This design comes from an exercise in tuning for small area, a short achievable clock period and few clock cycles on the open sky130 flow, not from production work.
RTL that was checked went through simulation tests only; none was proved equivalent to the original.
The series may have gaps, and a smaller design here may also do less where the tests do not look.
Only the layout flow was run in runs 5 to 8; the RTL was not checked for function there.

Fig. 1: run 1, metal 3
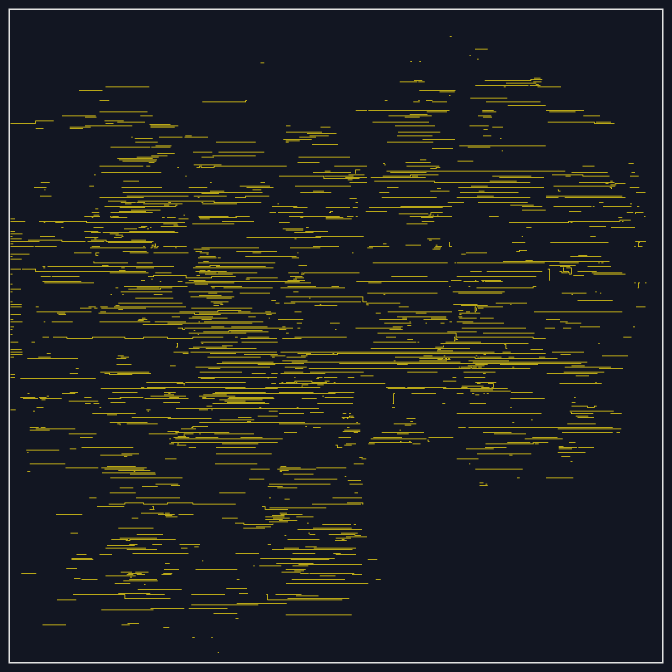
Fig. 2: run 1, cell classes on the final placement
The bar under the picture is 100 um long.
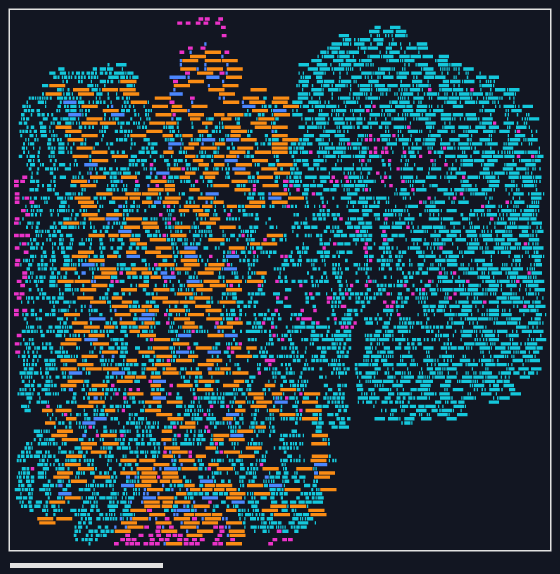
Fig. 3: run 1, cell area per tile
35 x 35 tiles, from black (low) to pale yellow (high), 0 to 100% covered.
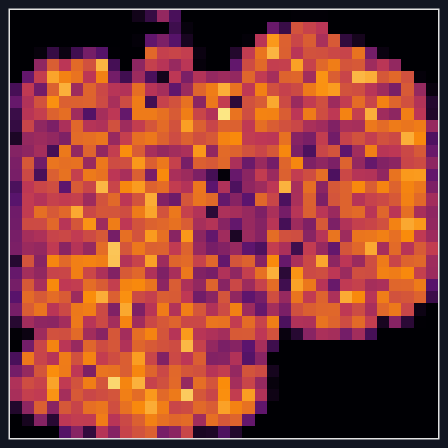
$ cat flow/config.mk
export PLATFORM = sky130hd
export DESIGN_NAME = FPU
export DESIGN_NICKNAME = FPU
export VERILOG_FILES = /design/flow/design.v
export SDC_FILE = /design/flow/constraint.sdc
export NUM_CORES = 4
export LEC_CHECK = 0
export CAP_MARGIN = 20
export CORE_MARGIN = 2
export CORE_UTILIZATION = 40
export SLEW_MARGIN = 20
$ cat flow/constraint.sdc
create_clock -name core_clock -period 40.0 [get_ports {Clk}]
set_input_delay 8.0000 -clock core_clock [delete_from_list [all_inputs] [get_ports {Clk}]]
set_output_delay 8.0000 -clock core_clock [all_outputs]
set_load 0.01 [all_outputs]
$ cat flow/design.v
module float_adder_subtractor(
	inA,
	inB,
	clk,
	op,
	load,
	out,
	valid
);
parameter PRECISION = 32;
input [PRECISION-1:0] inA;
input [PRECISION-1:0] inB;
input clk;
input op;
input load;
output [PRECISION-1:0] out;
output valid;
localparam expSize = (PRECISION==32) ? 8 : 11;
localparam mantSize = (PRECISION==32) ? 23 : 52;
localparam expInf = (PRECISION==32) ? 8'hff : 11'hfff;
localparam mantInf = (PRECISION==32) ? 23'h0 : 52'h0;
localparam expNaN = (PRECISION==32) ? 8'hff : 11'hfff;
localparam mantNaN = (PRECISION==32) ? 23'hffffff : 52'hfffffffffffff;
localparam expZero = (PRECISION==32) ? 8'h0 : 11'h0;
localparam mantZero = (PRECISION==32) ? 23'h0 : 52'h0;
localparam neglectThreshold = (PRECISION==32) ? 5'd23 : 6'd52;
wire wire_signA = inA[PRECISION-1];
wire [expSize-1:0] wire_expA = inA[PRECISION-2:mantSize];
wire [mantSize:0] wire_mantA = {1'b1,inA[mantSize-1:0]};
wire wire_signB = inB[PRECISION-1] ^ op;
wire [expSize-1:0] wire_expB = inB[PRECISION-2:mantSize];
wire [mantSize:0] wire_mantB = {1'b1,inB[mantSize-1:0]};
wire wire_Aisbig = (wire_expA>wire_expB)||(wire_expA==wire_expB && wire_mantA>wire_mantB)?1'b1:1'b0;
wire wire_diffSign = wire_signA ^ wire_signB;
reg signA;
reg [expSize-1:0] expA;
reg [mantSize:0] mantA;
reg signB;
reg [expSize-1:0] expB;
reg [mantSize:0] mantB;
reg signOut;
reg [expSize-1:0] expOut;
reg [mantSize+1:0] mantOut;
reg Aisbig;
reg diffSign;
reg subShiftPhase;
reg addShiftPhase;
reg specialCase;
reg validOutput;
always @(posedge clk) begin
	if (load==1'b1) begin
		signA <= inA[PRECISION-1];
		expA <= inA[PRECISION-2:mantSize];
		mantA <= {1'b1,inA[mantSize-1:0]};
		signB <= inB[PRECISION-1] ^ op;
		expB <= inB[PRECISION-2:mantSize];
		mantB <= {1'b1,inB[mantSize-1:0]};
		if (wire_expA>wire_expB)
			Aisbig <= 1'b1;
		else if (wire_expB>wire_expA)
			Aisbig <= 1'b0;
		else
			if(wire_mantA>wire_mantB)
				Aisbig <= 1'b1;
			else
				Aisbig <= 1'b0;
		diffSign <= wire_signA ^ wire_signB;
		subShiftPhase <= 1'b0;
		addShiftPhase <= 1'b0;
		validOutput <= 1'b0;
		if((wire_expA==expNaN && wire_mantA[mantSize-1]==1'b1) || (wire_expB==expNaN && wire_mantB[mantSize-1]==1'b1)) begin
			signOut <= 1'b0;
			expOut <= expNaN;
			mantOut <= {2'h0,mantNaN};
			specialCase <= 1'b1;
		end
		else if(wire_expA==expInf && wire_mantA[mantSize-1:0]==mantInf) begin
			if(wire_expB==expInf && wire_mantB[mantSize-1:0]==mantInf && wire_diffSign==1'b1) begin
				signOut <= 1'b0;
				expOut <= expNaN;
				mantOut <= {2'h0,mantNaN};
			end
			else begin
				signOut <= wire_signA;
				expOut <= expInf;
				mantOut <= {2'h0,mantInf};
			end
			specialCase <= 1'b1;
		end
		else if(wire_expB==expInf && wire_mantB[mantSize-1]==1'b0) begin
			if(wire_expA==expInf &&wire_mantA[mantSize-1:0]==mantInf && wire_diffSign==1'b1) begin
				signOut <= 1'b0;
				expOut <= expNaN;
				mantOut <= {2'h0,mantNaN};
			end
			else begin
				signOut <= wire_signB;
				expOut <= expInf;
				mantOut <= {2'h0,mantInf};
			end
			specialCase <= 1'b1;
		end
		else if(wire_expA == expZero && wire_mantA[mantSize-1:0] == mantZero) begin
			signOut <= wire_signB;
			expOut <= wire_expB;
			mantOut <= {1'h0,wire_mantB};
			specialCase <= 1'b1;
		end
		else if(wire_expB == expZero && wire_mantB[mantSize-1:0] == mantZero) begin
			signOut <= wire_signA;
			expOut <= wire_expA;
			mantOut <= { 1'h0 , wire_mantA };
			specialCase <= 1'b1;
		end
		else if (wire_Aisbig==1'b1 && wire_expA-wire_expB > neglectThreshold) begin
			signOut <= wire_signA;
			expOut <= wire_expA;
			mantOut <= {1'h0,wire_mantA};
			specialCase <= 1'b1;
		end
		else if (wire_Aisbig==1'b0 && wire_expB-wire_expA > neglectThreshold) begin
			signOut <= wire_signB;
			expOut <= wire_expB;
			mantOut <= {1'h0,wire_mantB};
			specialCase <= 1'b1;
		end
		else
			specialCase <= 1'b0;
	end
	else if(specialCase==1'b1) begin
		validOutput <= 1'b1;
	end
	else if (addShiftPhase==1'b1) begin
		if (validOutput <= 1'b0) begin
			if(expOut+1'b1==expInf) begin
				mantOut <= {2'h0,mantInf};
				expOut <= expInf;
			end
			else if(mantOut[mantSize+1]==1'b1) begin
				mantOut[mantSize-1:0] <= mantOut[mantSize:1];
				expOut <= expOut + 1'b1;
			end
			validOutput <= 1'b1;
		end
	end
	else if (subShiftPhase==1'b1) begin
		if (validOutput <= 1'b0)
			if(mantOut[mantSize:mantSize-3]==4'b0000) begin
				if(expOut<3'h4) begin
					mantOut <= {2'h0,mantZero};
					expOut <= expZero;
					validOutput <= 1'b1;
				end
				else begin
					mantOut[mantSize:0] <= {mantOut[mantSize-4:0],4'b0000};
					expOut <= expOut - 3'h4;
				end
			end
			else if (mantOut[mantSize]==1'b0) begin
				if(expOut==expZero) begin
					mantOut <= {2'h0,mantZero};
					validOutput <= 1'b1;
				end
				else begin
					mantOut[mantSize:0] <= {mantOut[mantSize-1:0],1'b0};
					expOut <= expOut - 1'b1;
				end
			end
			else
				validOutput <= 1'b1;
	end
	else begin	
		if (Aisbig==1'b1) begin
			if (expA==expB) begin
				if(diffSign==1'b1) begin
					mantOut <= mantA - mantB;
					subShiftPhase <= 1'b1;
				end
				else begin
					mantOut <= mantA + mantB;
					addShiftPhase <= 1'b1;
				end
				signOut <= signA;
				expOut <= expA;
			end
			else if (expA-expB<4) begin
				mantB <= {1'b0,mantB[mantSize:1]};
				expB <= expB + 1'b1;
			end
			else begin
				mantB <= {4'b0000,mantB[mantSize:4]};
				expB <= expB + 3'h4;
			end
		end
		else begin
			if (expA==expB) begin
				if(diffSign==1'b1) begin
					mantOut <= mantB - mantA;
					subShiftPhase <= 1'b1;
				end
				else begin
					mantOut <= mantB + mantA;
					addShiftPhase <= 1'b1;
				end
				signOut <= signB;
				expOut <= expB;
			end
			else if (expB-expA<4) begin
				mantA <= {1'b0,mantA[mantSize:1]};
				expA <= expA + 1'b1;
			end
			else begin
				mantA <= {4'b0000,mantA[mantSize:4]};
				expA <= expA + 3'h4;
			end
		end
	end
end
assign out[PRECISION-1] = signOut;
assign out[PRECISION-2:mantSize] = expOut;
assign out[mantSize-1:0] = mantOut[mantSize-1:0];
assign valid = validOutput;
endmodule
module FP_Multiplier( 
Result, A, B); 
parameter N = 32; 
 input [N-1:0] A, B ;  
 output [N-1:0] Result ;  
 wire [N-1:0] Result ;
localparam M = (N==32)?23:52;
localparam E = (N==32)?8:11;
localparam Bias = (N==32)?9'd127 : 12'd1023;
 reg sign ;  
 reg [M-1:0] norm_mul ;  
 reg [E:0] exp_out ;  
 localparam zero ={1'b0,{E{1'b0}},{M{1'b0}}};
 localparam NaN = {1'b0,{E{1'b1}},{M{1'b1}}};
 localparam p_inf = {1'b0,{E{1'b1}},{M{1'b0}}};
 localparam n_inf = {1'b1,{E{1'b1}},{M{1'b0}}};
 wire s1, s2;  
 wire [(M-1):0] m1, m2 ;  
 wire [E:0] e1, e2, sum_e1_e2 ;  
 wire [(2*M+1):0] non_norm_mul ;  
 assign s1 = A[N-1];  
 assign e1 = {1'b0, A[N-2:M]};  
 assign m1 = A[M-1:0] ;  
 assign s2 = B[N-1]; 
 assign e2 = {1'b0, B[N-2:M]};  
 assign m2 = B[M-1:0] ; 
assign non_norm_mul={1'b1,m1}*{1'b1,m2}; 
assign sum_e1_e2 = (non_norm_mul[(2*M)+1] == 1'b1)? e1 + e2 + 1: e1 + e2;  
assign Result = {sign, exp_out[E-1:0], norm_mul} ; 
 always @(*)
 begin
 if (((A==zero)&&((B==p_inf)||(B==n_inf)))||((B==zero)&&((A==p_inf)||(A==n_inf))))
 begin
  sign = NaN[N-1];
 exp_out[E-1:0] = NaN[N-2:M];
 norm_mul[M-1:0] = NaN[M-1:0];
 end
 else if ((A==p_inf && B==p_inf) || (A==n_inf && B==n_inf))
 begin
 sign = 1'b0;
 exp_out[E-1:0] = {E{1'b1}};
 norm_mul[M-1:0] = {M{1'b0}};
 end
 else if (((A==p_inf) && (B==n_inf)) || ((A==n_inf) && (B==p_inf)))
 begin
 sign = 1'b1;
 exp_out[E-1:0] = {E{1'b1}};
 norm_mul[M-1:0] = {M{1'b0}};
 end
 else if (((A==p_inf) || (A==n_inf)) || ((B == p_inf) || (B==n_inf)) && (A!==B))
 begin
 sign = s1 ^ s2;
 exp_out[E-1:0] = {E{1'b1}};
 norm_mul[M-1:0] = {M{1'b0}};
 end
 else if((A==zero) || (B==zero))
 begin
 sign = 1'b0;
 exp_out[E-1:0] = {E{1'b0}};
 norm_mul[M-1:0] = {M{1'b0}};
 end
 else if((A==NaN) || (B==NaN))
 begin 
 sign = NaN[N-1];
 exp_out[E-1:0] = NaN[N-2:M];
 norm_mul[M-1:0] = NaN[M-1:0];
 end
 else
 begin
 sign = s1 ^ s2 ;  
 if (non_norm_mul[(2*M)+1]==1)  
 begin 
 exp_out = (N==32)?sum_e1_e2 - 9'd127:sum_e1_e2 - 11'd1023; 
 norm_mul = non_norm_mul[2*M:M+1];
 end 
else 
 begin 
 exp_out = (N==32)?sum_e1_e2 - 9'd127:sum_e1_e2 - 11'd1023; 
 norm_mul = non_norm_mul[(2*M)-1:M]; 
 end
 if(sum_e1_e2 > 3*Bias)
 begin
 exp_out[E-1:0] = p_inf[N-2:M];
 norm_mul[M-1:0] = p_inf[M-1:0];
 end
 if(sum_e1_e2 < Bias)
 begin
 exp_out[E-1:0] = zero[N-2:M];
 norm_mul[M-1:0] = zero[M-1:0];
 end
 end 
 end
endmodule
module FP_Divider
	#(
		parameter PRECISION = 32
	) (
		input [PRECISION-1:0] A,
		input [PRECISION-1:0] B,
		input Load,
		input Enable,
		input Clk,
		output reg [PRECISION-1:0] Result,  
		output reg Valid,  
		input fromAddValid,
		input [PRECISION-1:0] fromAddOut,
		input [PRECISION-1:0] fromMulResult,
		output reg [PRECISION-1:0] toAddA,
		output reg [PRECISION-1:0] toAddB,
		output reg toAddOp,
		output reg toAddLoad,
		output reg [PRECISION-1:0] toMulA,
		output reg [PRECISION-1:0] toMulB
	);
	localparam S = PRECISION - 1;
	localparam E = (PRECISION == 32) ? 30 : 62;
	localparam M = (PRECISION == 32) ? 22 : 51;
	localparam ZERO = (PRECISION==32) ? 32'b0_00000000_00000000000000000000000 : 64'b0_00000000000_0000000000000000000000000000000000000000000000000000;
	localparam HALF = (PRECISION==32) ? 32'b0_01111110_00000000000000000000000 : 64'b0_01111111110_0000000000000000000000000000000000000000000000000000;
	localparam ONE = (PRECISION==32) ? 32'b0_01111111_00000000000000000000000 : 64'b0_01111111111_0000000000000000000000000000000000000000000000000000;
	localparam THIRTYTWO_OVER_SEVENTEEN = (PRECISION==32) ? 32'b0_01111111_11100001111000011110001 : 64'b0_01111111111_1110000111100001111000011110000111100001111000011110;
	localparam TWO = (PRECISION==32) ? 32'b0_10000000_00000000000000000000000 : 64'b0_10000000000_0000000000000000000000000000000000000000000000000000;
	localparam FORTYEIGHT_OVER_SEVENTEEN = (PRECISION==32) ? 32'b0_10000000_01101001011010010110101 : 64'b0_10000000000_0110100101101001011010010110100101101001011010010111;
	localparam PINF = (PRECISION==32) ? 32'b0_11111111_00000000000000000000000 : 64'b0_11111111111_0000000000000000000000000000000000000000000000000000;
	localparam NINF = (PRECISION==32) ? 32'b1_11111111_00000000000000000000000 : 64'b1_11111111111_0000000000000000000000000000000000000000000000000000;
	localparam NAN = (PRECISION==32) ? 32'b0_11111111_11111111111111111111111 : 64'b0_11111111111_1111111111111111111111111111111111111111111111111111;
	reg [PRECISION-1:0] StoredA;  
	reg [PRECISION-1:0] StoredB;  
	reg [PRECISION-1:0] StoredX;  
	reg [E+1:M+1] ExponentDifference;
	reg [2:0] IterationCounter;
	reg [1:0] StepCounter;
	wire isInf_A = (&A[E:M+1]) & (~|A[M:0]);
	wire isZero_A = ~|A[E:0];
	wire isNaN_A = (&A[E:M+1]) & (|A[M:0]);
	wire isInf_B = (&B[E:M+1]) & (~|B[M:0]);
	wire isZero_B = ~|B[E:0];
	wire isNaN_B = (&B[E:M+1]) & (|B[M:0]);
	wire [E+1:M+1] exponentDifferenceCalculation = A[E:M+1] - B[E:M+1] + {ONE[E-1:M+1], 1'b0};  
	wire [E:M+1] resultExponent = ExponentDifference[E+1:M+1] - {ONE[E:M+1], 1'b0} + fromMulResult[E:M+1];
	always @(posedge Clk) begin
		if (Load & Enable) begin
			StoredA <= {A[S], HALF[E:M+1], A[M:0]};
			StoredB <= {B[S], HALF[E:M+1], B[M:0]};
			ExponentDifference <= exponentDifferenceCalculation;
			StoredX <= {PRECISION{1'b0}};
			toAddA <= {PRECISION{1'b0}};
			toAddB <= {PRECISION{1'b0}};
			toAddOp <= 1'b0;
			toAddLoad <= 1'b0;
			if (isNaN_A | isNaN_B | (isZero_A & isZero_B) | (isInf_A & isInf_B)) begin  
				IterationCounter <= 3'b111;
				StepCounter <= 2'b11;
				Valid <= 1'b1;
				Result <= NAN;
				toMulA <= {PRECISION{1'b0}};
				toMulB <= {PRECISION{1'b0}};
			end
			else if (isZero_A | (exponentDifferenceCalculation < ONE[E+1:M+1])) begin  
				IterationCounter <= 3'b111;
				StepCounter <= 2'b11;
				Valid <= 1'b1;
				Result <= ZERO;
				toMulA <= {PRECISION{1'b0}};
				toMulB <= {PRECISION{1'b0}};
			end
			else if (isInf_A | isZero_B | (exponentDifferenceCalculation > (3 * ONE[E-1:M+1]))) begin  
				IterationCounter <= 3'b111;
				StepCounter <= 2'b11;
				Valid <= 1'b1;
				Result <= {A[S] ^ B[S],PINF[E:0]};
				toMulA <= {PRECISION{1'b0}};
				toMulB <= {PRECISION{1'b0}};
			end
			else begin
				IterationCounter <= 3'b000;
				StepCounter <= 2'b00;
				Valid <= 1'b0;
				Result <= {PRECISION{1'b0}};
				toMulA <= THIRTYTWO_OVER_SEVENTEEN;
				toMulB <= {B[S], HALF[E:M+1], B[M:0]};
			end
		end
		else if (Enable) begin
			case (IterationCounter)
				3'b000: begin
					case (StepCounter)
						2'b00: begin
							StepCounter <= 2'b01;
							toMulA <= ZERO;
							toMulB <= ZERO;
							toAddA <= FORTYEIGHT_OVER_SEVENTEEN;
							toAddB <= fromMulResult;
							toAddOp <= 1'b1;
							toAddLoad <= 1'b1;
						end
						2'b01: begin  
							toAddLoad <= 1'b0;
							if (fromAddValid & ~toAddLoad) begin
								IterationCounter <= 3'b001;
								StepCounter <= 2'b00;
								toAddA <= ZERO;
								toAddB <= ZERO;
								toAddOp <= 1'b0;
								StoredX <= fromAddOut;
								toMulA <= fromAddOut;
								toMulB <= StoredB;
							end
						end
						default: begin
							IterationCounter <= 3'b111;
							StepCounter <= 2'b11;
						end
					endcase
				end
				3'b111: begin
					case (StepCounter)
						2'b00: begin
							StepCounter <= 2'b01;
							toMulA <= StoredA;
							toMulB <= StoredX;
						end
						2'b01: begin  
							StepCounter <= 2'b11;
							Result <= {fromMulResult[S], resultExponent, fromMulResult[M:0]};
							toMulA <= ZERO;
							toMulB <= ZERO;
							Valid <= 1'b1;
						end
						default: begin
							IterationCounter <= 3'b111;
							StepCounter <= 2'b11;
						end
					endcase
				end
				default: begin
					case (StepCounter)
						2'b00: begin
							StepCounter <= 2'b01;
							toMulA <= ZERO;
							toMulB <= ZERO;
							toAddA <= TWO;
							toAddB <= fromMulResult;
							toAddOp <= 1'b1;
							toAddLoad <= 1'b1;
						end
						2'b01: begin  
							toAddLoad <= 1'b0;
							if (fromAddValid & ~toAddLoad) begin
								StepCounter <= 2'b10;
								toAddA <= ZERO;
								toAddB <= ZERO;
								toAddOp <= 1'b0;
								toMulA <= fromAddOut;
								toMulB <= StoredX;
							end
						end
						3'b10: begin
							if (StoredX != fromMulResult)
								IterationCounter <= IterationCounter + 3'b001;
							else
								IterationCounter <= 3'b111;
							StepCounter <= 2'b00;
							StoredX <= fromMulResult;
							toMulA <= fromMulResult;
							toMulB <= StoredB;
						end
						default: begin
							IterationCounter <= 3'b111;
							StepCounter <= 2'b11;
						end
					endcase
				end
			endcase
		end
	end
endmodule
module FPU
	#(
		parameter PRECISION = 32
	) (
		input [PRECISION-1:0] A,
		input [PRECISION-1:0] B,
		input Clk,
		input Reset,
		input [1:0] Operation,
		output [PRECISION-1:0] Result,
		output Done
	);
	reg [PRECISION-1:0] StoredA;
	reg [PRECISION-1:0] StoredB;
	reg [1:0] StoredOperation;
	reg ExternalAddLoad;
	reg LoadDiv;
	wire [PRECISION-1:0] DivToAddA;
	wire [PRECISION-1:0] DivToAddB;
	wire DivToAddOp;
	wire DivToAddLoad;
	wire [PRECISION-1:0] DivToMulA;
	wire [PRECISION-1:0] DivToMulB;
	wire [PRECISION-1:0] DivResult;
	wire DivValid;
	wire [PRECISION-1:0] AddA = (~StoredOperation[1]) ? StoredA : DivToAddA;
	wire [PRECISION-1:0] AddB = (~StoredOperation[1]) ? StoredB : DivToAddB;
	wire AddOp = (~StoredOperation[1]) ? StoredOperation[0] : DivToAddOp;
	wire AddLoad = (~StoredOperation[1]) ? ExternalAddLoad : DivToAddLoad;
	wire [PRECISION-1:0] AddOut;
	wire AddValid;
	wire [PRECISION-1:0] MulA = (~StoredOperation[0]) ? StoredA : DivToMulA;
	wire [PRECISION-1:0] MulB = (~StoredOperation[0]) ? StoredB : DivToMulB;
	wire [PRECISION-1:0] MulResult;
	reg [1:0] counter;
	assign Result =	(LoadDiv | ExternalAddLoad) ? {PRECISION{1'b0}}:
					(~StoredOperation[1]) ? AddOut :
					(~StoredOperation[0]) ? MulResult : DivResult;
	assign Done =	(LoadDiv | ExternalAddLoad) ? 1'b0:
					(~StoredOperation[1]) ? AddValid :
					(~StoredOperation[0]) ? 1'b1 : DivValid;
	always @(negedge Clk) begin
		if (Reset) begin
			StoredA <= A;
			StoredB <= B;
			StoredOperation <= Operation;
			ExternalAddLoad <= ~Operation[1];
			LoadDiv <= &Operation;
			counter <= 2'b00;
		end
		else begin
			if (counter < 2'b10)
				counter <= counter + 2'b01;
			if (counter == 1'b1) begin
				ExternalAddLoad <= 1'b0;
				LoadDiv <= 1'b0;
			end
		end
	end
	float_adder_subtractor #(.PRECISION(PRECISION)) adder (.inA(AddA),.inB(AddB),.clk(Clk),.op(AddOp),.load(AddLoad),.out(AddOut),.valid(AddValid));
	FP_Multiplier #(.N(PRECISION)) multiplier (.Result(MulResult), .A(MulA), .B(MulB));
	FP_Divider #(.PRECISION(PRECISION)) divider (StoredA, StoredB, LoadDiv, &StoredOperation, Clk, DivResult, DivValid, AddValid, AddOut, MulResult, DivToAddA, DivToAddB, DivToAddOp, DivToAddLoad, DivToMulA, DivToMulB);
endmodule
$ cat flow/run.sh
#!/bin/bash
# synth_recipe.tcl (not shown) runs the flow's synth.tcl, then flattens the netlist and writes it again
# the make line also repeats each setting of config.mk as NAME=value (left out here)
make -C /OpenROAD-flow-scripts/flow DESIGN_CONFIG=/design/flow/config.mk WORK_HOME=/design/flow/orfs CLKGATE_MAP_FILE= SYNTH_SCRIPT=/design/flow/synth_recipe.tcl finish
==> results list, run 1 <==
* Hold buffer count at cts: 0
- The H-tree was split into 2 levels.
- STA puts the critical path data arrival time at 31660 ps.
- Summing the areas of all fa, ha and maj instances in the mapped netlist gives 29.7% of the synthesized area.
* Most used cells in the layout excluding fill and tap cells: 855 x sky130_fd_sc_hd__inv_1, 676 x sky130_fd_sc_hd__nor2_1, 586 x sky130_fd_sc_hd__nand2_1, 489 x sky130_fd_sc_hd__fa_1, 408 x sky130_fd_sc_hd__a21oi_1
* Most frequently used flop master after synthesis: sky130_fd_sc_hd__edfxtp_1
- In the post-synthesis netlist, the biggest area contributors are sky130_fd_sc_hd__edfxtp_1 20%, sky130_fd_sc_hd__fa_1 20%, sky130_fd_sc_hd__ha_1 9.6%.
* Count of buffers added by post-CTS timing repair for setup: 4
- The run finished with no timing, DRC or antenna violations.
- Fin Setup TNS: 0 ps
- Crit Reg-Reg Startpoint: StoredOperation[0]
- In the detailed route, the total length drawn on met3 is 14800 um.
- Number of global-route vias before repair: 42000
- Max_cap viols: 0
* Antenna-violating nets left: 0
- Routed length per instance: 25.0 um
- Clock-pin slew reported for the worst setup and hold paths after clock tree synthesis: 70 ps
- Non-filler cells in the finished layout: 7372
* Routing layer with the top usage in global route: met2
- Total length of routed met2 wires: 85200 um
* Worst-Margin Slew: 1280 ps
- Leaving out the clock tree, the finished layout contains a buffer count of 298.
- A synthesized cell averages 8.67 um^2.
- Met1 track demand over resource in global routing: 38.1%
- Synthesis-stage register bit count: 432
* Footprint of the multi-input gates: 32700 um^2
* Setup CP Type: flip-flop to primary output
- Worst path most repeated cell: sky130_fd_sc_hd__fa_1
Testbench counts for the RTL of run 1, summed over its fixed seeds: cycles 209,384.
Notes on Fig. 1 above:
nets with wire on the layer	670
longest straight run	131 um
Total Wirelength: 184000 um
global-route track usage on met3: 3.25%
detailed-route via count: 42900

Notes on Fig. 2 above:
class	colour	cells	share of their area
registers	orange	432	23%
remaining logic cells	cyan	4877	69%
clock drivers and dummy loads	blue	152	3.5%
remaining buffers and delay cells	magenta	298	4.8%
final core area utilization: 44.9%
sequential fraction of total cell area: 22.1%
cell row count: 127
core area: 120000 um^2
post-route standard cell area excluding fillers: 54100 um^2

Notes on Fig. 3 above:
nearly empty tiles	19%
mean over tiles	42%
emptiest ninth of the die	bottom right
Initial Utilization: 40.4%

Fig. 4: run 1, the routed nets
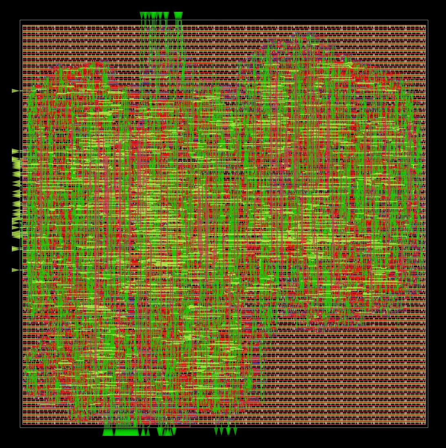

==> run 2: a larger rewrite; changed files in full <==
==> flow/design.v <==
module fadd_comb (
	input  [31:0] inA,
	input  [31:0] inB,
	input         op,
	output reg [31:0] out
);
	wire       sA = inA[31];
	wire [7:0] eA = inA[30:23];
	wire [23:0] mA = {1'b1, inA[22:0]};
	wire       sB = inB[31] ^ op;
	wire [7:0] eB = inB[30:23];
	wire [23:0] mB = {1'b1, inB[22:0]};
	wire eGt = eA > eB;
	wire eEq = eA == eB;
	wire Aisbig = eGt | (eEq & (mA > mB));
	wire diffSign = sA ^ sB;
	wire [7:0] dAB = eA - eB;
	wire [7:0] dBA = eB - eA;
	wire sBig = Aisbig ? sA : sB;
	wire [7:0] eBig = Aisbig ? eA : eB;
	wire [23:0] mBig = Aisbig ? mA : mB;
	wire [23:0] mSmall = Aisbig ? mB : mA;
	wire [7:0] d = Aisbig ? dAB : dBA;
	wire [23:0] mAl = mSmall >> d[4:0];
	wire [24:0] sum = {1'b0, mBig} + {1'b0, mAl};
	wire [23:0] dif = mBig - mAl;
	reg [4:0] lz;
	integer i;
	always @(*) begin
		lz = 5'd24;
		for (i = 0; i < 24; i = i + 1)
			if (dif[i]) lz = 5'd23 - i[4:0];
	end
	wire [23:0] difN = dif << lz;
	always @(*) begin
		if ((eA == 8'hff && inA[22]) || (eB == 8'hff && inB[22]))
			out = 32'h7fffffff;
		else if (eA == 8'hff && inA[22:0] == 23'd0) begin
			if (eB == 8'hff && inB[22:0] == 23'd0 && diffSign)
				out = 32'h7fffffff;
			else
				out = {sA, 8'hff, 23'd0};
		end
		else if (eB == 8'hff)
			out = {sB, 8'hff, 23'd0};
		else if (eA == 8'd0 && inA[22:0] == 23'd0)
			out = {sB, eB, inB[22:0]};
		else if (eB == 8'd0 && inB[22:0] == 23'd0)
			out = {sA, eA, inA[22:0]};
		else if (d > 8'd23)
			out = {sBig, eBig, mBig[22:0]};
		else if (diffSign) begin
			if (dif == 24'd0 || eBig < {3'd0, lz})
				out = {sBig, 8'd0, 23'd0};
			else
				out = {sBig, eBig - {3'd0, lz}, difN[22:0]};
		end
		else begin
			if (eBig == 8'hfe)
				out = {sBig, 8'hff, 23'd0};
			else if (sum[24])
				out = {sBig, eBig + 8'd1, sum[23:1]};
			else
				out = {sBig, eBig, sum[22:0]};
		end
	end
endmodule
module FP_Multiplier( 
Result, A, B); 
parameter N = 32; 
 input [N-1:0] A, B ;  
 output [N-1:0] Result ;  
 wire [N-1:0] Result ;
localparam M = (N==32)?23:52;
localparam E = (N==32)?8:11;
localparam Bias = (N==32)?9'd127 : 12'd1023;
 reg sign ;  
 reg [M-1:0] norm_mul ;  
 reg [E:0] exp_out ;  
 localparam zero ={1'b0,{E{1'b0}},{M{1'b0}}};
 localparam NaN = {1'b0,{E{1'b1}},{M{1'b1}}};
 localparam p_inf = {1'b0,{E{1'b1}},{M{1'b0}}};
 localparam n_inf = {1'b1,{E{1'b1}},{M{1'b0}}};
 wire s1, s2;  
 wire [(M-1):0] m1, m2 ;  
 wire [E:0] e1, e2, sum_e1_e2 ;  
 wire [(2*M+1):0] non_norm_mul ;  
 assign s1 = A[N-1];  
 assign e1 = {1'b0, A[N-2:M]};  
 assign m1 = A[M-1:0] ;  
 assign s2 = B[N-1]; 
 assign e2 = {1'b0, B[N-2:M]};  
 assign m2 = B[M-1:0] ; 
assign non_norm_mul={1'b1,m1}*{1'b1,m2}; 
assign sum_e1_e2 = (non_norm_mul[(2*M)+1] == 1'b1)? e1 + e2 + 1: e1 + e2;  
assign Result = {sign, exp_out[E-1:0], norm_mul} ; 
 always @(*)
 begin
 if (((A==zero)&&((B==p_inf)||(B==n_inf)))||((B==zero)&&((A==p_inf)||(A==n_inf))))
 begin
  sign = NaN[N-1];
 exp_out[E-1:0] = NaN[N-2:M];
 norm_mul[M-1:0] = NaN[M-1:0];
 end
 else if ((A==p_inf && B==p_inf) || (A==n_inf && B==n_inf))
 begin
 sign = 1'b0;
 exp_out[E-1:0] = {E{1'b1}};
 norm_mul[M-1:0] = {M{1'b0}};
 end
 else if (((A==p_inf) && (B==n_inf)) || ((A==n_inf) && (B==p_inf)))
 begin
 sign = 1'b1;
 exp_out[E-1:0] = {E{1'b1}};
 norm_mul[M-1:0] = {M{1'b0}};
 end
 else if (((A==p_inf) || (A==n_inf)) || ((B == p_inf) || (B==n_inf)) && (A!==B))
 begin
 sign = s1 ^ s2;
 exp_out[E-1:0] = {E{1'b1}};
 norm_mul[M-1:0] = {M{1'b0}};
 end
 else if((A==zero) || (B==zero))
 begin
 sign = 1'b0;
 exp_out[E-1:0] = {E{1'b0}};
 norm_mul[M-1:0] = {M{1'b0}};
 end
 else if((A==NaN) || (B==NaN))
 begin 
 sign = NaN[N-1];
 exp_out[E-1:0] = NaN[N-2:M];
 norm_mul[M-1:0] = NaN[M-1:0];
 end
 else
 begin
 sign = s1 ^ s2 ;  
 if (non_norm_mul[(2*M)+1]==1)  
 begin 
 exp_out = (N==32)?sum_e1_e2 - 9'd127:sum_e1_e2 - 11'd1023; 
 norm_mul = non_norm_mul[2*M:M+1];
 end 
else 
 begin 
 exp_out = (N==32)?sum_e1_e2 - 9'd127:sum_e1_e2 - 11'd1023; 
 norm_mul = non_norm_mul[(2*M)-1:M]; 
 end
 if(sum_e1_e2 > 3*Bias)
 begin
 exp_out[E-1:0] = p_inf[N-2:M];
 norm_mul[M-1:0] = p_inf[M-1:0];
 end
 if(sum_e1_e2 < Bias)
 begin
 exp_out[E-1:0] = zero[N-2:M];
 norm_mul[M-1:0] = zero[M-1:0];
 end
 end 
 end
endmodule
module FP_DivCheck (
	input  [31:0] A,
	input  [31:0] B,
	output        special,
	output [31:0] specialResult,
	output [8:0]  expDiff
);
	wire isInf_A = (&A[30:23]) & (~|A[22:0]);
	wire isZero_A = ~|A[30:0];
	wire isNaN_A = (&A[30:23]) & (|A[22:0]);
	wire isInf_B = (&B[30:23]) & (~|B[22:0]);
	wire isZero_B = ~|B[30:0];
	wire isNaN_B = (&B[30:23]) & (|B[22:0]);
	assign expDiff = A[30:23] - B[30:23] + 9'd254;
	wire nanCase = isNaN_A | isNaN_B | (isZero_A & isZero_B) | (isInf_A & isInf_B);
	wire zeroCase = isZero_A | (expDiff < 9'd127);
	wire infCase = isInf_A | isZero_B | (expDiff > 9'd381);
	assign special = nanCase | zeroCase | infCase;
	assign specialResult = nanCase ? 32'h7fffffff :
	                       zeroCase ? 32'h00000000 :
	                       {A[31] ^ B[31], 31'h7f800000};
endmodule
module FPU
	#(
		parameter PRECISION = 32
	) (
		input [PRECISION-1:0] A,
		input [PRECISION-1:0] B,
		input Clk,
		input Reset,
		input [1:0] Operation,
		output [PRECISION-1:0] Result,
		output Done
	);
	localparam [31:0] HALF_E = 32'h3f000000;
	localparam [31:0] C32 = 32'b0_01111111_11100001111000011110001;
	localparam [31:0] C48 = 32'b0_10000000_01101001011010010110101;
	localparam [31:0] TWO = 32'h40000000;
	localparam [2:0] S_IDLE = 3'd0, S_START = 3'd1, S_A0 = 3'd2, S_T = 3'd3,
	                 S_S = 3'd4, S_X = 3'd5, S_F = 3'd6;
	reg [31:0] rA, rB;
	reg [1:0] rOp;
	reg [31:0] X, Y, R;
	reg [2:0] state;
	reg [2:0] iter;
	reg D;
	wire [31:0] Nq = {rA[31], 8'd126, rA[22:0]};
	wire [31:0] Dq = {rB[31], 8'd126, rB[22:0]};
	wire divSpecial;
	wire [31:0] divSpecialResult;
	wire [8:0] expDiff;
	FP_DivCheck chk (.A(rA), .B(rB), .special(divSpecial), .specialResult(divSpecialResult), .expDiff(expDiff));
	reg [31:0] mulA, mulB;
	wire [31:0] mulR;
	always @(*) begin
		case (state)
			S_START: begin mulA = rOp[0] ? C32 : rA; mulB = rOp[0] ? Dq : rB; end
			S_T:     begin mulA = X;  mulB = Dq; end
			S_X:     begin mulA = Y;  mulB = X;  end
			default: begin mulA = Nq; mulB = X;  end
		endcase
	end
	FP_Multiplier #(.N(32)) mul (.Result(mulR), .A(mulA), .B(mulB));
	wire addDiv = rOp[1];
	wire [31:0] addA = addDiv ? ((state == S_A0) ? C48 : TWO) : rA;
	wire [31:0] addB = addDiv ? Y : rB;
	wire addOp = addDiv | rOp[0];
	wire [31:0] addR;
	fadd_comb add (.inA(addA), .inB(addB), .op(addOp), .out(addR));
	wire [7:0] finalExp = expDiff - 9'd254 + mulR[30:23];
	always @(posedge Clk) begin
		if (Reset) begin
			rA <= A;
			rB <= B;
			rOp <= Operation;
			state <= S_START;
			D <= 1'b0;
		end
		else begin
			case (state)
				S_START: begin
					if (~rOp[1]) begin
						R <= addR;
						D <= 1'b1;
						state <= S_IDLE;
					end
					else if (~rOp[0]) begin
						R <= mulR;
						D <= 1'b1;
						state <= S_IDLE;
					end
					else if (divSpecial) begin
						R <= divSpecialResult;
						D <= 1'b1;
						state <= S_IDLE;
					end
					else begin
						Y <= mulR;
						state <= S_A0;
					end
				end
				S_A0: begin
					X <= addR;
					iter <= 3'd1;
					state <= S_T;
				end
				S_T: begin
					Y <= mulR;
					state <= S_S;
				end
				S_S: begin
					Y <= addR;
					state <= S_X;
				end
				S_X: begin
					X <= mulR;
					iter <= iter + 3'd1;
					if (mulR == X || iter == 3'd6)
						state <= S_F;
					else
						state <= S_T;
				end
				S_F: begin
					R <= {mulR[31], finalExp, mulR[22:0]};
					D <= 1'b1;
					state <= S_IDLE;
				end
				default: ;
			endcase
		end
	end
	assign Result = R;
	assign Done = D;
endmodule
Fig. 5: run 2, the routed nets
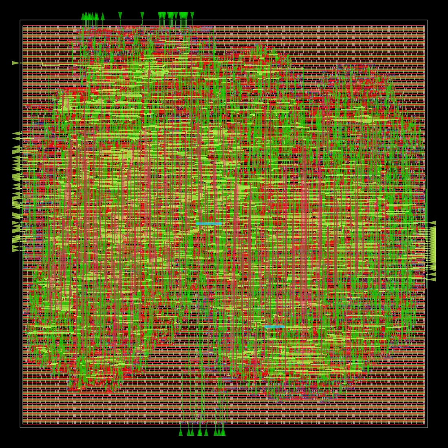
detailed-route via count: 40200
Total Wirelength: 181000 um

Fig. 6: run 2, metal 3
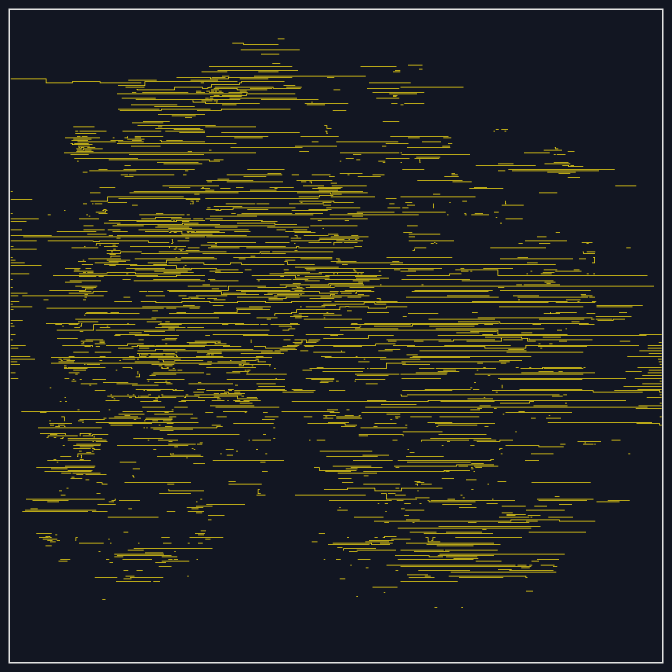
wire length on this layer	19500 um
nets with wire on the layer	846
longest straight run	158 um
global-route track usage on met3: 7.40%

==> run 2 against run 1 <==
  * Via count decreased by 6.2%
  * Synthesized cell count decreased by 9.6%
  * Worst setup slack improved by 25000 ps
  * Highest routed layer is now met5
  * Routed wire length decreased by 1.7%
  * Die area decreased by 16%
  * Final cell count decreased by 13%
  * Critical path type is now flip-flop to flip-flop
  * Design area decreased by 19%
  * Still clean on timing, DRC and antenna
==> results list, run 2 <==
* Post-route standard cell area excluding fillers: 43700 um^2 (-19%)
- The number of register bits inferred by synthesis was 169 (-61%).
- Hold buffer count at cts: 0 (unchanged)
- Routed length per instance: 28.2 um (+13%)
- Clock-pin slew reported for the worst setup and hold paths after clock tree synthesis: 80 ps (about the same)
* Async S/R FF share, synth: 0%
- The register share of the cell area came to 11.5% (-11 points).
- The data arrival time of the critical path is 14610 ps (-17050 ps).
* Netlist cell types: 117
* Cell row count: 116 (-8.7%)
- The final cell count without fillers is 6407 (-13%).
* Run status: complete, no violations
- In the layout the commonest cells are 697 x sky130_fd_sc_hd__inv_1, 553 x sky130_fd_sc_hd__nand2_1, 533 x sky130_fd_sc_hd__nor2_1, 488 x sky130_fd_sc_hd__fa_1, 321 x sky130_fd_sc_hd__ha_1.
- The post-route setup TNS is 0 ps (unchanged).
* Antenna-violating nets left: 0 (unchanged)
- Most frequently used flop master after synthesis: sky130_fd_sc_hd__edfxtp_1
* Crit Reg-Reg Startpoint: state[1]
* Setup crit start kind: flip-flop
- Max_cap viols: 0 (unchanged)
- Footprint of the multi-input gates: 31900 um^2 (-2.5%)
- Core area: 100000 um^2 (-17%)
- Summing the areas of all xor and xnor instances in the mapped netlist gives 2.54% of the synthesized area.
- Sequential elements use 12.4% of the synthesized area.
* Total length of routed met2 wires: 79100 um (-7.2%)
- The first global-routing pass estimated 261000 um of wire.
- The number of antenna violations at the first check in global routing came to 5.
* H-tree lvl count: 4 (+2)
* Initial Utilization: 40.5% (about the same)
- Non-clock buffer count: 210 (-30%)
- The met1 track demand over resource in global routing came to 42.8% (+4.7 points).
- sky130_fd_sc_hd__fa_1 takes more of the synthesized area than any other cell.
- The fraction of the core area covered by cells at the end of the flow came to 43.5% (-1.4 points).
- Sorting the synthesized cells by area gives the leading types as sky130_fd_sc_hd__fa_1 24%, sky130_fd_sc_hd__edfxtp_1 12%, sky130_fd_sc_hd__ha_1 9.9%.
- Post-Syn Area per Cell: 8.01 um^2 (-7.6%)
- In this design, the critical path's most frequently occurring cell is sky130_fd_sc_hd__fa_1.
- Number of global-route vias before repair: 39000 (-7.1%)
- The number of antenna diodes in the final layout is 0.
- Summing all flip-flop and latch instances after layout gives 5040 um^2.
- The global routing stage identified its most utilized layer as met2.
- Count of buffers added by post-CTS timing repair for setup: 0 (-4)
* Gr usage total: 34.4%
- Worst-Margin Slew: 1230 ps (-47.9 ps)
- For this design the top-level I/O count stands at 101.
- Data on the critical path is required at its endpoint by 40230 ps.
Testbench counts for the RTL of run 2, summed over its fixed seeds: cycles 87,176.
Fig. 7: run 2, cell classes on the final placement
The bar under the picture is 100 um long.
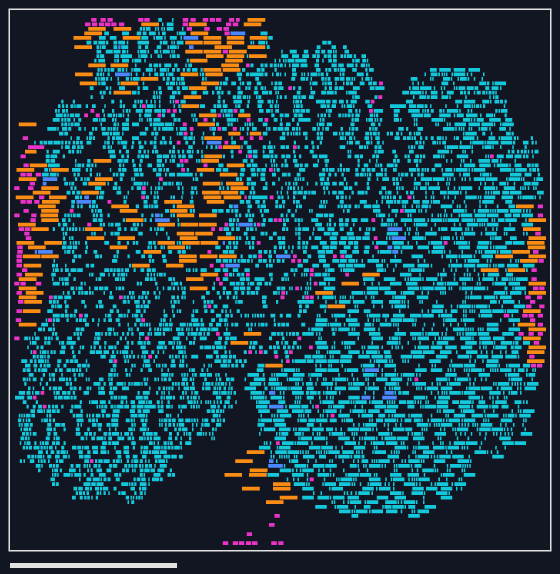

## Run 3: files that changed since run 2, shown whole
removed: flow/run.sh
==> flow/design.v <==
module fadd_comb (
	input  [31:0] inA,
	input  [31:0] inB,
	input         op,
	output [31:0] out
);
	wire       sA = inA[31];
	wire [7:0] eA = inA[30:23];
	wire [23:0] mA = {1'b1, inA[22:0]};
	wire       sB = inB[31] ^ op;
	wire [7:0] eB = inB[30:23];
	wire [23:0] mB = {1'b1, inB[22:0]};
	wire diffSign = sA ^ sB;
	wire [8:0] dAB9 = {1'b0, eA} - {1'b0, eB};
	wire [7:0] dBA = eB - eA;
	wire eALt = dAB9[8];                
	wire eEq = (eA == eB);
	wire [7:0] d = eALt ? dBA : dAB9[7:0];
	wire neglect = (d > 8'd23);
	wire A_qnan = (eA == 8'hff) & inA[22];
	wire B_qnan = (eB == 8'hff) & inB[22];
	wire A_inf = (eA == 8'hff) & (inA[22:0] == 23'd0);
	wire B_ff = (eB == 8'hff);
	wire B_inf = B_ff & (inB[22:0] == 23'd0);
	wire A_zero = (eA == 8'd0) & (inA[22:0] == 23'd0);
	wire B_zero = (eB == 8'd0) & (inB[22:0] == 23'd0);
	reg [31:0] special;
	reg isSpecial;
	always @(*) begin
		isSpecial = 1'b1;
		if (A_qnan | B_qnan)
			special = 32'h7fffffff;
		else if (A_inf)
			special = (B_inf & diffSign) ? 32'h7fffffff : {sA, 8'hff, 23'd0};
		else if (B_ff)
			special = {sB, 8'hff, 23'd0};
		else if (A_zero)
			special = {sB, eB, inB[22:0]};
		else if (B_zero)
			special = {sA, eA, inA[22:0]};
		else begin
			special = 32'd0;
			isSpecial = 1'b0;
		end
	end
	wire        fS = eALt ? sB : sA;
	wire [7:0]  fE = eALt ? eB : eA;
	wire [23:0] fBig = eALt ? mB : mA;
	wire [23:0] fSmall = eALt ? mA : mB;
	wire [23:0] fAl = fSmall >> d[4:0];
	wire [24:0] fSum = {1'b0, fBig} + {1'b0, fAl};
	wire [23:0] fDif = fBig - fAl;
	reg [31:0] far;
	always @(*) begin
		if (diffSign)
			far = fDif[23] ? {fS, fE, fDif[22:0]} : {fS, fE - 8'd1, fDif[21:0], 1'b0};
		else if (fE == 8'hfe)
			far = {fS, 8'hff, 23'd0};
		else if (fSum[24])
			far = {fS, fE + 8'd1, fSum[23:1]};
		else
			far = {fS, fE, fSum[22:0]};
	end
	wire [23:0] nP = eALt ? mB : mA;
	wire [23:0] nQ = eEq ? mB : (eALt ? {1'b0, mA[23:1]} : {1'b0, mB[23:1]});
	wire [24:0] nR1 = {1'b0, nP} - {1'b0, nQ};
	wire [23:0] nR2 = mB - mA;
	wire useR2 = eEq & (nR1[24] | (nR1[23:0] == 24'd0));
	wire [23:0] nDif = useR2 ? nR2 : nR1[23:0];
	wire nS = eEq ? (useR2 ? sB : sA) : fS;
	reg [4:0] lz;
	integer i;
	always @(*) begin
		lz = 5'd24;
		for (i = 0; i < 24; i = i + 1)
			if (nDif[i]) lz = 5'd23 - i[4:0];
	end
	wire [23:0] nNorm = nDif << lz;
	wire nZero = (nDif == 24'd0) | (fE < {3'd0, lz});
	wire [31:0] near = nZero ? {nS, 31'd0} : {nS, fE - {3'd0, lz}, nNorm[22:0]};
	wire useNear = diffSign & (d[7:1] == 7'd0);
	assign out = isSpecial ? special :
	             neglect ? (eALt ? {sB, eB, inB[22:0]} : {sA, eA, inA[22:0]}) :
	             useNear ? near : far;
endmodule
module FP_Multiplier (
	input  [31:0] A,
	input  [31:0] B,
	input  [7:0]  expAdj,
	output [31:0] Result
);
	wire s1 = A[31];
	wire s2 = B[31];
	wire [8:0] e1 = {1'b0, A[30:23]};
	wire [8:0] e2 = {1'b0, B[30:23]};
	wire [47:0] P = {1'b1, A[22:0]} * {1'b1, B[22:0]};
	wire hi = P[47];
	wire A_zero = (A == 32'h00000000);
	wire B_zero = (B == 32'h00000000);
	wire A_inf = (A[30:0] == 31'h7f800000);
	wire B_inf = (B[30:0] == 31'h7f800000);
	wire A_nan = (A == 32'h7fffffff);
	wire B_nan = (B == 32'h7fffffff);
	wire [8:0] sum0 = e1 + e2;
	wire [8:0] sum1 = e1 + e2 + 9'd1;
	wire ov0 = sum0 > 9'd381;
	wire ov1 = sum1 > 9'd381;
	wire un0 = sum0 < 9'd127;
	wire un1 = sum1 < 9'd127;
	wire [7:0] x0 = sum0[7:0] - 8'd127 + expAdj;
	wire [7:0] x1 = sum1[7:0] - 8'd127 + expAdj;
	wire [7:0] xInf = 8'hff + expAdj;
	wire [7:0] xZero = expAdj;
	wire nanRes = ((A_zero & B_inf) | (B_zero & A_inf)) |
	              (~(A_inf | B_inf) & ~(A_zero | B_zero) & (A_nan | B_nan));
	wire infRes = ~nanRes & (A_inf | B_inf);
	wire zeroRes = ~nanRes & ~infRes & (A_zero | B_zero);
	wire special = nanRes | infRes | zeroRes;
	wire sSpecial = infRes ? (s1 ^ s2) : 1'b0;
	wire [7:0] eSpecial = nanRes ? 8'hff + expAdj : infRes ? xInf : xZero;
	wire [22:0] mSpecial = nanRes ? 23'h7fffff : 23'd0;
	wire ov = hi ? ov1 : ov0;
	wire un = hi ? un1 : un0;
	wire [7:0] eNorm = un ? xZero : ov ? xInf : (hi ? x1 : x0);
	wire [22:0] mNorm = (un | ov) ? 23'd0 : (hi ? P[46:24] : P[45:23]);
	assign Result = special ? {sSpecial, eSpecial, mSpecial} : {s1 ^ s2, eNorm, mNorm};
endmodule
module FP_DivCheck (
	input  [31:0] A,
	input  [31:0] B,
	output        special,
	output [31:0] specialResult,
	output [8:0]  expDiff
);
	wire isInf_A = (&A[30:23]) & (~|A[22:0]);
	wire isZero_A = ~|A[30:0];
	wire isNaN_A = (&A[30:23]) & (|A[22:0]);
	wire isInf_B = (&B[30:23]) & (~|B[22:0]);
	wire isZero_B = ~|B[30:0];
	wire isNaN_B = (&B[30:23]) & (|B[22:0]);
	assign expDiff = A[30:23] - B[30:23] + 9'd254;
	wire nanCase = isNaN_A | isNaN_B | (isZero_A & isZero_B) | (isInf_A & isInf_B);
	wire zeroCase = isZero_A | (expDiff < 9'd127);
	wire infCase = isInf_A | isZero_B | (expDiff > 9'd381);
	assign special = nanCase | zeroCase | infCase;
	assign specialResult = nanCase ? 32'h7fffffff :
	                       zeroCase ? 32'h00000000 :
	                       {A[31] ^ B[31], 31'h7f800000};
endmodule
module FPU
	#(
		parameter PRECISION = 32
	) (
		input [PRECISION-1:0] A,
		input [PRECISION-1:0] B,
		input Clk,
		input Reset,
		input [1:0] Operation,
		output [PRECISION-1:0] Result,
		output Done
	);
	localparam [31:0] C32 = 32'b0_01111111_11100001111000011110001;
	localparam [31:0] C48 = 32'b0_10000000_01101001011010010110101;
	localparam [31:0] TWO = 32'h40000000;
	reg [31:0] rA, rB;
	reg [1:0] rOp;
	reg [31:0] X, Y, R;
	reg [2:0] iter;
	reg D;
	reg sStart, sA0, sT, sS, sX, sF;
	wire [31:0] Nq = {rA[31], 8'd126, rA[22:0]};
	wire [31:0] Dq = {rB[31], 8'd126, rB[22:0]};
	wire divSpecial;
	wire [31:0] divSpecialResult;
	wire [8:0] expDiff;
	FP_DivCheck chk (.A(rA), .B(rB), .special(divSpecial), .specialResult(divSpecialResult), .expDiff(expDiff));
	wire [31:0] mulA = sStart ? (rOp[0] ? C32 : rA) : sT ? X : sX ? Y : Nq;
	wire [31:0] mulB = (sStart | sT) ? {rB[31], ((sStart & ~rOp[0]) ? rB[30:23] : 8'd126), rB[22:0]} : X;
	wire [7:0] mulAdj = sF ? expDiff[7:0] - 8'd254 : 8'd0;
	wire [31:0] mulR;
	FP_Multiplier mul (.A(mulA), .B(mulB), .expAdj(mulAdj), .Result(mulR));
	wire addDiv = rOp[1];
	wire [31:0] addA = addDiv ? (sA0 ? C48 : TWO) : rA;
	wire [31:0] addB = addDiv ? Y : rB;
	wire addOp = addDiv | rOp[0];
	wire [31:0] addR;
	fadd_comb add (.inA(addA), .inB(addB), .op(addOp), .out(addR));
	wire converged = (mulR[31:1] == 31'h1fc00000);
	always @(posedge Clk) begin
		if (Reset) begin
			rA <= A;
			rB <= B;
			rOp <= Operation;
			sStart <= 1'b1;
			sA0 <= 1'b0; sT <= 1'b0; sS <= 1'b0; sX <= 1'b0; sF <= 1'b0;
			D <= 1'b0;
		end
		else begin
			sStart <= 1'b0;
			sA0 <= 1'b0; sT <= 1'b0; sS <= 1'b0; sX <= 1'b0; sF <= 1'b0;
			if (sStart) begin
				if (~rOp[1]) begin
					R <= addR;
					D <= 1'b1;
				end
				else if (~rOp[0]) begin
					R <= mulR;
					D <= 1'b1;
				end
				else if (divSpecial) begin
					R <= divSpecialResult;
					D <= 1'b1;
				end
				else begin
					Y <= mulR;
					sA0 <= 1'b1;
				end
			end
			if (sA0) begin
				X <= addR;
				iter <= 3'd1;
				sT <= 1'b1;
			end
			if (sT) begin
				Y <= mulR;
				if (converged)
					sF <= 1'b1;
				else
					sS <= 1'b1;
			end
			if (sS) begin
				Y <= addR;
				sX <= 1'b1;
			end
			if (sX) begin
				X <= mulR;
				iter <= iter + 3'd1;
				if (mulR == X || iter == 3'd6)
					sF <= 1'b1;
				else
					sT <= 1'b1;
			end
			if (sF) begin
				R <= mulR;
				D <= 1'b1;
			end
		end
	end
	assign Result = R;
	assign Done = D;
endmodule
==> flow/flow/run.sh <==
#!/bin/bash
# Standard ORFS layout (standard.sh, unchanged synthesis), with
# repair_timing asked to leave a larger setup margin than the default so the
# resizer works on the critical paths although the 40 ns clock is met.
set -euo pipefail
cd "$(dirname "$0")/.."
bash standard.sh SETUP_SLACK_MARGIN=31 finish > standard_flow.log 2>&1
==> flow/standard.sh <==
#!/bin/bash
# synth_recipe.tcl (not shown) runs the flow's synth.tcl, then flattens the netlist and writes it again
# the make line also repeats each setting of config.mk as NAME=value (left out here)
make -C /OpenROAD-flow-scripts/flow DESIGN_CONFIG=/design/flow/config.mk WORK_HOME=/design/flow/orfs CLKGATE_MAP_FILE= SYNTH_SCRIPT=/design/flow/synth_recipe.tcl "${@:-finish}"
Fig. 8: run 3, cell classes on the final placement
The bar under the picture is 100 um long.
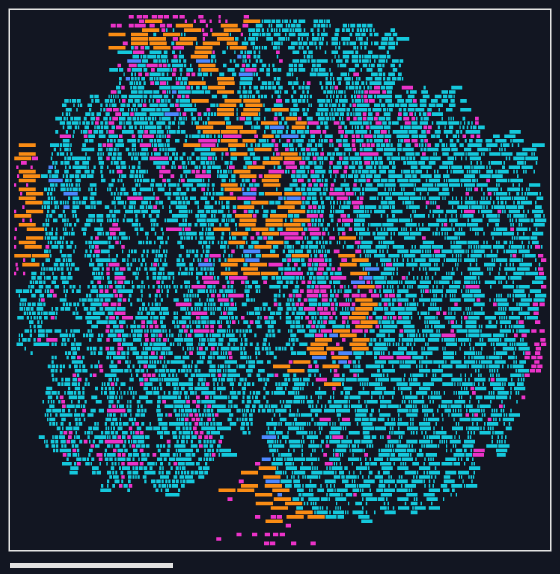
class	colour	cells	share of their area
clock drivers and dummy loads	blue	32	1.2%
remaining logic cells	cyan	5020	77%
registers	orange	172	9.5%
remaining buffers and delay cells	magenta	637	12%
post-route standard cell area excluding fillers: 55200 um^2
sequential fraction of total cell area: 9.24%

==> run 3 against run 2 <==
  * Critical endpoint is now sF
  * Die area rose by 5.8%
  * Register-to-register slack improved by 4800 ps
  * Largest cell class unchanged
  * Clock skew fell by 19 ps
  * Design area rose by 26%
  * Area after synthesis rose by 5.9%
  * Critical path type unchanged
  * Count of clock-buffer cells in the layout did not move
  * Maximum frequency rose by 50%
==> results list, run 3 <==
* Detailed-route via count: 46400 (+15%)
- Worst path most repeated cell: sky130_fd_sc_hd__fa_1
- Antenna-violating nets left: 0 (unchanged)
- Non-filler cells in the finished layout: 7266 (+13%)
- Largest cells by area after synthesis: sky130_fd_sc_hd__fa_1 23%, sky130_fd_sc_hd__edfxtp_1 12%, sky130_fd_sc_hd__ha_1 9.8%
- The number of antenna violations at the first check in global routing is 10 (+5).
- Worst-Margin Slew: 1300 ps (+67.3 ps)
- Cell row count: 120 (+3.4%)
- The share of the synthesized netlist area taken by xor and xnor gates is 3.62% (+1.1 points).
* Core area: 107000 um^2 (+6.4%)
- The global routing stage identified its most utilized layer as met2.
- Run status: complete, no violations
- Post-Syn Area per Cell: 7.90 um^2 (-1.4%)
- Share of the yosys chip area belonging to registers: 11.8% (-0.55 points)
- Total length of routed met2 wires: 85800 um (+8.4%)
* Area taken by flip-flops and latches: 5100 um^2 (+1.3%)
* Footprint of the multi-input gates: 38300 um^2 (+20%)
- The post-route setup TNS is 0 ps (unchanged).
- Data arrival time of the critical path: 10020 ps (-4590 ps)
* Max_cap viols: 0 (unchanged)
- Netlist cell types: 116 (-0.85%)
- Crit Reg-Reg Startpoint: sT
- The proportion of synthesized flip-flops having asynchronous set or reset came to 0% (unchanged).
- Data required, critical path: 40420 ps (+190 ps)
- The global routing met3 resource utilization was 10.6% (+3.2 points).
- The fraction of the core area covered by cells at the end of the flow is 51.7% (+8.1 points).
- The number of antenna cells inserted was 2 (+2).
Testbench counts for the RTL of run 3, summed over its fixed seeds: cycles 84,080.
Fig. 9: run 3, the routed nets
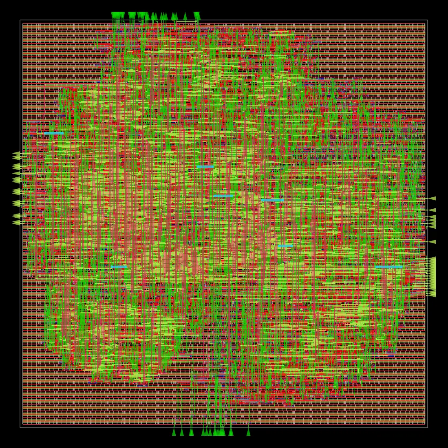
Total Wirelength: 203000 um
met1 wire length: 72200 um
gr usage total: 35.2%
routed length per instance: 28.0 um
detailed-routed wire length on met3: 26700 um

Fig. 10: run 3, cell area per tile
33 x 33 tiles, from black (low) to pale yellow (high), 0 to 100% covered.
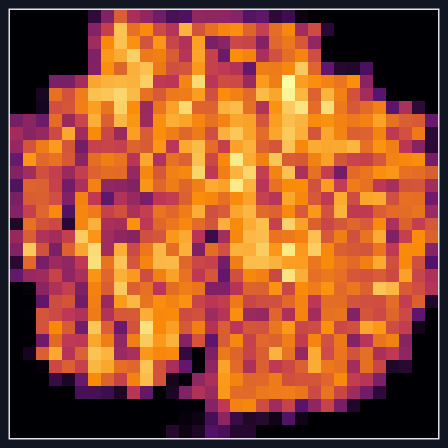

==> run 4, diff against run 3 <==
--- a/flow/flow/run.sh
+++ b/flow/flow/run.sh
@@ -4,4 +4,4 @@
 # resizer works on the critical paths although the 40 ns clock is met.
 set -euo pipefail
 cd "$(dirname "$0")/.."
-bash standard.sh SETUP_SLACK_MARGIN=31 finish > standard_flow.log 2>&1
+bash standard.sh SETUP_SLACK_MARGIN=30 finish > standard_flow.log 2>&1
Fig. 11: run 4, cell area per tile
33 x 33 tiles, from black (low) to pale yellow (high), 0 to 100% covered.
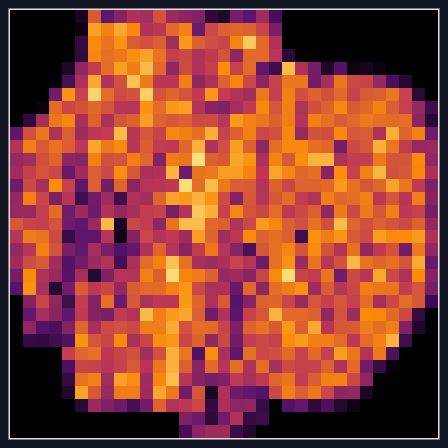
tiles over 75% full	8.7%
mean over tiles	44%
fullest tile	93%
nearly empty tiles	18%
core area: 107000 um^2
Initial Utilization: 40.2%
final core area utilization: 47.1%

==> run 4 against run 3 <==
  * Global-route usage is 2.0 points lower
  * Maximum frequency is 3.0% lower
  * Worst hold slack better by 0.99 ps
  * Sequential cell count stayed put
==> results list, run 4 <==
* Non-filler cells in the finished layout: 7011 (-3.5%)
- In this run the critical register-to-register path is launched from rOp[1].
* Synth Area in Compound Gates: 19.2%
* Post-Syn Area per Cell: 7.90 um^2 (unchanged)
- Number of DRC markers after the initial detailed-route iteration: 5743
* Run status: complete, no violations
- Detailed-routed wire length on met3: 21300 um (-20%)
* Routing layer with the top usage in global route: met2
* Routed length per instance: 27.2 um (-2.7%)
- Sequential fraction of total cell area: 10.1% (+0.89 points)
* Dominant kind of cell by area: multi-input gates
* Data arrival time of the critical path: 10140 ps (+120 ps)
- Post-route standard cell area excluding fillers: 50400 um^2 (-8.8%)
* Xor and xnor area share after synthesis: 3.62% (unchanged)
* Initial antenna violation count: 6 (-4)
- Antenna Cells: 2 (unchanged)
* Async S/R FF share, synth: 0% (unchanged)
- The multi-input combinational cell area is 35800 um^2 (-6.5%).
* Worst-Margin Slew: 1350 ps (+50.1 ps)
- The total of max-cap violations was 0 (unchanged).
* Cell row count: 120 (unchanged)
- The design received a total of 1403 well taps at floorplan.
- Top-Level Pins: 101
- The post-route setup TNS came to 0 ps (unchanged).
- The register area share after synthesis was 11.8% (unchanged).
* Worst-case hold slack: 459 ps
* Data required, critical path: 40240 ps (-180 ps)
- Maximum clock frequency: 0.101 GHz
- Netlist cell types: 116 (unchanged)
- In this run, post-CTS hold repair placed 0 buffers.
- Multiplexer area fraction after synthesis: 4.85%
- For this run, the slowest stage of the critical path takes 880 ps.
- For hold timing, the worst endpoint is D.
- The area of all sequential standard cells is 5110 um^2 (about the same).
- The all-layer global routing usage came to 33.1% (-2.0 points).
* Synthesized instance count: 5446
- The count of antenna-violating nets left after detailed routing came to 0 (unchanged).
* Total length of routed met2 wires: 82900 um (-3.3%)
- Largest cells by area after synthesis: sky130_fd_sc_hd__fa_1 23%, sky130_fd_sc_hd__edfxtp_1 12%, sky130_fd_sc_hd__ha_1 9.8%
- Setup slack, reg-to-reg: 30100 ps
* Met1 wire length: 71100 um (-1.5%)
- Class of the worst hold path: flip-flop to flip-flop
- The die is 332 um wide.
- Clock-pin slew reported for the worst setup and hold paths after clock tree synthesis: 100 ps
- Aggregate global routing overflow: 0
Fig. 12: run 4, metal 3
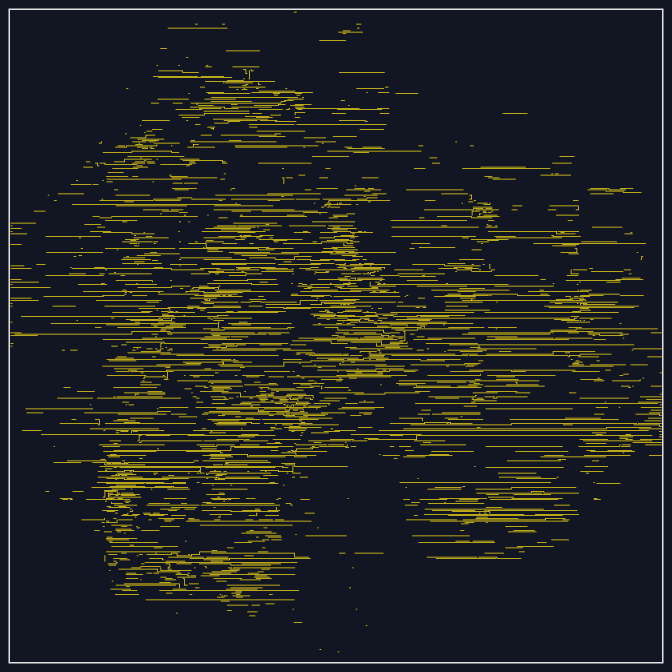
share of all routed wire	11%
nets with wire on the layer	1012
wire length on this layer	21.3 mm
main direction	horizontal
detailed-route via count: 44100
Total Wirelength: 191000 um
global-route track usage on met3: 7.09%

Fig. 13: run 4, the routed nets
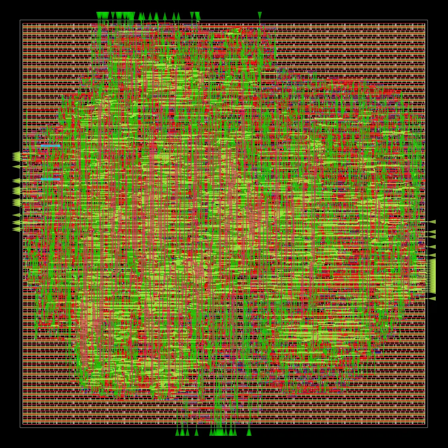

==> run 5, diff against run 4 <==
--- a/flow/design.v
+++ b/flow/design.v
@@ -93,7 +93,8 @@
 	wire s2 = B[31];
 	wire [8:0] e1 = {1'b0, A[30:23]};
 	wire [8:0] e2 = {1'b0, B[30:23]};
-	wire [47:0] P = {1'b1, A[22:0]} * {1'b1, B[22:0]};
+	wire [47:0] P;
+	mul24_booth mm (.a({1'b1, A[22:0]}), .b({1'b1, B[22:0]}), .p(P));
 	wire hi = P[47];
 	wire A_zero = (A == 32'h00000000);
 	wire B_zero = (B == 32'h00000000);
@@ -125,6 +126,49 @@
 	wire [22:0] mNorm = (un | ov) ? 23'd0 : (hi ? P[46:24] : P[45:23]);
 	assign Result = special ? {sSpecial, eSpecial, mSpecial} : {s1 ^ s2, eNorm, mNorm};
 endmodule
+module mul24_booth #(parameter N = 24) (
+	input  [N-1:0] a,
+	input  [N-1:0] b,
+	output [2*N-1:0] p
+);
+	localparam R = N / 2 + 1;           
+	wire [N+1:0] bx = {2'b00, b};
+	wire [2*N-1:0] rows [0:R-1];
+	wire [2*N-1:0] negs [0:R-1];
+	genvar i;
+	generate
+		for (i = 0; i < R; i = i + 1) begin : g
+			wire b2 = bx[2*i+1];
+			wire b1 = bx[2*i];
+			wire b0 = (i == 0) ? 1'b0 : bx[2*i-1];
+			wire one = b1 ^ b0;
+			wire two = (b2 & ~b1 & ~b0) | (~b2 & b1 & b0);
+			wire neg = b2 & ~(b1 & b0);
+			wire [N:0] mag = ({N+1{one}} & {1'b0, a}) | ({N+1{two}} & {a, 1'b0});
+			wire [N:0] x = mag ^ {N+1{neg}};
+			assign rows[i] = {{(2*N){1'b0}}, ~neg, x} << (2*i);
+			assign negs[i] = {{(2*N-1){1'b0}}, neg} << (2*i);
+		end
+	endgenerate
+	function [2*N-1:0] kconst;
+		input dummy;
+		integer j;
+		begin
+			kconst = 0;
+			for (j = 0; j < R; j = j + 1)
+				kconst = kconst - ({{(2*N-1){1'b0}}, 1'b1} << (N + 1 + 2*j));
+		end
+	endfunction
+	localparam [2*N-1:0] K = kconst(1'b0);
+	reg [2*N-1:0] acc;
+	integer k;
+	always @(*) begin
+		acc = K;
+		for (k = 0; k < R; k = k + 1)
+			acc = acc + rows[k] + negs[k];
+	end
+	assign p = acc;
+endmodule
 module FP_DivCheck (
 	input  [31:0] A,
 	input  [31:0] B,
@@ -164,7 +208,7 @@
 	localparam [31:0] TWO = 32'h40000000;
 	reg [31:0] rA, rB;
 	reg [1:0] rOp;
-	reg [31:0] X, Y, R;
+	reg [31:0] X, Y;
 	reg [2:0] iter;
 	reg D;
 	reg sStart, sA0, sT, sS, sX, sF;
@@ -174,6 +218,7 @@
 	wire [31:0] divSpecialResult;
 	wire [8:0] expDiff;
 	FP_DivCheck chk (.A(rA), .B(rB), .special(divSpecial), .specialResult(divSpecialResult), .expDiff(expDiff));
+	wire isDiv = rOp[1] & rOp[0];
 	wire [31:0] mulA = sStart ? (rOp[0] ? C32 : rA) : sT ? X : sX ? Y : Nq;
 	wire [31:0] mulB = (sStart | sT) ? {rB[31], ((sStart & ~rOp[0]) ? rB[30:23] : 8'd126), rB[22:0]} : X;
 	wire [7:0] mulAdj = sF ? expDiff[7:0] - 8'd254 : 8'd0;
@@ -186,66 +231,35 @@
 	wire [31:0] addR;
 	fadd_comb add (.inA(addA), .inB(addB), .op(addOp), .out(addR));
 	wire converged = (mulR[31:1] == 31'h1fc00000);
+	wire stop = (mulR == X) | (iter == 3'd6);
 	always @(posedge Clk) begin
 		if (Reset) begin
 			rA <= A;
 			rB <= B;
 			rOp <= Operation;
-			sStart <= 1'b1;
-			sA0 <= 1'b0; sT <= 1'b0; sS <= 1'b0; sX <= 1'b0; sF <= 1'b0;
-			D <= 1'b0;
-		end
-		else begin
-			sStart <= 1'b0;
-			sA0 <= 1'b0; sT <= 1'b0; sS <= 1'b0; sX <= 1'b0; sF <= 1'b0;
-			if (sStart) begin
-				if (~rOp[1]) begin
-					R <= addR;
-					D <= 1'b1;
-				end
-				else if (~rOp[0]) begin
-					R <= mulR;
-					D <= 1'b1;
-				end
-				else if (divSpecial) begin
-					R <= divSpecialResult;
-					D <= 1'b1;
-				end
-				else begin
-					Y <= mulR;
-					sA0 <= 1'b1;
-				end
-			end
-			if (sA0) begin
-				X <= addR;
-				iter <= 3'd1;
-				sT <= 1'b1;
-			end
-			if (sT) begin
-				Y <= mulR;
-				if (converged)
-					sF <= 1'b1;
-				else
-					sS <= 1'b1;
-			end
-			if (sS) begin
-				Y <= addR;
-				sX <= 1'b1;
-			end
-			if (sX) begin
-				X <= mulR;
-				iter <= iter + 3'd1;
-				if (mulR == X || iter == 3'd6)
-					sF <= 1'b1;
-				else
-					sT <= 1'b1;
-			end
-			if (sF) begin
-				R <= mulR;
-				D <= 1'b1;
-			end
-		end
-	end
-	assign Result = R;
+		end
+		sStart <= Reset;
+		sA0 <= ~Reset & sStart & isDiv & ~divSpecial;
+		sT <= ~Reset & (sA0 | (sX & ~stop));
+		sS <= ~Reset & sT & ~converged;
+		sX <= ~Reset & sS;
+		sF <= ~Reset & ((sT & converged) | (sX & stop));
+		D <= ~Reset & (D | (sStart & ~(isDiv & ~divSpecial)) | sF);
+		if (sStart)
+			X <= ~rOp[1] ? addR : ~rOp[0] ? mulR : divSpecialResult;
+		if (sA0)
+			X <= addR;
+		if (sX | sF)
+			X <= mulR;
+		if (sStart | sT)
+			Y <= mulR;
+		if (sS)
+			Y <= addR;
+		if (sA0)
+			iter <= 3'd1;
+		if (sX)
+			iter <= iter + 3'd1;
+	end
+	assign Result = X;
 	assign Done = D;
 endmodule
Fig. 14: run 5, the routed nets
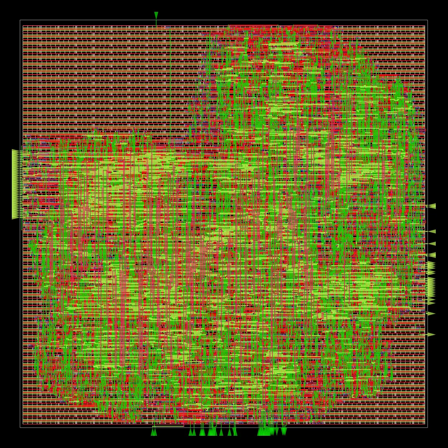
gr usage total: 33.6%
detailed-routed wire length on met3: 21000 um
Total Wirelength: 179000 um
top sig layer: met4
detailed-route via count: 42000

==> run 5 against run 4 <==
  * Count of clock-buffer cells in the layout did not move
  * Critical path type is now flip-flop to primary output
  * First-iteration DRC count is 5.0% lower
==> results list, run 5 <==
* Antenna-violating nets left: 0 (unchanged)
- Clock-pin slew reported for the worst setup and hold paths after clock tree synthesis: 70 ps (-30 ps)
- Top-Level Pins: 101 (unchanged)
- Number of DRC markers after the initial detailed-route iteration: 5454 (-5.0%)
- The maximum operating frequency is 0.0996 GHz (-1.4%).
- The multi-input combinational cell area was 34400 um^2 (-4.1%).
- The number of antenna violations at the first check in global routing was 3 (-3).
- The cell count after synthesis is 5005 (-8.1%).
- The routed length on met1 is 70200 um (-1.3%).
- Well Taps: 1276 (-9.1%)
- Xor and xnor area share after synthesis: 9.72% (+6.1 points)
* Clock insertion delay at the later pin of the skew report: 480 ps
* Async S/R FF share, synth: 0% (unchanged)
- The wire length per cell after detailed routing is 27.7 um (+1.6%).
- met2 is the most crowded layer.
- Netlist cell types: 105 (-9.5%)
- The post-route setup TNS is 0 ps (unchanged).
* Chip Width: 317 um (-4.4%)
- Antenna Cells: 4 (+2)
- Data required, critical path: 32000 ps (-8240 ps)
* Synth Area in Compound Gates: 25.1% (+5.9 points)
- The overall overflow remaining after global route is 0 (unchanged).
- Worst-case hold slack: 506 ps (+47.1 ps)
- The transition time at the pin with the least slew margin was 1170 ps (-179 ps).
- Multiplexer area fraction after synthesis: 6.80% (+2.0 points)
* Share of the yosys chip area belonging to registers: 10.5% (-1.3 points)
- Counting both buffers and inverters, the worst setup path holds a total of 1.
* Class of the worst hold path: flip-flop to flip-flop
- The average footprint of a synthesized cell came to 7.84 um^2 (-0.74%).
- The register-to-register setup slack came to 30130 ps (+30 ps).
- The data arrival time of the critical path was 2040 ps (-8100 ps).
- The register share of the cell area was 8.87% (-1.3 points).
- Total length of routed met2 wires: 75500 um (-8.9%)
- The final cell area excluding filler cells came to 46700 um^2 (-7.3%).
- The core area is 97000 um^2 (-9.3%).
- Run status: complete, no violations
* Maximum cell stage delay along the critical path: 870 ps (about the same)
- Hold buffer count at cts: 0 (unchanged)
* Largest cells by area after synthesis: sky130_fd_sc_hd__fa_1 13%, sky130_fd_sc_hd__ha_1 11%, sky130_fd_sc_hd__edfxtp_1 10%
- The area of all sequential standard cells was 4140 um^2 (-19%).
Fig. 15: run 5, cell area per tile
32 x 32 tiles, from black (low) to pale yellow (high), 0 to 100% covered.
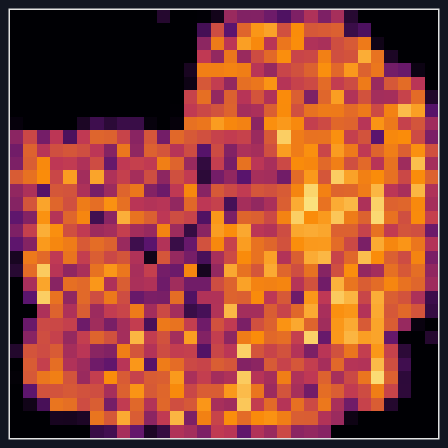
densest ninth of the die	right middle
nearly empty tiles	18%
fullest tile	93%
mean over tiles	45%
tiles over 75% full	11%
Initial Utilization: 40.5%
final core area utilization: 48.2%

Fig. 16: run 5, register map, names as in the netlist
The bar under the picture is 100 um long. Other sequential cells in the stronger grey, the rest of the logic in the fainter grey.
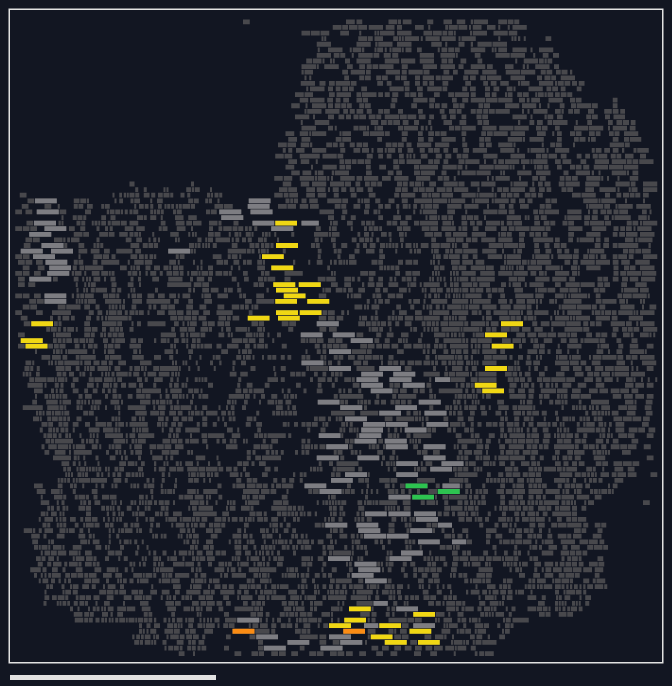

==> run 6: too many edits to list; what changed since run 5 <==
flow/design.v: 265 -> 1180 lines; modules unchanged: 2
  fadd_comb: edited, 85 -> 67 lines
  FP_Multiplier: edited, 43 -> 43 lines
  mul24_dadda: new, 976 lines
  removed: mul24_booth
==> module FP_Multiplier as of run 6 <==
module FP_Multiplier (
	input  [31:0] A,
	input  [31:0] B,
	input  [7:0]  expAdj,
	output [31:0] Result
);
	wire s1 = A[31];
	wire s2 = B[31];
	wire [8:0] e1 = {1'b0, A[30:23]};
	wire [8:0] e2 = {1'b0, B[30:23]};
	wire [47:0] P;
	mul24_dadda mm (.a({1'b1, A[22:0]}), .b({1'b1, B[22:0]}), .p(P));
	wire hi = P[47];
	wire A_zero = (A == 32'h00000000);
	wire B_zero = (B == 32'h00000000);
	wire A_inf = (A[30:0] == 31'h7f800000);
	wire B_inf = (B[30:0] == 31'h7f800000);
	wire A_nan = (A == 32'h7fffffff);
	wire B_nan = (B == 32'h7fffffff);
	wire [8:0] sum0 = e1 + e2;
	wire [8:0] sum1 = e1 + e2 + 9'd1;
	wire ov0 = sum0 > 9'd381;
	wire ov1 = sum1 > 9'd381;
	wire un0 = sum0 < 9'd127;
	wire un1 = sum1 < 9'd127;
	wire [7:0] x0 = sum0[7:0] - 8'd127 + expAdj;
	wire [7:0] x1 = sum1[7:0] - 8'd127 + expAdj;
	wire [7:0] xInf = 8'hff + expAdj;
	wire [7:0] xZero = expAdj;
	wire nanRes = ((A_zero & B_inf) | (B_zero & A_inf)) |
	              (~(A_inf | B_inf) & ~(A_zero | B_zero) & (A_nan | B_nan));
	wire infRes = ~nanRes & (A_inf | B_inf);
	wire zeroRes = ~nanRes & ~infRes & (A_zero | B_zero);
	wire special = nanRes | infRes | zeroRes;
	wire sSpecial = infRes ? (s1 ^ s2) : 1'b0;
	wire [7:0] eSpecial = nanRes ? 8'hff + expAdj : infRes ? xInf : xZero;
	wire [22:0] mSpecial = nanRes ? 23'h7fffff : 23'd0;
	wire ov = hi ? ov1 : ov0;
	wire un = hi ? un1 : un0;
	wire [7:0] eNorm = un ? xZero : ov ? xInf : (hi ? x1 : x0);
	wire [22:0] mNorm = (un | ov) ? 23'd0 : (hi ? P[46:24] : P[45:23]);
	assign Result = special ? {sSpecial, eSpecial, mSpecial} : {s1 ^ s2, eNorm, mNorm};
endmodule
==> module fadd_comb as of run 6 <==
module fadd_comb (
	input  [31:0] inA,
	input  [31:0] inB,
	input         op,
	output reg [31:0] out
);
	wire       sA = inA[31];
	wire [7:0] eA = inA[30:23];
	wire [23:0] mA = {1'b1, inA[22:0]};
	wire       sB = inB[31] ^ op;
	wire [7:0] eB = inB[30:23];
	wire [23:0] mB = {1'b1, inB[22:0]};
	wire eGt = eA > eB;
	wire eEq = eA == eB;
	wire Aisbig = eGt | (eEq & (mA > mB));
	wire diffSign = sA ^ sB;
	wire [7:0] dAB = eA - eB;
	wire [7:0] dBA = eB - eA;
	wire sBig = Aisbig ? sA : sB;
	wire [7:0] eBig = Aisbig ? eA : eB;
	wire [23:0] mBig = Aisbig ? mA : mB;
	wire [23:0] mSmall = Aisbig ? mB : mA;
	wire [7:0] d = Aisbig ? dAB : dBA;
	wire [23:0] mAl = mSmall >> d[4:0];
	wire [24:0] sum = {1'b0, mBig} + {1'b0, mAl};
	wire [23:0] dif = mBig - mAl;
	reg [4:0] lz;
	integer i;
	always @(*) begin
		lz = 5'd24;
		for (i = 0; i < 24; i = i + 1)
			if (dif[i]) lz = 5'd23 - i[4:0];
	end
	wire [23:0] difN = dif << lz;
	always @(*) begin
		if ((eA == 8'hff && inA[22]) || (eB == 8'hff && inB[22]))
			out = 32'h7fffffff;
		else if (eA == 8'hff && inA[22:0] == 23'd0) begin
			if (eB == 8'hff && inB[22:0] == 23'd0 && diffSign)
				out = 32'h7fffffff;
			else
				out = {sA, 8'hff, 23'd0};
		end
		else if (eB == 8'hff)
			out = {sB, 8'hff, 23'd0};
		else if (eA == 8'd0 && inA[22:0] == 23'd0)
			out = {sB, eB, inB[22:0]};
		else if (eB == 8'd0 && inB[22:0] == 23'd0)
			out = {sA, eA, inA[22:0]};
		else if (d > 8'd23)
			out = {sBig, eBig, mBig[22:0]};
		else if (diffSign) begin
			if (dif == 24'd0 || eBig < {3'd0, lz})
				out = {sBig, 8'd0, 23'd0};
			else
				out = {sBig, eBig - {3'd0, lz}, difN[22:0]};
		end
		else begin
			if (eBig == 8'hfe)
				out = {sBig, 8'hff, 23'd0};
			else if (sum[24])
				out = {sBig, eBig + 8'd1, sum[23:1]};
			else
				out = {sBig, eBig, sum[22:0]};
		end
	end
endmodule
Fig. 17: run 6, register map, names as in the netlist
The bar under the picture is 100 um long. Other sequential cells in the stronger grey, the rest of the logic in the fainter grey.
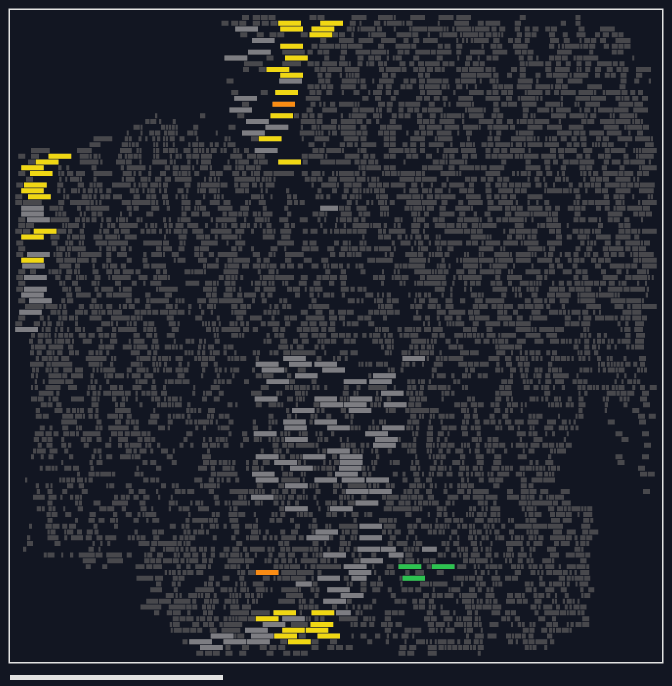
netlist name	colour	flops
rB	yellow	32
rOp	orange	2
iter	green	3
not coloured	103
area taken by flip-flops and latches: 4140 um^2
sequential fraction of total cell area: 9.62%

==> run 6 against run 5 <==
  * Worst hold slack improved by 25 ps
  * Highest routed layer is now met5
  * First-iteration DRC count shrank 8.0%
  * Die area down 6.5%
  * Register-to-register slack better by 90 ps
  * Largest cell class unchanged
  * Synthesized cell count is 7.2% lower
  * Sequential share of layout area up 0.76 points
  * Maximum frequency up 0.28%
  * Design area is 8.0% lower
==> results list, run 6 <==
* Top-Level Pins: 101 (unchanged)
* Fin Setup TNS: 0 ps (unchanged)
- Top sig layer: met5
- The total vias in the final route was 39300 (-6.3%).
- Number of DRC markers after the initial detailed-route iteration: 5016 (-8.0%)
* Footprint of the multi-input gates: 31800 um^2 (-7.5%)
- The average footprint of a synthesized cell is 7.89 um^2 (+0.67%).
- Multiplexer area fraction after synthesis: 5.50% (-1.3 points)
- The number of antenna violations at the first check in global routing came to 5 (+2).
- Data arrival time of the critical path: 2010 ps (-30 ps)
- The transition time at the pin with the least slew margin is 1220 ps (+49.0 ps).
- The proportion of synthesized flip-flops having asynchronous set or reset was 0% (unchanged).
* Setup slack, reg-to-reg: 30220 ps (+90 ps)
- The compound-gate portion of the synthesized area was 26.8% (+1.7 points).
* Detailed-routed wire length on met3: 17600 um (-16%)
- Run status: complete, no violations
- The routed length on met1 came to 66700 um (-5.0%).
- Chip Width: 307 um (-3.3%)
- Synthesized instance count: 4646 (-7.2%)
- Number of setup violations in the final report: 0
- Hold buffer count at cts: 0 (unchanged)
* Worst-case hold slack: 532 ps (+25.3 ps)
- Share of final-layout standard cells stronger than drive strength 1: 14.9%
- The maximum operating frequency was 0.0999 GHz (+0.28%).
* Data required, critical path: 32000 ps (about the same)
- Class of the worst hold path: flip-flop to flip-flop
* Total length of routed met2 wires: 77900 um (+3.1%)
* Initial Utilization: 40.2% (-0.27 points)
- Clock insertion delay at the later pin of the skew report: 500 ps (+20 ps)
- The register area share after synthesis is 11.3% (+0.74 points).
- The all-layer global routing usage is 36.5% (+2.9 points).
* Largest cells by area after synthesis: sky130_fd_sc_hd__fa_1 14%, sky130_fd_sc_hd__edfxtp_1 11%, sky130_fd_sc_hd__ha_1 8.1%
* Xor and xnor area share after synthesis: 10.4% (+0.69 points)
- Maximum cell stage delay along the critical path: 840 ps (-30 ps)
* Antenna-violating nets left: 0 (unchanged)
* Critical path buffers and inverters: 1 (unchanged)
Fig. 18: run 6, cell classes on the final placement
The bar under the picture is 100 um long.
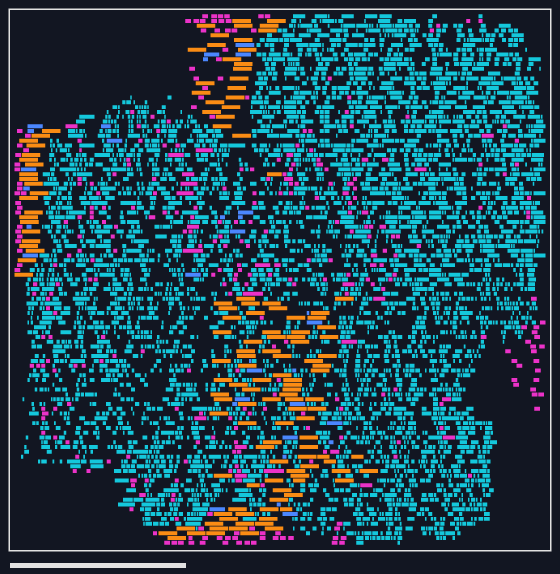
class	colour	cells	share of their area
clock drivers and dummy loads	blue	32	1.4%
remaining buffers and delay cells	magenta	352	8.0%
remaining logic cells	cyan	4211	81%
registers	orange	140	10%
core area: 91200 um^2
final core area utilization: 47.1%
cell row count: 111
post-route standard cell area excluding fillers: 43000 um^2

Fig. 19: run 6, the routed nets
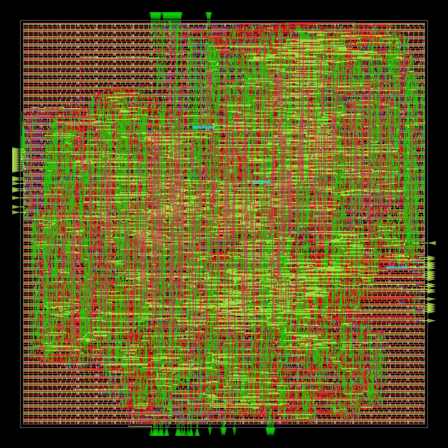

==> run 7, diff against run 6 <==
--- a/flow/design.v
+++ b/flow/design.v
@@ -1127,6 +1127,7 @@
 	reg [2:0] iter;
 	reg D;
 	reg sStart, sA0, sT, sS, sX, sF;
+	reg negY;
 	wire [31:0] Nq = {rA[31], 8'd126, rA[22:0]};
 	wire [31:0] Dq = {rB[31], 8'd126, rB[22:0]};
 	wire divSpecial;
@@ -1134,7 +1135,7 @@
 	wire [8:0] expDiff;
 	FP_DivCheck chk (.A(rA), .B(rB), .special(divSpecial), .specialResult(divSpecialResult), .expDiff(expDiff));
 	wire isDiv = rOp[1] & rOp[0];
-	wire [31:0] mulA = sStart ? (rOp[0] ? C32 : rA) : sT ? X : sX ? Y : Nq;
+	wire [31:0] mulA = sStart ? (rOp[0] ? C32 : rA) : sT ? X : sX ? {Y[31] ^ negY, Y[30:0]} : Nq;
 	wire [31:0] mulB = (sStart | sT) ? {rB[31], ((sStart & ~rOp[0]) ? rB[30:23] : 8'd126), rB[22:0]} : X;
 	wire [7:0] mulAdj = sF ? expDiff[7:0] - 8'd254 : 8'd0;
 	wire [31:0] mulR;
@@ -1147,6 +1148,7 @@
 	fadd_comb add (.inA(addA), .inB(addB), .op(addOp), .out(addR));
 	wire converged = (mulR[31:1] == 31'h1fc00000);
 	wire stop = (mulR == X) | (iter == 3'd6);
+	wire bigT = (mulR[30:23] >= 8'd152) & (mulR[30:23] != 8'hff);
 	always @(posedge Clk) begin
 		if (Reset) begin
 			rA <= A;
@@ -1156,8 +1158,9 @@
 		sStart <= Reset;
 		sA0 <= ~Reset & sStart & isDiv & ~divSpecial;
 		sT <= ~Reset & (sA0 | (sX & ~stop));
-		sS <= ~Reset & sT & ~converged;
-		sX <= ~Reset & sS;
+		sS <= ~Reset & sT & ~converged & ~bigT;
+		sX <= ~Reset & (sS | (sT & ~converged & bigT));
+		negY <= sT;
 		sF <= ~Reset & ((sT & converged) | (sX & stop));
 		D <= ~Reset & (D | (sStart & ~(isDiv & ~divSpecial)) | sF);
 		if (sStart)
Fig. 20: run 7, the routed nets
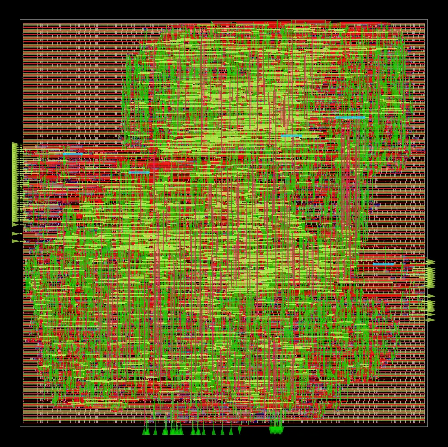
routed length per instance: 28.7 um
gr usage total: 35.1%
detailed-routed wire length on met3: 22000 um
top sig layer: met5
Total Wirelength: 167000 um

==> run 7 against run 6 <==
  * Sequential cell count grew 1
  * Synthesized cell count shrank 3.7%
  * Area after synthesis shrank 2.8%
  * Critical endpoint is now Y[9]
==> results list, run 7 <==
- The count of antenna-violating nets left after detailed routing came to 0 (unchanged).
- The first global-routing pass estimated 240000 um of wire.
- Run status: complete, no violations
- The post-route setup TNS was 0 ps (unchanged).
- Class of the worst hold path: flip-flop to flip-flop
* Hold buffer count at cts: 0 (unchanged)
- The die covers 91500 um^2.
- The initial core utilization came to 40.3% (+0.13 points).
- The share of final-layout standard cells stronger than drive strength 1 is 18.3% (+3.4 points).
- Top-Level Pins: 101 (unchanged)
- The routed length on met1 is 66500 um (-0.30%).
* Number of global-route vias before repair: 35800
- Synth Area in Compound Gates: 25.8% (-1.0 points)
- The chip width is 302 um (-1.4%).
* Data required, critical path: 40340 ps (+8340 ps)
- Multiplexer area fraction after synthesis: 6.02% (+0.52 points)
- Largest cells by area after synthesis: sky130_fd_sc_hd__fa_1 14%, sky130_fd_sc_hd__edfxtp_1 11%, sky130_fd_sc_hd__ha_1 8.3%
- Number of setup violations in the final report: 0 (unchanged)
* Total length of routed met2 wires: 69400 um (-11%)
- Maximum clock frequency: 0.0961 GHz (-3.9%)
- The share of the synthesized netlist area taken by xor and xnor gates came to 10.1% (-0.31 points).
- The number of antenna violations at the first check in global routing is 5 (unchanged).
- The library cells used most frequently in the layout, excluding fill and tap cells, are 410 x sky130_fd_sc_hd__inv_1, 322 x sky130_fd_sc_hd__nand2_1, 308 x sky130_fd_sc_hd__xnor2_1, 284 x sky130_fd_sc_hd__nor2_1, 255 x sky130_fd_sc_hd__fa_1.
- The DRC marker count from the first detailed-route iteration was 5437 (+8.4%).
* Pre-CTS setup slack: 25600 ps
* Post-Syn Area per Cell: 7.96 um^2 (+0.88%)
- Synthesized instance count: 4475 (-3.7%)
* Clock-pin slew reported for the worst setup and hold paths after clock tree synthesis: 80 ps
* Worst-Margin Slew: 1300 ps (+83.2 ps)
- Clock insertion delay at the later pin of the skew report: 480 ps (-20 ps)
- Async S/R FF share, synth: 0% (unchanged)
- Maximum cell stage delay along the critical path: 560 ps (-280 ps)
- The total vias in the final route is 38200 (-2.8%).
- Worst-case setup margin in the final layout: 29590 ps
* Critical path buffers and inverters: 12 (+11)
Fig. 21: run 7, cell classes on the final placement
The bar under the picture is 100 um long.
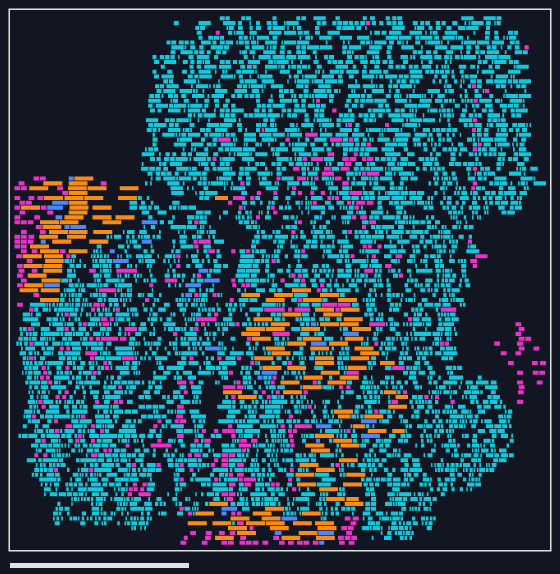
class	colour	cells	share of their area
remaining buffers and delay cells	magenta	405	9.6%
clock drivers and dummy loads	blue	32	1.4%
remaining logic cells	cyan	4060	79%
registers	orange	141	9.9%
core area: 88400 um^2
post-route standard cell area excluding fillers: 43400 um^2
cell row count: 109
sequential fraction of total cell area: 9.57%
final core area utilization: 49.2%

Fig. 22: run 7, register map, names as in the netlist
The bar under the picture is 100 um long. Other sequential cells in the stronger grey, the rest of the logic in the fainter grey.
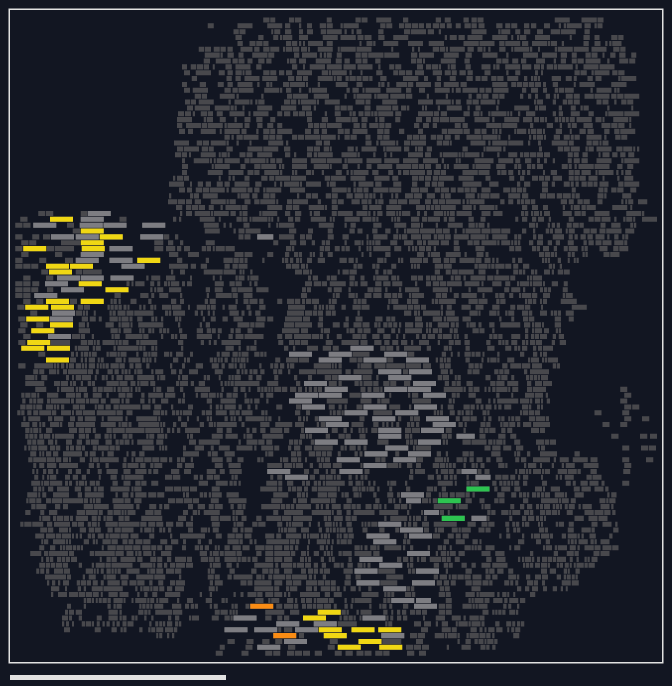

==> run 8, diff against run 7 <==
--- a/flow/flow/run.sh
+++ b/flow/flow/run.sh
@@ -4,4 +4,4 @@
 # resizer works on the critical paths although the 40 ns clock is met.
 set -euo pipefail
 cd "$(dirname "$0")/.."
-bash standard.sh SETUP_SLACK_MARGIN=30 finish > standard_flow.log 2>&1
+bash standard.sh SETUP_SLACK_MARGIN=30 REMOVE_ABC_BUFFERS=1 finish > standard_flow.log 2>&1
Fig. 23: run 8, register map, names as in the netlist
The bar under the picture is 100 um long. Other sequential cells in the stronger grey, the rest of the logic in the fainter grey.
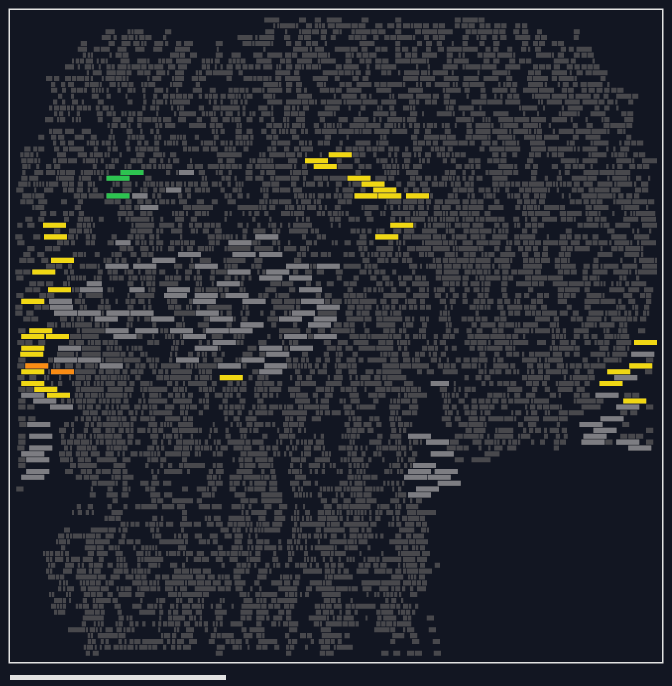
netlist name	colour	flops
rOp	orange	2
rB	yellow	32
iter	green	3
sequential fraction of total cell area: 9.44%
area taken by flip-flops and latches: 4160 um^2

Fig. 24: run 8, cell area per tile
30 x 30 tiles, from black (low) to pale yellow (high), 0 to 100% covered.
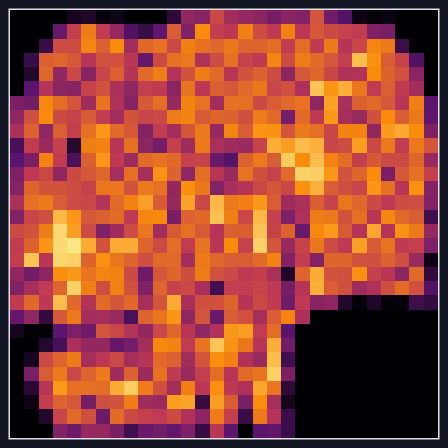
fullest tile	95%
nearly empty tiles	15%
emptiest ninth of the die	bottom right
mean over tiles	47%
final core area utilization: 49.9%
Initial Utilization: 40.3%

==> run 8 against run 7 <==
  * Still clean
  * Final cell count rose by 0.71%
  * First-iteration DRC count down 1.6%
  * Area after synthesis unchanged
  * Largest cell class unchanged
  * Highest routed layer unchanged
==> results list, run 8 <==
- Synth Area in Compound Gates: 25.8% (unchanged)
* Run status: complete, no violations
- After synthesis, the largest area contributor takes up 14.4% of total cell area.
* Cell row count: 109 (unchanged)
- Number of global-route vias before repair: 35400 (-1.3%)
- Critical path buffers and inverters: 12 (unchanged)
* Clock-pin slew reported for the worst setup and hold paths after clock tree synthesis: 70 ps (about the same)
* First-pass GRT wire length: 235000 um (-1.8%)
- The layout has 17 clock buffers.
- The transition time at the pin with the least slew margin came to 1400 ps (+102 ps).
* Maximum clock frequency: 0.0950 GHz (-1.1%)
- Detailed-route via count: 38400 (+0.49%)
* Total Wirelength: 164000 um (-1.7%)
* Synthesized instance count: 4475 (unchanged)
- Number of setup violations in the final report: 0 (unchanged)
* Data required, critical path: 40210 ps (-130 ps)
- Post-route standard cell area excluding fillers: 44100 um^2 (+1.4%)
- The multiplexer share of the synthesized area was 6.02% (unchanged).
- The routed length on met1 was 66700 um (+0.36%).
- The worst setup slack after placement was 24930 ps (-675 ps).
* Maximum cell stage delay along the critical path: 580 ps (+20 ps)
- The all-layer global routing usage came to 34.1% (-0.97 points).
* Chip Width: 302 um (unchanged)
- The share of the synthesized netlist area taken by xor and xnor gates was 10.1% (unchanged).
- The setup slack after layout is 29480 ps (-113 ps).
* Worst min-delay path endpoint: negY
- The worst-skew pair later-pin latency was 460 ps (-20 ps).
- After synthesis, the cell types taking the most area are sky130_fd_sc_hd__fa_1 14%, sky130_fd_sc_hd__edfxtp_1 11%, sky130_fd_sc_hd__ha_1 8.3%.
- The proportion of synthesized flip-flops having asynchronous set or reset came to 0% (unchanged).
* Initial antenna violation count: 1 (-4)
- The overall die area came to 91500 um^2 (unchanged).
* Antenna-violating nets left: 0 (unchanged)
- Class of the worst hold path: flip-flop to flip-flop
- The DRC marker count from the first detailed-route iteration is 5351 (-1.6%).
- Core area: 88400 um^2 (unchanged)
- The wire length per cell after detailed routing is 28.0 um (-2.4%).
* Most used cells in the layout excluding fill and tap cells: 413 x sky130_fd_sc_hd__inv_1, 316 x sky130_fd_sc_hd__nand2_1, 306 x sky130_fd_sc_hd__xnor2_1, 286 x sky130_fd_sc_hd__nor2_1, 261 x sky130_fd_sc_hd__buf_4
Fig. 25: run 8, metal 3
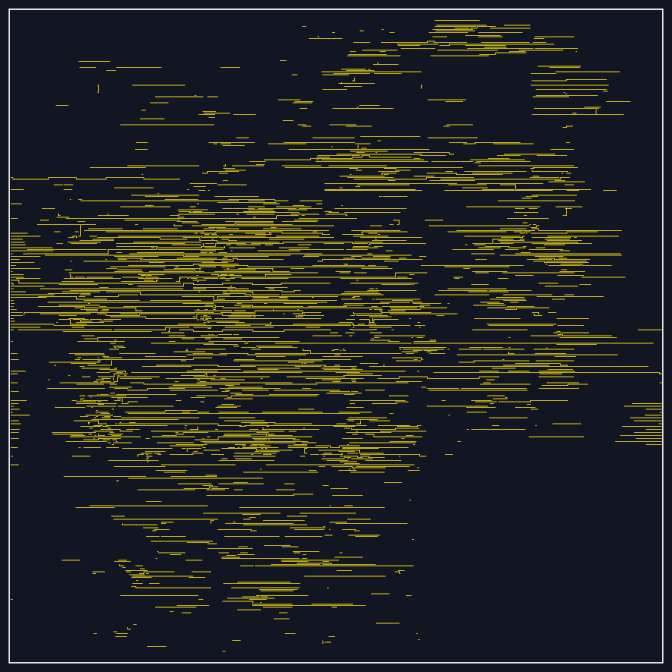

==> run 9, diff against run 8 <==
--- a/flow/design.v
+++ b/flow/design.v
@@ -10,18 +10,17 @@
 	wire       sB = inB[31] ^ op;
 	wire [7:0] eB = inB[30:23];
 	wire [23:0] mB = {1'b1, inB[22:0]};
-	wire eGt = eA > eB;
-	wire eEq = eA == eB;
-	wire Aisbig = eGt | (eEq & (mA > mB));
+	wire Aisbig = inA[30:0] > inB[30:0];
 	wire diffSign = sA ^ sB;
 	wire [7:0] dAB = eA - eB;
 	wire [7:0] dBA = eB - eA;
+	wire [23:0] mBal = mB >> dAB[4:0];
+	wire [23:0] mAal = mA >> dBA[4:0];
 	wire sBig = Aisbig ? sA : sB;
 	wire [7:0] eBig = Aisbig ? eA : eB;
 	wire [23:0] mBig = Aisbig ? mA : mB;
-	wire [23:0] mSmall = Aisbig ? mB : mA;
+	wire [23:0] mAl = Aisbig ? mBal : mAal;
 	wire [7:0] d = Aisbig ? dAB : dBA;
-	wire [23:0] mAl = mSmall >> d[4:0];
 	wire [24:0] sum = {1'b0, mBig} + {1'b0, mAl};
 	wire [23:0] dif = mBig - mAl;
 	reg [4:0] lz;
@@ -1142,7 +1141,7 @@
 	FP_Multiplier mul (.A(mulA), .B(mulB), .expAdj(mulAdj), .Result(mulR));
 	wire addDiv = rOp[1];
 	wire [31:0] addA = addDiv ? (sA0 ? C48 : TWO) : rA;
-	wire [31:0] addB = addDiv ? Y : rB;
+	wire [31:0] addB = Y;
 	wire addOp = addDiv | rOp[0];
 	wire [31:0] addR;
 	fadd_comb add (.inA(addA), .inB(addB), .op(addOp), .out(addR));
@@ -1173,6 +1172,8 @@
 			Y <= mulR;
 		if (sS)
 			Y <= addR;
+		if (Reset)
+			Y <= B;
 		if (sA0)
 			iter <= 3'd1;
 		if (sX)
==> flow/flow/run.sh (replaced) <==
#!/bin/bash
# Standard ORFS layout (standard.sh, unchanged synthesis), with
# repair_timing asked to leave a larger setup margin than the default so the
# resizer works on the critical paths although the 40 ns clock is met.
set -euo pipefail
cd "$(dirname "$0")/.."
bash standard.sh SETUP_SLACK_MARGIN=31 finish > standard_flow.log 2>&1
Fig. 26: run 9, metal 3
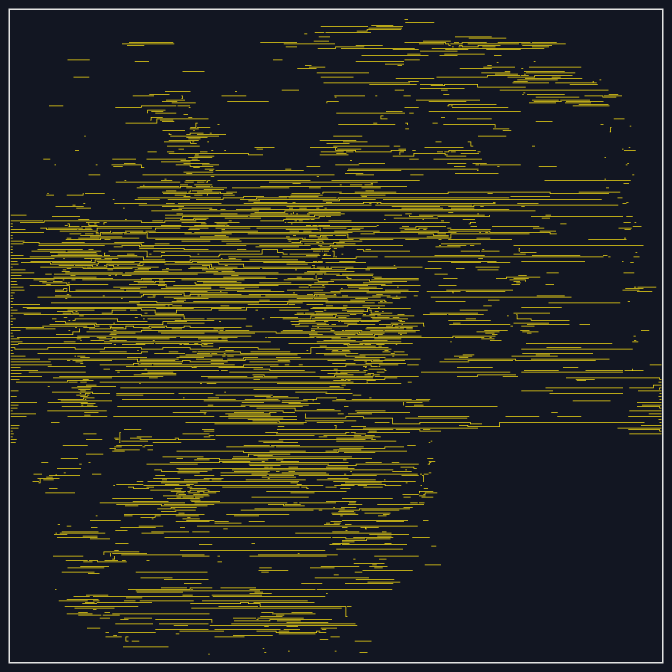
share of all routed wire	14%
longest straight run	139 um
wire length on this layer	25.9 mm
main direction	horizontal
nets with wire on the layer	999
detailed-route via count: 41400
Total Wirelength: 180000 um
global-route track usage on met3: 10.2%

Fig. 27: run 9, cell area per tile
31 x 31 tiles, from black (low) to pale yellow (high), 0 to 100% covered.
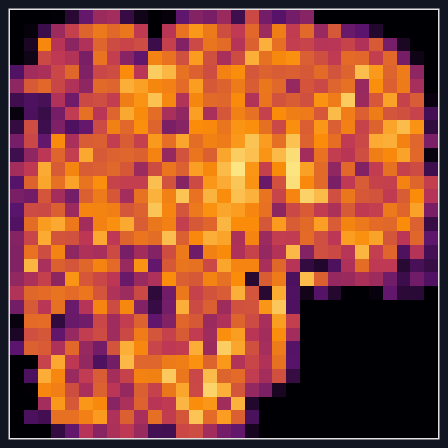
nearly empty tiles	16%
emptiest ninth of the die	bottom right
mean over tiles	47%
tiles over 75% full	14%
Initial Utilization: 40.4%
final core area utilization: 50.4%
core area: 91700 um^2

==> run 9 against run 8 <==
  * Clock skew fell by 3.0 ps
  * Via count rose by 7.8%
  * Worst setup slack improved by 1300 ps
  * Worst hold slack improved by 120 ps
  * Critical path depth fell by 48
  * Core utilization rose by 0.51 points
  * Critical path type is now flip-flop to primary output
  * Critical endpoint is now Result[0]
==> results list, run 9 <==
* Gr usage total: 35.5% (+1.3 points)
- The routed length on met1 came to 70500 um (+5.7%).
- Iteration count of the initial detailed-routing pass: 9
- Between clock sinks in the finished design, the worst skew comes to 17.6 ps.
* Synthesis-to-finish area growth: 24.8%
- The largest stage delay on the critical path came to 540 ps (-40 ps).
- Routed length per instance: 29.3 um (+4.5%)
- Tap insertion was completed with 1186 tapcells.
* Worst-case setup margin in the final layout: 30790 ps (+1310 ps)
- In the layout the commonest cells are 402 x sky130_fd_sc_hd__inv_1, 376 x sky130_fd_sc_hd__nand2_1, 334 x sky130_fd_sc_hd__buf_4, 286 x sky130_fd_sc_hd__xnor2_1, 261 x sky130_fd_sc_hd__nor2_1.
- Of the cells placed in the final design, the portion with a size suffix greater than 1 is 21.1%.
- The clock slew seen by the registers of the worst setup and hold paths came to 80 ps (about the same).
- Multiplexer area fraction after synthesis: 5.72% (-0.30 points)
- Clock buffer instance count of the final layout: 18 (+1)
* Async S/R FF share, synth: 0% (unchanged)
* Detailed-routed wire length on met3: 25900 um
* First-pass GRT wire length: 252000 um (+7.1%)
- The fraction of final cell area spent on clock buffers and inverters in this run is 1.27%.
* Class of the worst hold path: flip-flop to flip-flop
* Area taken by flip-flops and latches: 4170 um^2 (about the same)
- Multi-input combinational cells in the finished layout were counted as 3800.
* Cell row count: 111 (+1.8%)
* Data required, critical path: 32000 ps (-8210 ps)
* Maximum clock frequency: 0.109 GHz (+14%)
- The final setup violation count came to 0 (unchanged).
* EDFF count, synth: 133
* Run status: complete, no violations
- Max Transition Viols Final: 0
* Sequential fraction of total cell area: 9.02% (-0.42 points)
* Share of the synthesized area in the top cell type: 13.9% (-0.53 points)
- The routed design uses 74700 um of met2 wire.
* Number of global-route vias before repair: 37000 (+4.7%)
* Max-slew headroom at the worst pin: 19.6%
- Pre-CTS setup slack: 28540 ps (+3610 ps)
* Clock insertion delay at the later pin of the skew report: 470 ps (about the same)
- Worst min-delay path endpoint: D
- The transition time at the pin with the least slew margin came to 1200 ps (-204 ps).
* Chip Width: 308 um (+1.9%)
- Instance count after placement with tap cells included: 5792
* Synth Area in Compound Gates: 27.3% (+1.5 points)
- Via density per instance: 6.73
- Critical path buffers and inverters: 1 (-11)
- The overall die area is 94900 um^2 (+3.8%).
- The DRC marker count from the first detailed-route iteration came to 6584 (+23%).
* Antenna-violating nets left: 0 (unchanged)
- The share of the synthesized netlist area taken by xor and xnor gates was 9.85% (-0.24 points).
* Largest cells by area after synthesis: sky130_fd_sc_hd__fa_1 14%, sky130_fd_sc_hd__edfxtp_1 11%, sky130_fd_sc_hd__ha_1 7.9%
* Initial antenna violation count: 4 (+3)
Testbench counts for the RTL of run 9, summed over its fixed seeds: cycles 81,175.
Fig. 28: run 9, register map, names as in the netlist
The bar under the picture is 100 um long. Other sequential cells in the stronger grey, the rest of the logic in the fainter grey.
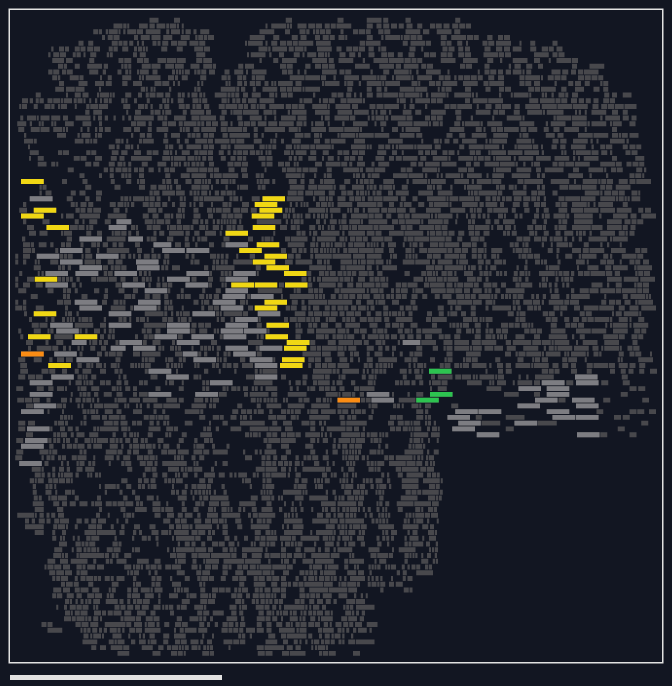

==> run 10, diff against run 9 <==
--- a/flow/config.mk
+++ b/flow/config.mk
@@ -5,6 +5,7 @@
 export SDC_FILE = /design/flow/constraint.sdc
 export NUM_CORES = 4
 export LEC_CHECK = 0
+export ABC_AREA = 1
 export CAP_MARGIN = 20
 export CORE_MARGIN = 2
 export CORE_UTILIZATION = 40
Fig. 29: run 10, register map, names as in the netlist
The bar under the picture is 100 um long. Other sequential cells in the stronger grey, the rest of the logic in the fainter grey.
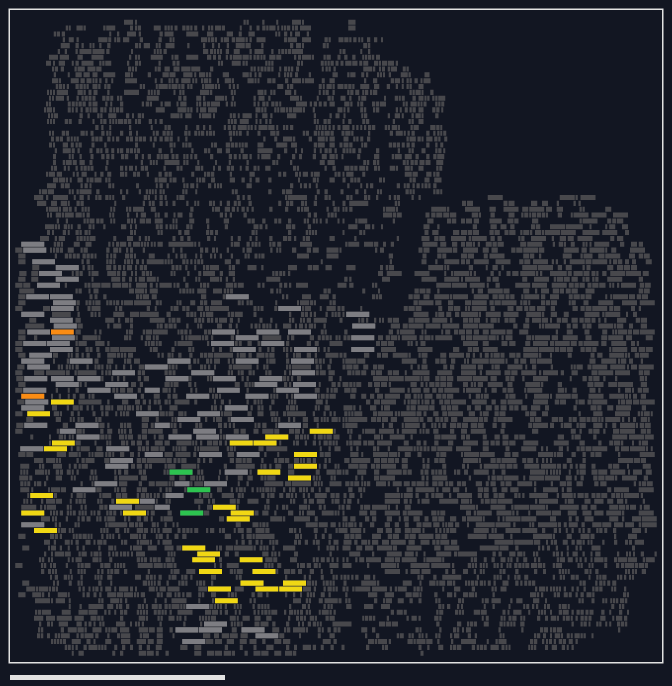
netlist name	colour	flops
rB	yellow	32
iter	green	3
rOp	orange	2
final core area utilization: 47.0%
area taken by flip-flops and latches: 4160 um^2
sequential fraction of total cell area: 10.0%

Fig. 30: run 10, the routed nets
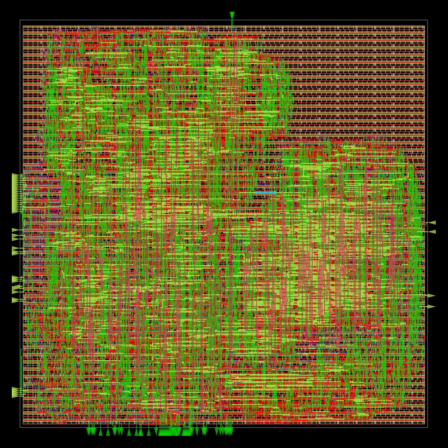
routed length per instance: 25.9 um
met1 wire length: 66400 um
detailed-routed wire length on met3: 19000 um
gr usage total: 36.2%

==> run 10 against run 9 <==
  * Still clean on timing, DRC and antenna
  * Worst hold slack got worse by 150 ps
  * Area after synthesis shrank 3.0%
  * Final cell count is 9.6% higher
  * Register-to-register slack gained 210 ps
  * Synthesized cell count up 16%
  * Clock skew fell by 2.1 ps
  * First-iteration DRC count decreased by 18%
  * Critical endpoint is now Result[15]
==> results list, run 10 <==
* Class of the worst hold path: flip-flop to flip-flop
* Max-slew headroom at the worst pin: 16.5% (-3.1 points)
- The count of TritonRoute iterations in the first routing pass was 8 (-1).
- The transition time at the pin with the least slew margin is 1250 ps (+53.3 ps).
* Clock-pin slew reported for the worst setup and hold paths after clock tree synthesis: 80 ps (about the same)
* Well Taps: 1165 (-1.8%)
* Critical path buffers and inverters: 1 (unchanged)
* Total Wirelength: 174000 um (-3.3%)
- The number of cell rows was 109 (-1.8%).
* Number of setup violations in the final report: 0 (unchanged)
- Via density per instance: 6.06 (-9.9%)
- Data required, critical path: 32000 ps (about the same)
- Max Transition Viols Final: 0 (unchanged)
- By area the synthesized netlist is led by sky130_fd_sc_hd__fa_1 14%, sky130_fd_sc_hd__nand2_1 12%, sky130_fd_sc_hd__edfxtp_1 11%.
* Most used cells in the layout excluding fill and tap cells: 1147 x sky130_fd_sc_hd__nand2_1, 754 x sky130_fd_sc_hd__inv_1, 350 x sky130_fd_sc_hd__xor2_1, 333 x sky130_fd_sc_hd__nor2_1, 316 x sky130_fd_sc_hd__nand3_1
- Share of the synthesized area in the top cell type: 14.3% (+0.43 points)
- Worst min-delay path endpoint: negY
* Clock network area share: 1.36% (+0.090 points)
- Area of the die: 92100 um^2 (-2.9%)
- Core area: 88600 um^2 (-3.3%)
- Clock buffer instance count of the final layout: 18 (unchanged)
* Synth Area in Compound Gates: 19.8% (-7.5 points)
- Relative to the synthesized area, the layout overhead comes to 16.0%.
- The chip width came to 304 um (-1.5%).
- Maximum cell stage delay along the critical path: 550 ps (about the same)
- The clock skew after layout came to 15.4 ps (-2.15 ps).
* Instance count after placement with tap cells included: 6513 (+12%)
- First-pass GRT wire length: 248000 um (-1.6%)
- The maximum operating frequency is 0.109 GHz (about the same).
* Multi-input logic cell count: 4198 (+10%)
- The amount of wire on met2 after detailed routing came to 76000 um (+1.8%).
* Run status: complete, no violations
- Async S/R FF share, synth: 0% (unchanged)
* Initial Utilization: 40.5% (+0.13 points)
* Detailed-route via count: 40900 (-1.3%)
- Share of final-layout standard cells stronger than drive strength 1: 11.7% (-9.5 points)
* Clock insertion delay at the later pin of the skew report: 450 ps (-20 ps)
Fig. 31: run 10, cell classes on the final placement
The bar under the picture is 100 um long.
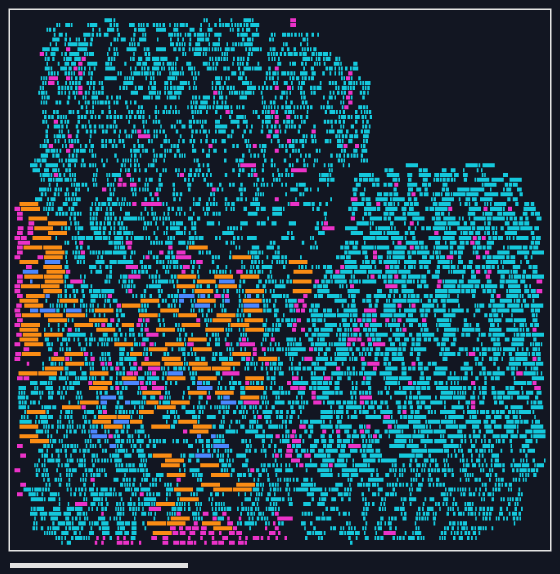

==> run 11, diff against run 10 <==
--- a/flow/flow/run.sh
+++ b/flow/flow/run.sh
@@ -4,4 +4,4 @@
 # resizer works on the critical paths although the 40 ns clock is met.
 set -euo pipefail
 cd "$(dirname "$0")/.."
-bash standard.sh SETUP_SLACK_MARGIN=31 finish > standard_flow.log 2>&1
+bash standard.sh SETUP_SLACK_MARGIN=30.5 finish > standard_flow.log 2>&1
--- a/flow/config.mk
+++ b/flow/config.mk
@@ -5,7 +5,6 @@
 export SDC_FILE = /design/flow/constraint.sdc
 export NUM_CORES = 4
 export LEC_CHECK = 0
-export ABC_AREA = 1
 export CAP_MARGIN = 20
 export CORE_MARGIN = 2
 export CORE_UTILIZATION = 40
Fig. 32: run 11, cell classes on the final placement
The bar under the picture is 100 um long.
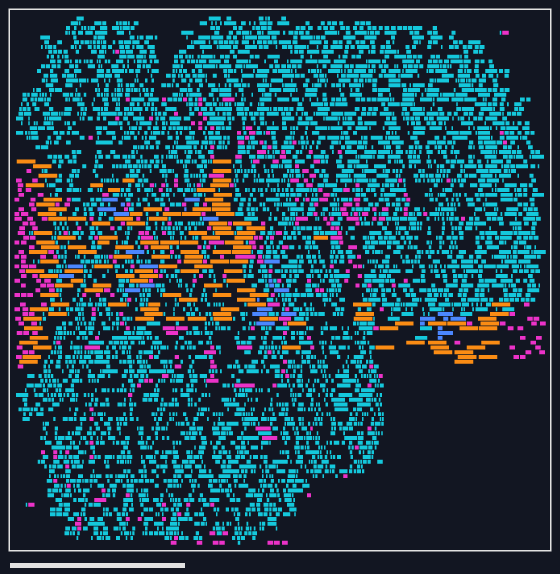
class	colour	cells	share of their area
remaining buffers and delay cells	magenta	347	8.1%
remaining logic cells	cyan	4244	80%
clock drivers and dummy loads	blue	30	1.5%
registers	orange	141	10%
sequential fraction of total cell area: 9.78%
final core area utilization: 46.4%
post-route standard cell area excluding fillers: 42600 um^2
cell row count: 111

Fig. 33: run 11, the routed nets
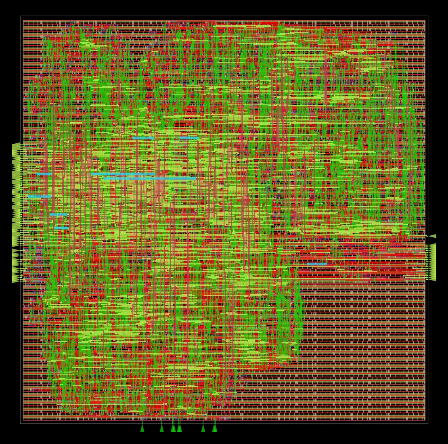
met1 wire length: 68900 um
Total Wirelength: 172000 um

==> run 11 against run 10 <==
  * Die area increased by 3.0%
  * Worst setup slack worse by 450 ps
  * First-iteration DRC count rose by 3.1%
  * Worst hold slack improved by 170 ps
  * Global-route usage down 1.6 points
  * Routed wire length fell by 1.4%
  * Register-to-register slack got worse by 720 ps
  * Design area increased by 2.3%
  * Non-clock buffer count is 12 lower
  * Core utilization down 0.52 points
  * Via count is 2.5% lower
  * Synthesized cell count decreased by 14%
  * Highest routed layer unchanged
==> results list, run 11 <==
- Layout Skew: 20.0 ps (+4.59 ps)
- Run status: complete, no violations
- Clock buffer instance count of the final layout: 17 (-1)
* Detailed-route via count: 39800 (-2.5%)
* Clock-pin slew reported for the worst setup and hold paths after clock tree synthesis: 70 ps (about the same)
- The global-route wire length before repair was 246000 um (-0.66%).
* Total length of routed met2 wires: 70700 um (-7.0%)
* Well Taps: 1186 (+1.8%)
- Maximum clock frequency: 0.104 GHz (-4.7%)
* Routed length per instance: 28.9 um (+12%)
- Synth Area in Compound Gates: 27.3% (+7.5 points)
- Async S/R FF share, synth: 0% (unchanged)
- The share of Yosys cell area claimed by the top area cell type came to 13.9% (-0.43 points).
- The count of buffering cells on the critical path with inverters included came to 2 (+1).
* Number of setup violations in the final report: 0 (unchanged)
- The area of all sequential standard cells is 4160 um^2 (about the same).
* Detailed-routed wire length on met3: 23100 um (+22%)
- From synthesis to final layout, the design area changed by 15.0%.
* Via density per instance: 6.69 (+10%)
* Most used cells in the layout excluding fill and tap cells: 423 x sky130_fd_sc_hd__inv_1, 387 x sky130_fd_sc_hd__nand2_1, 295 x sky130_fd_sc_hd__xnor2_1, 268 x sky130_fd_sc_hd__nor2_1, 266 x sky130_fd_sc_hd__a21oi_1
* Chip Width: 308 um (+1.5%)
- The count of TritonRoute iterations in the first routing pass was 7 (-1).
* Core area: 91700 um^2 (+3.4%)
* Max Transition Viols Final: 0 (unchanged)
* Clock insertion delay at the later pin of the skew report: 460 ps (about the same)

==> screenshots <==
Cell area per tile.
picture 1
32 x 32 tiles, from black (low) to pale yellow (high), 0 to 100% covered.
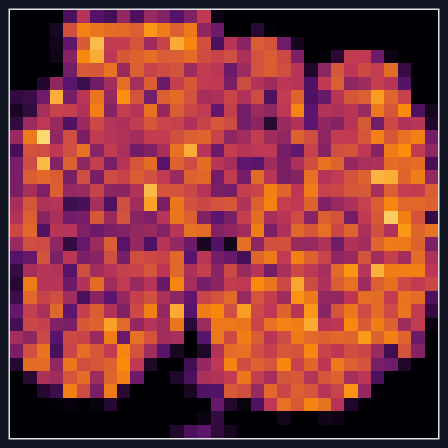
picture 2
31 x 31 tiles, from black (low) to pale yellow (high), 0 to 100% covered.
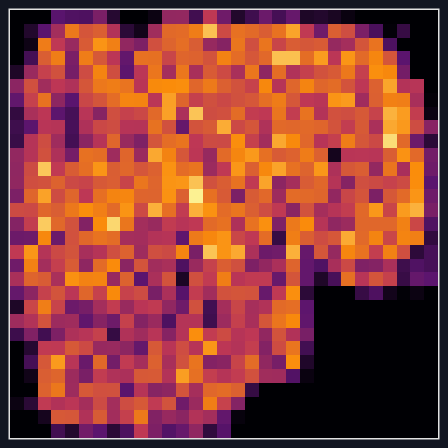
picture 3
30 x 30 tiles, from black (low) to pale yellow (high), 0 to 100% covered.
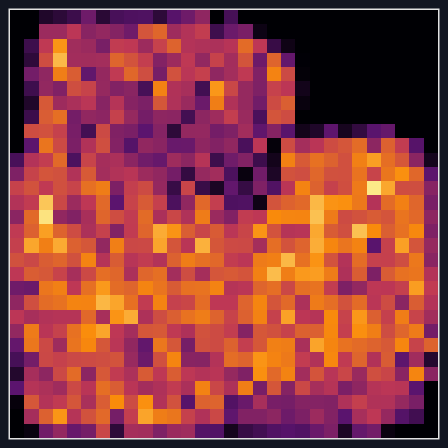
picture 4
30 x 30 tiles, from black (low) to pale yellow (high), 0 to 100% covered.
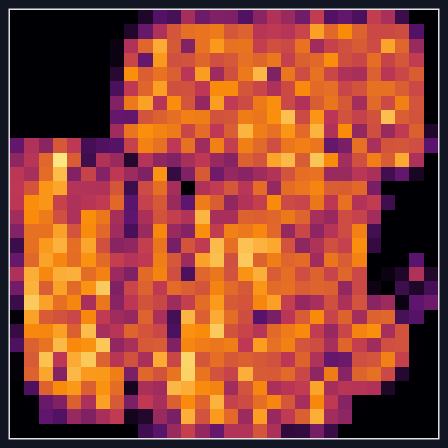
picture 5
31 x 31 tiles, from black (low) to pale yellow (high), 0 to 100% covered.
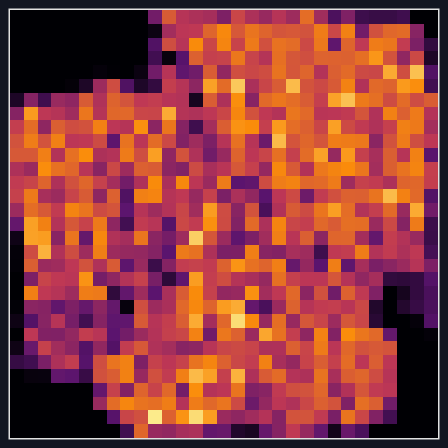
- run 2 = picture 1
- run 10 = picture 3
- run 11 = picture 2
- run 7 = picture 4
- run 6 = picture 5

Key to picture 1:
mean over tiles	40%
emptiest ninth of the die	top right
nearly empty tiles	17%


==> gallery <==
Cell classes on the final placement.
The bar under the picture is 100 um long.
shot_01.png
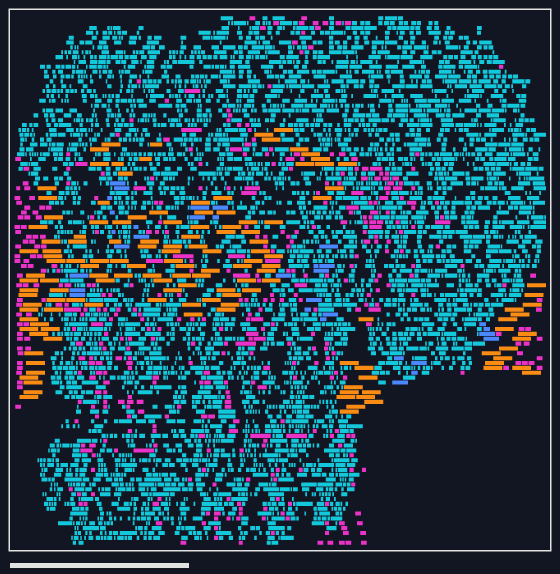
shot_02.png
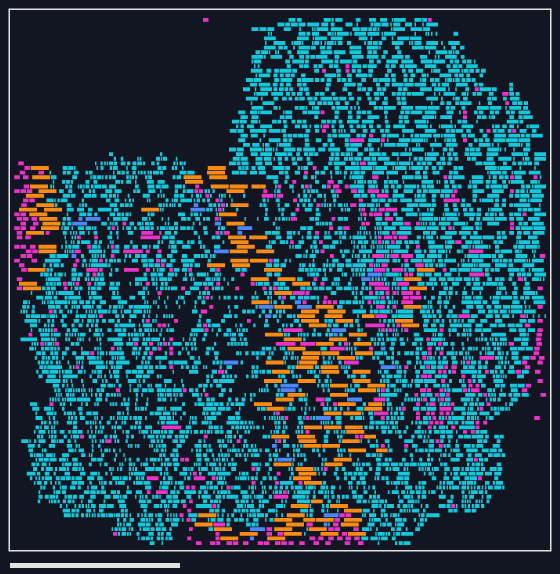
shot_03.png
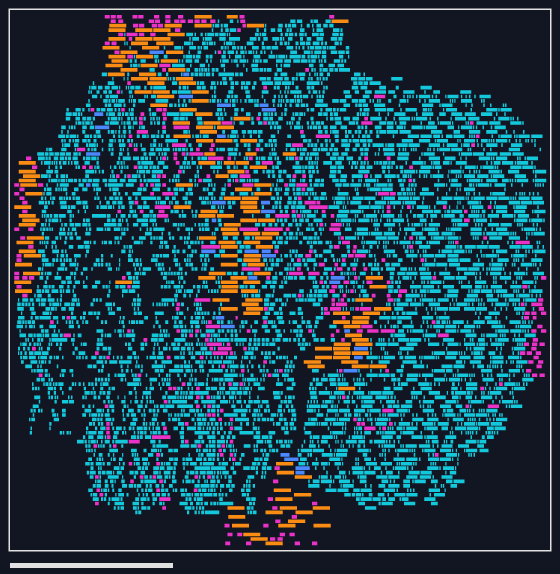
For run 8, see shot_01.png.
For run 4, see shot_03.png.
For run 5, see shot_02.png.
- most sequential cells: shot_03.png

Key to shot_01.png:
class	colour	cells	share of their area
remaining buffers and delay cells	magenta	443	10%
registers	orange	141	9.8%
remaining logic cells	cyan	4064	79%
clock drivers and dummy loads	blue	32	1.5%

[afterwards: timing with drivers on the ports]
How much do the figures lean on ideal ports? The routed layouts below were timed once more, with nothing changed but the port constraints. Step 1 assumes that a clkbuf_16 drives the clock port and a buf_2 every other input. Step 2 moves the port delays by t, midway between the first and last clock arrival at a register: inputs arrive t later, outputs are due t later. That takes back most of the time a late clock gives input paths. Slacks: no drivers / after step 1 / after step 2; pairs: no drivers / after step 1.
run | shift t [ns] | setup slack, ns | hold slack, ns | slew at the worst register clock pin (ns) | worst slew at a driven data input, ns
run 2 | 0.599 | 25.621 / 25.621 / 25.621 | 0.482 / 0.482 / 0.482 | 0.10 / 0.10 | 0.08
run 3 | 0.562 | 30.403 / 30.403 / 30.294 | 0.458 / 0.458 / 0.458 | 0.08 / 0.08 | 0.05
run 4 | 0.556 | 30.102 / 30.102 / 29.981 | 0.459 / 0.459 / 0.459 | 0.10 / 0.10 | 0.05
run 5 | 0.524 | 29.964 / 29.917 / 30.133 | 0.506 / 0.506 / 0.506 | 0.07 / 0.07 | 0.05
run 6 | 0.548 | 29.992 / 29.935 / 30.221 | 0.532 / 0.532 / 0.532 | 0.08 / 0.08 | 0.06
run 7 | 0.519 | 29.591 / 29.591 / 29.591 | 0.531 / 0.531 / 0.531 | 0.08 / 0.08 | 0.06
run 8 | 0.519 | 29.478 / 29.478 / 29.478 | 0.470 / 0.470 / 0.470 | 0.08 / 0.08 | 0.05
run 9 | 0.514 | 30.790 / 30.735 / 30.569 | 0.591 / 0.591 / 0.591 | 0.08 / 0.08 | 0.10
run 10 | 0.500 | 30.793 / 30.739 / 30.562 | 0.440 / 0.440 / 0.440 | 0.08 / 0.08 | 0.06
run 11 | 0.506 | 30.339 / 30.371 / 29.865 | 0.608 / 0.608 / 0.608 | 0.08 / 0.08 | 0.10
After both steps every run listed still meets setup and hold. For run 11, which loses most, drivers alone change the setup slack by +0.032 ns; drivers and shift together by -0.474 ns.
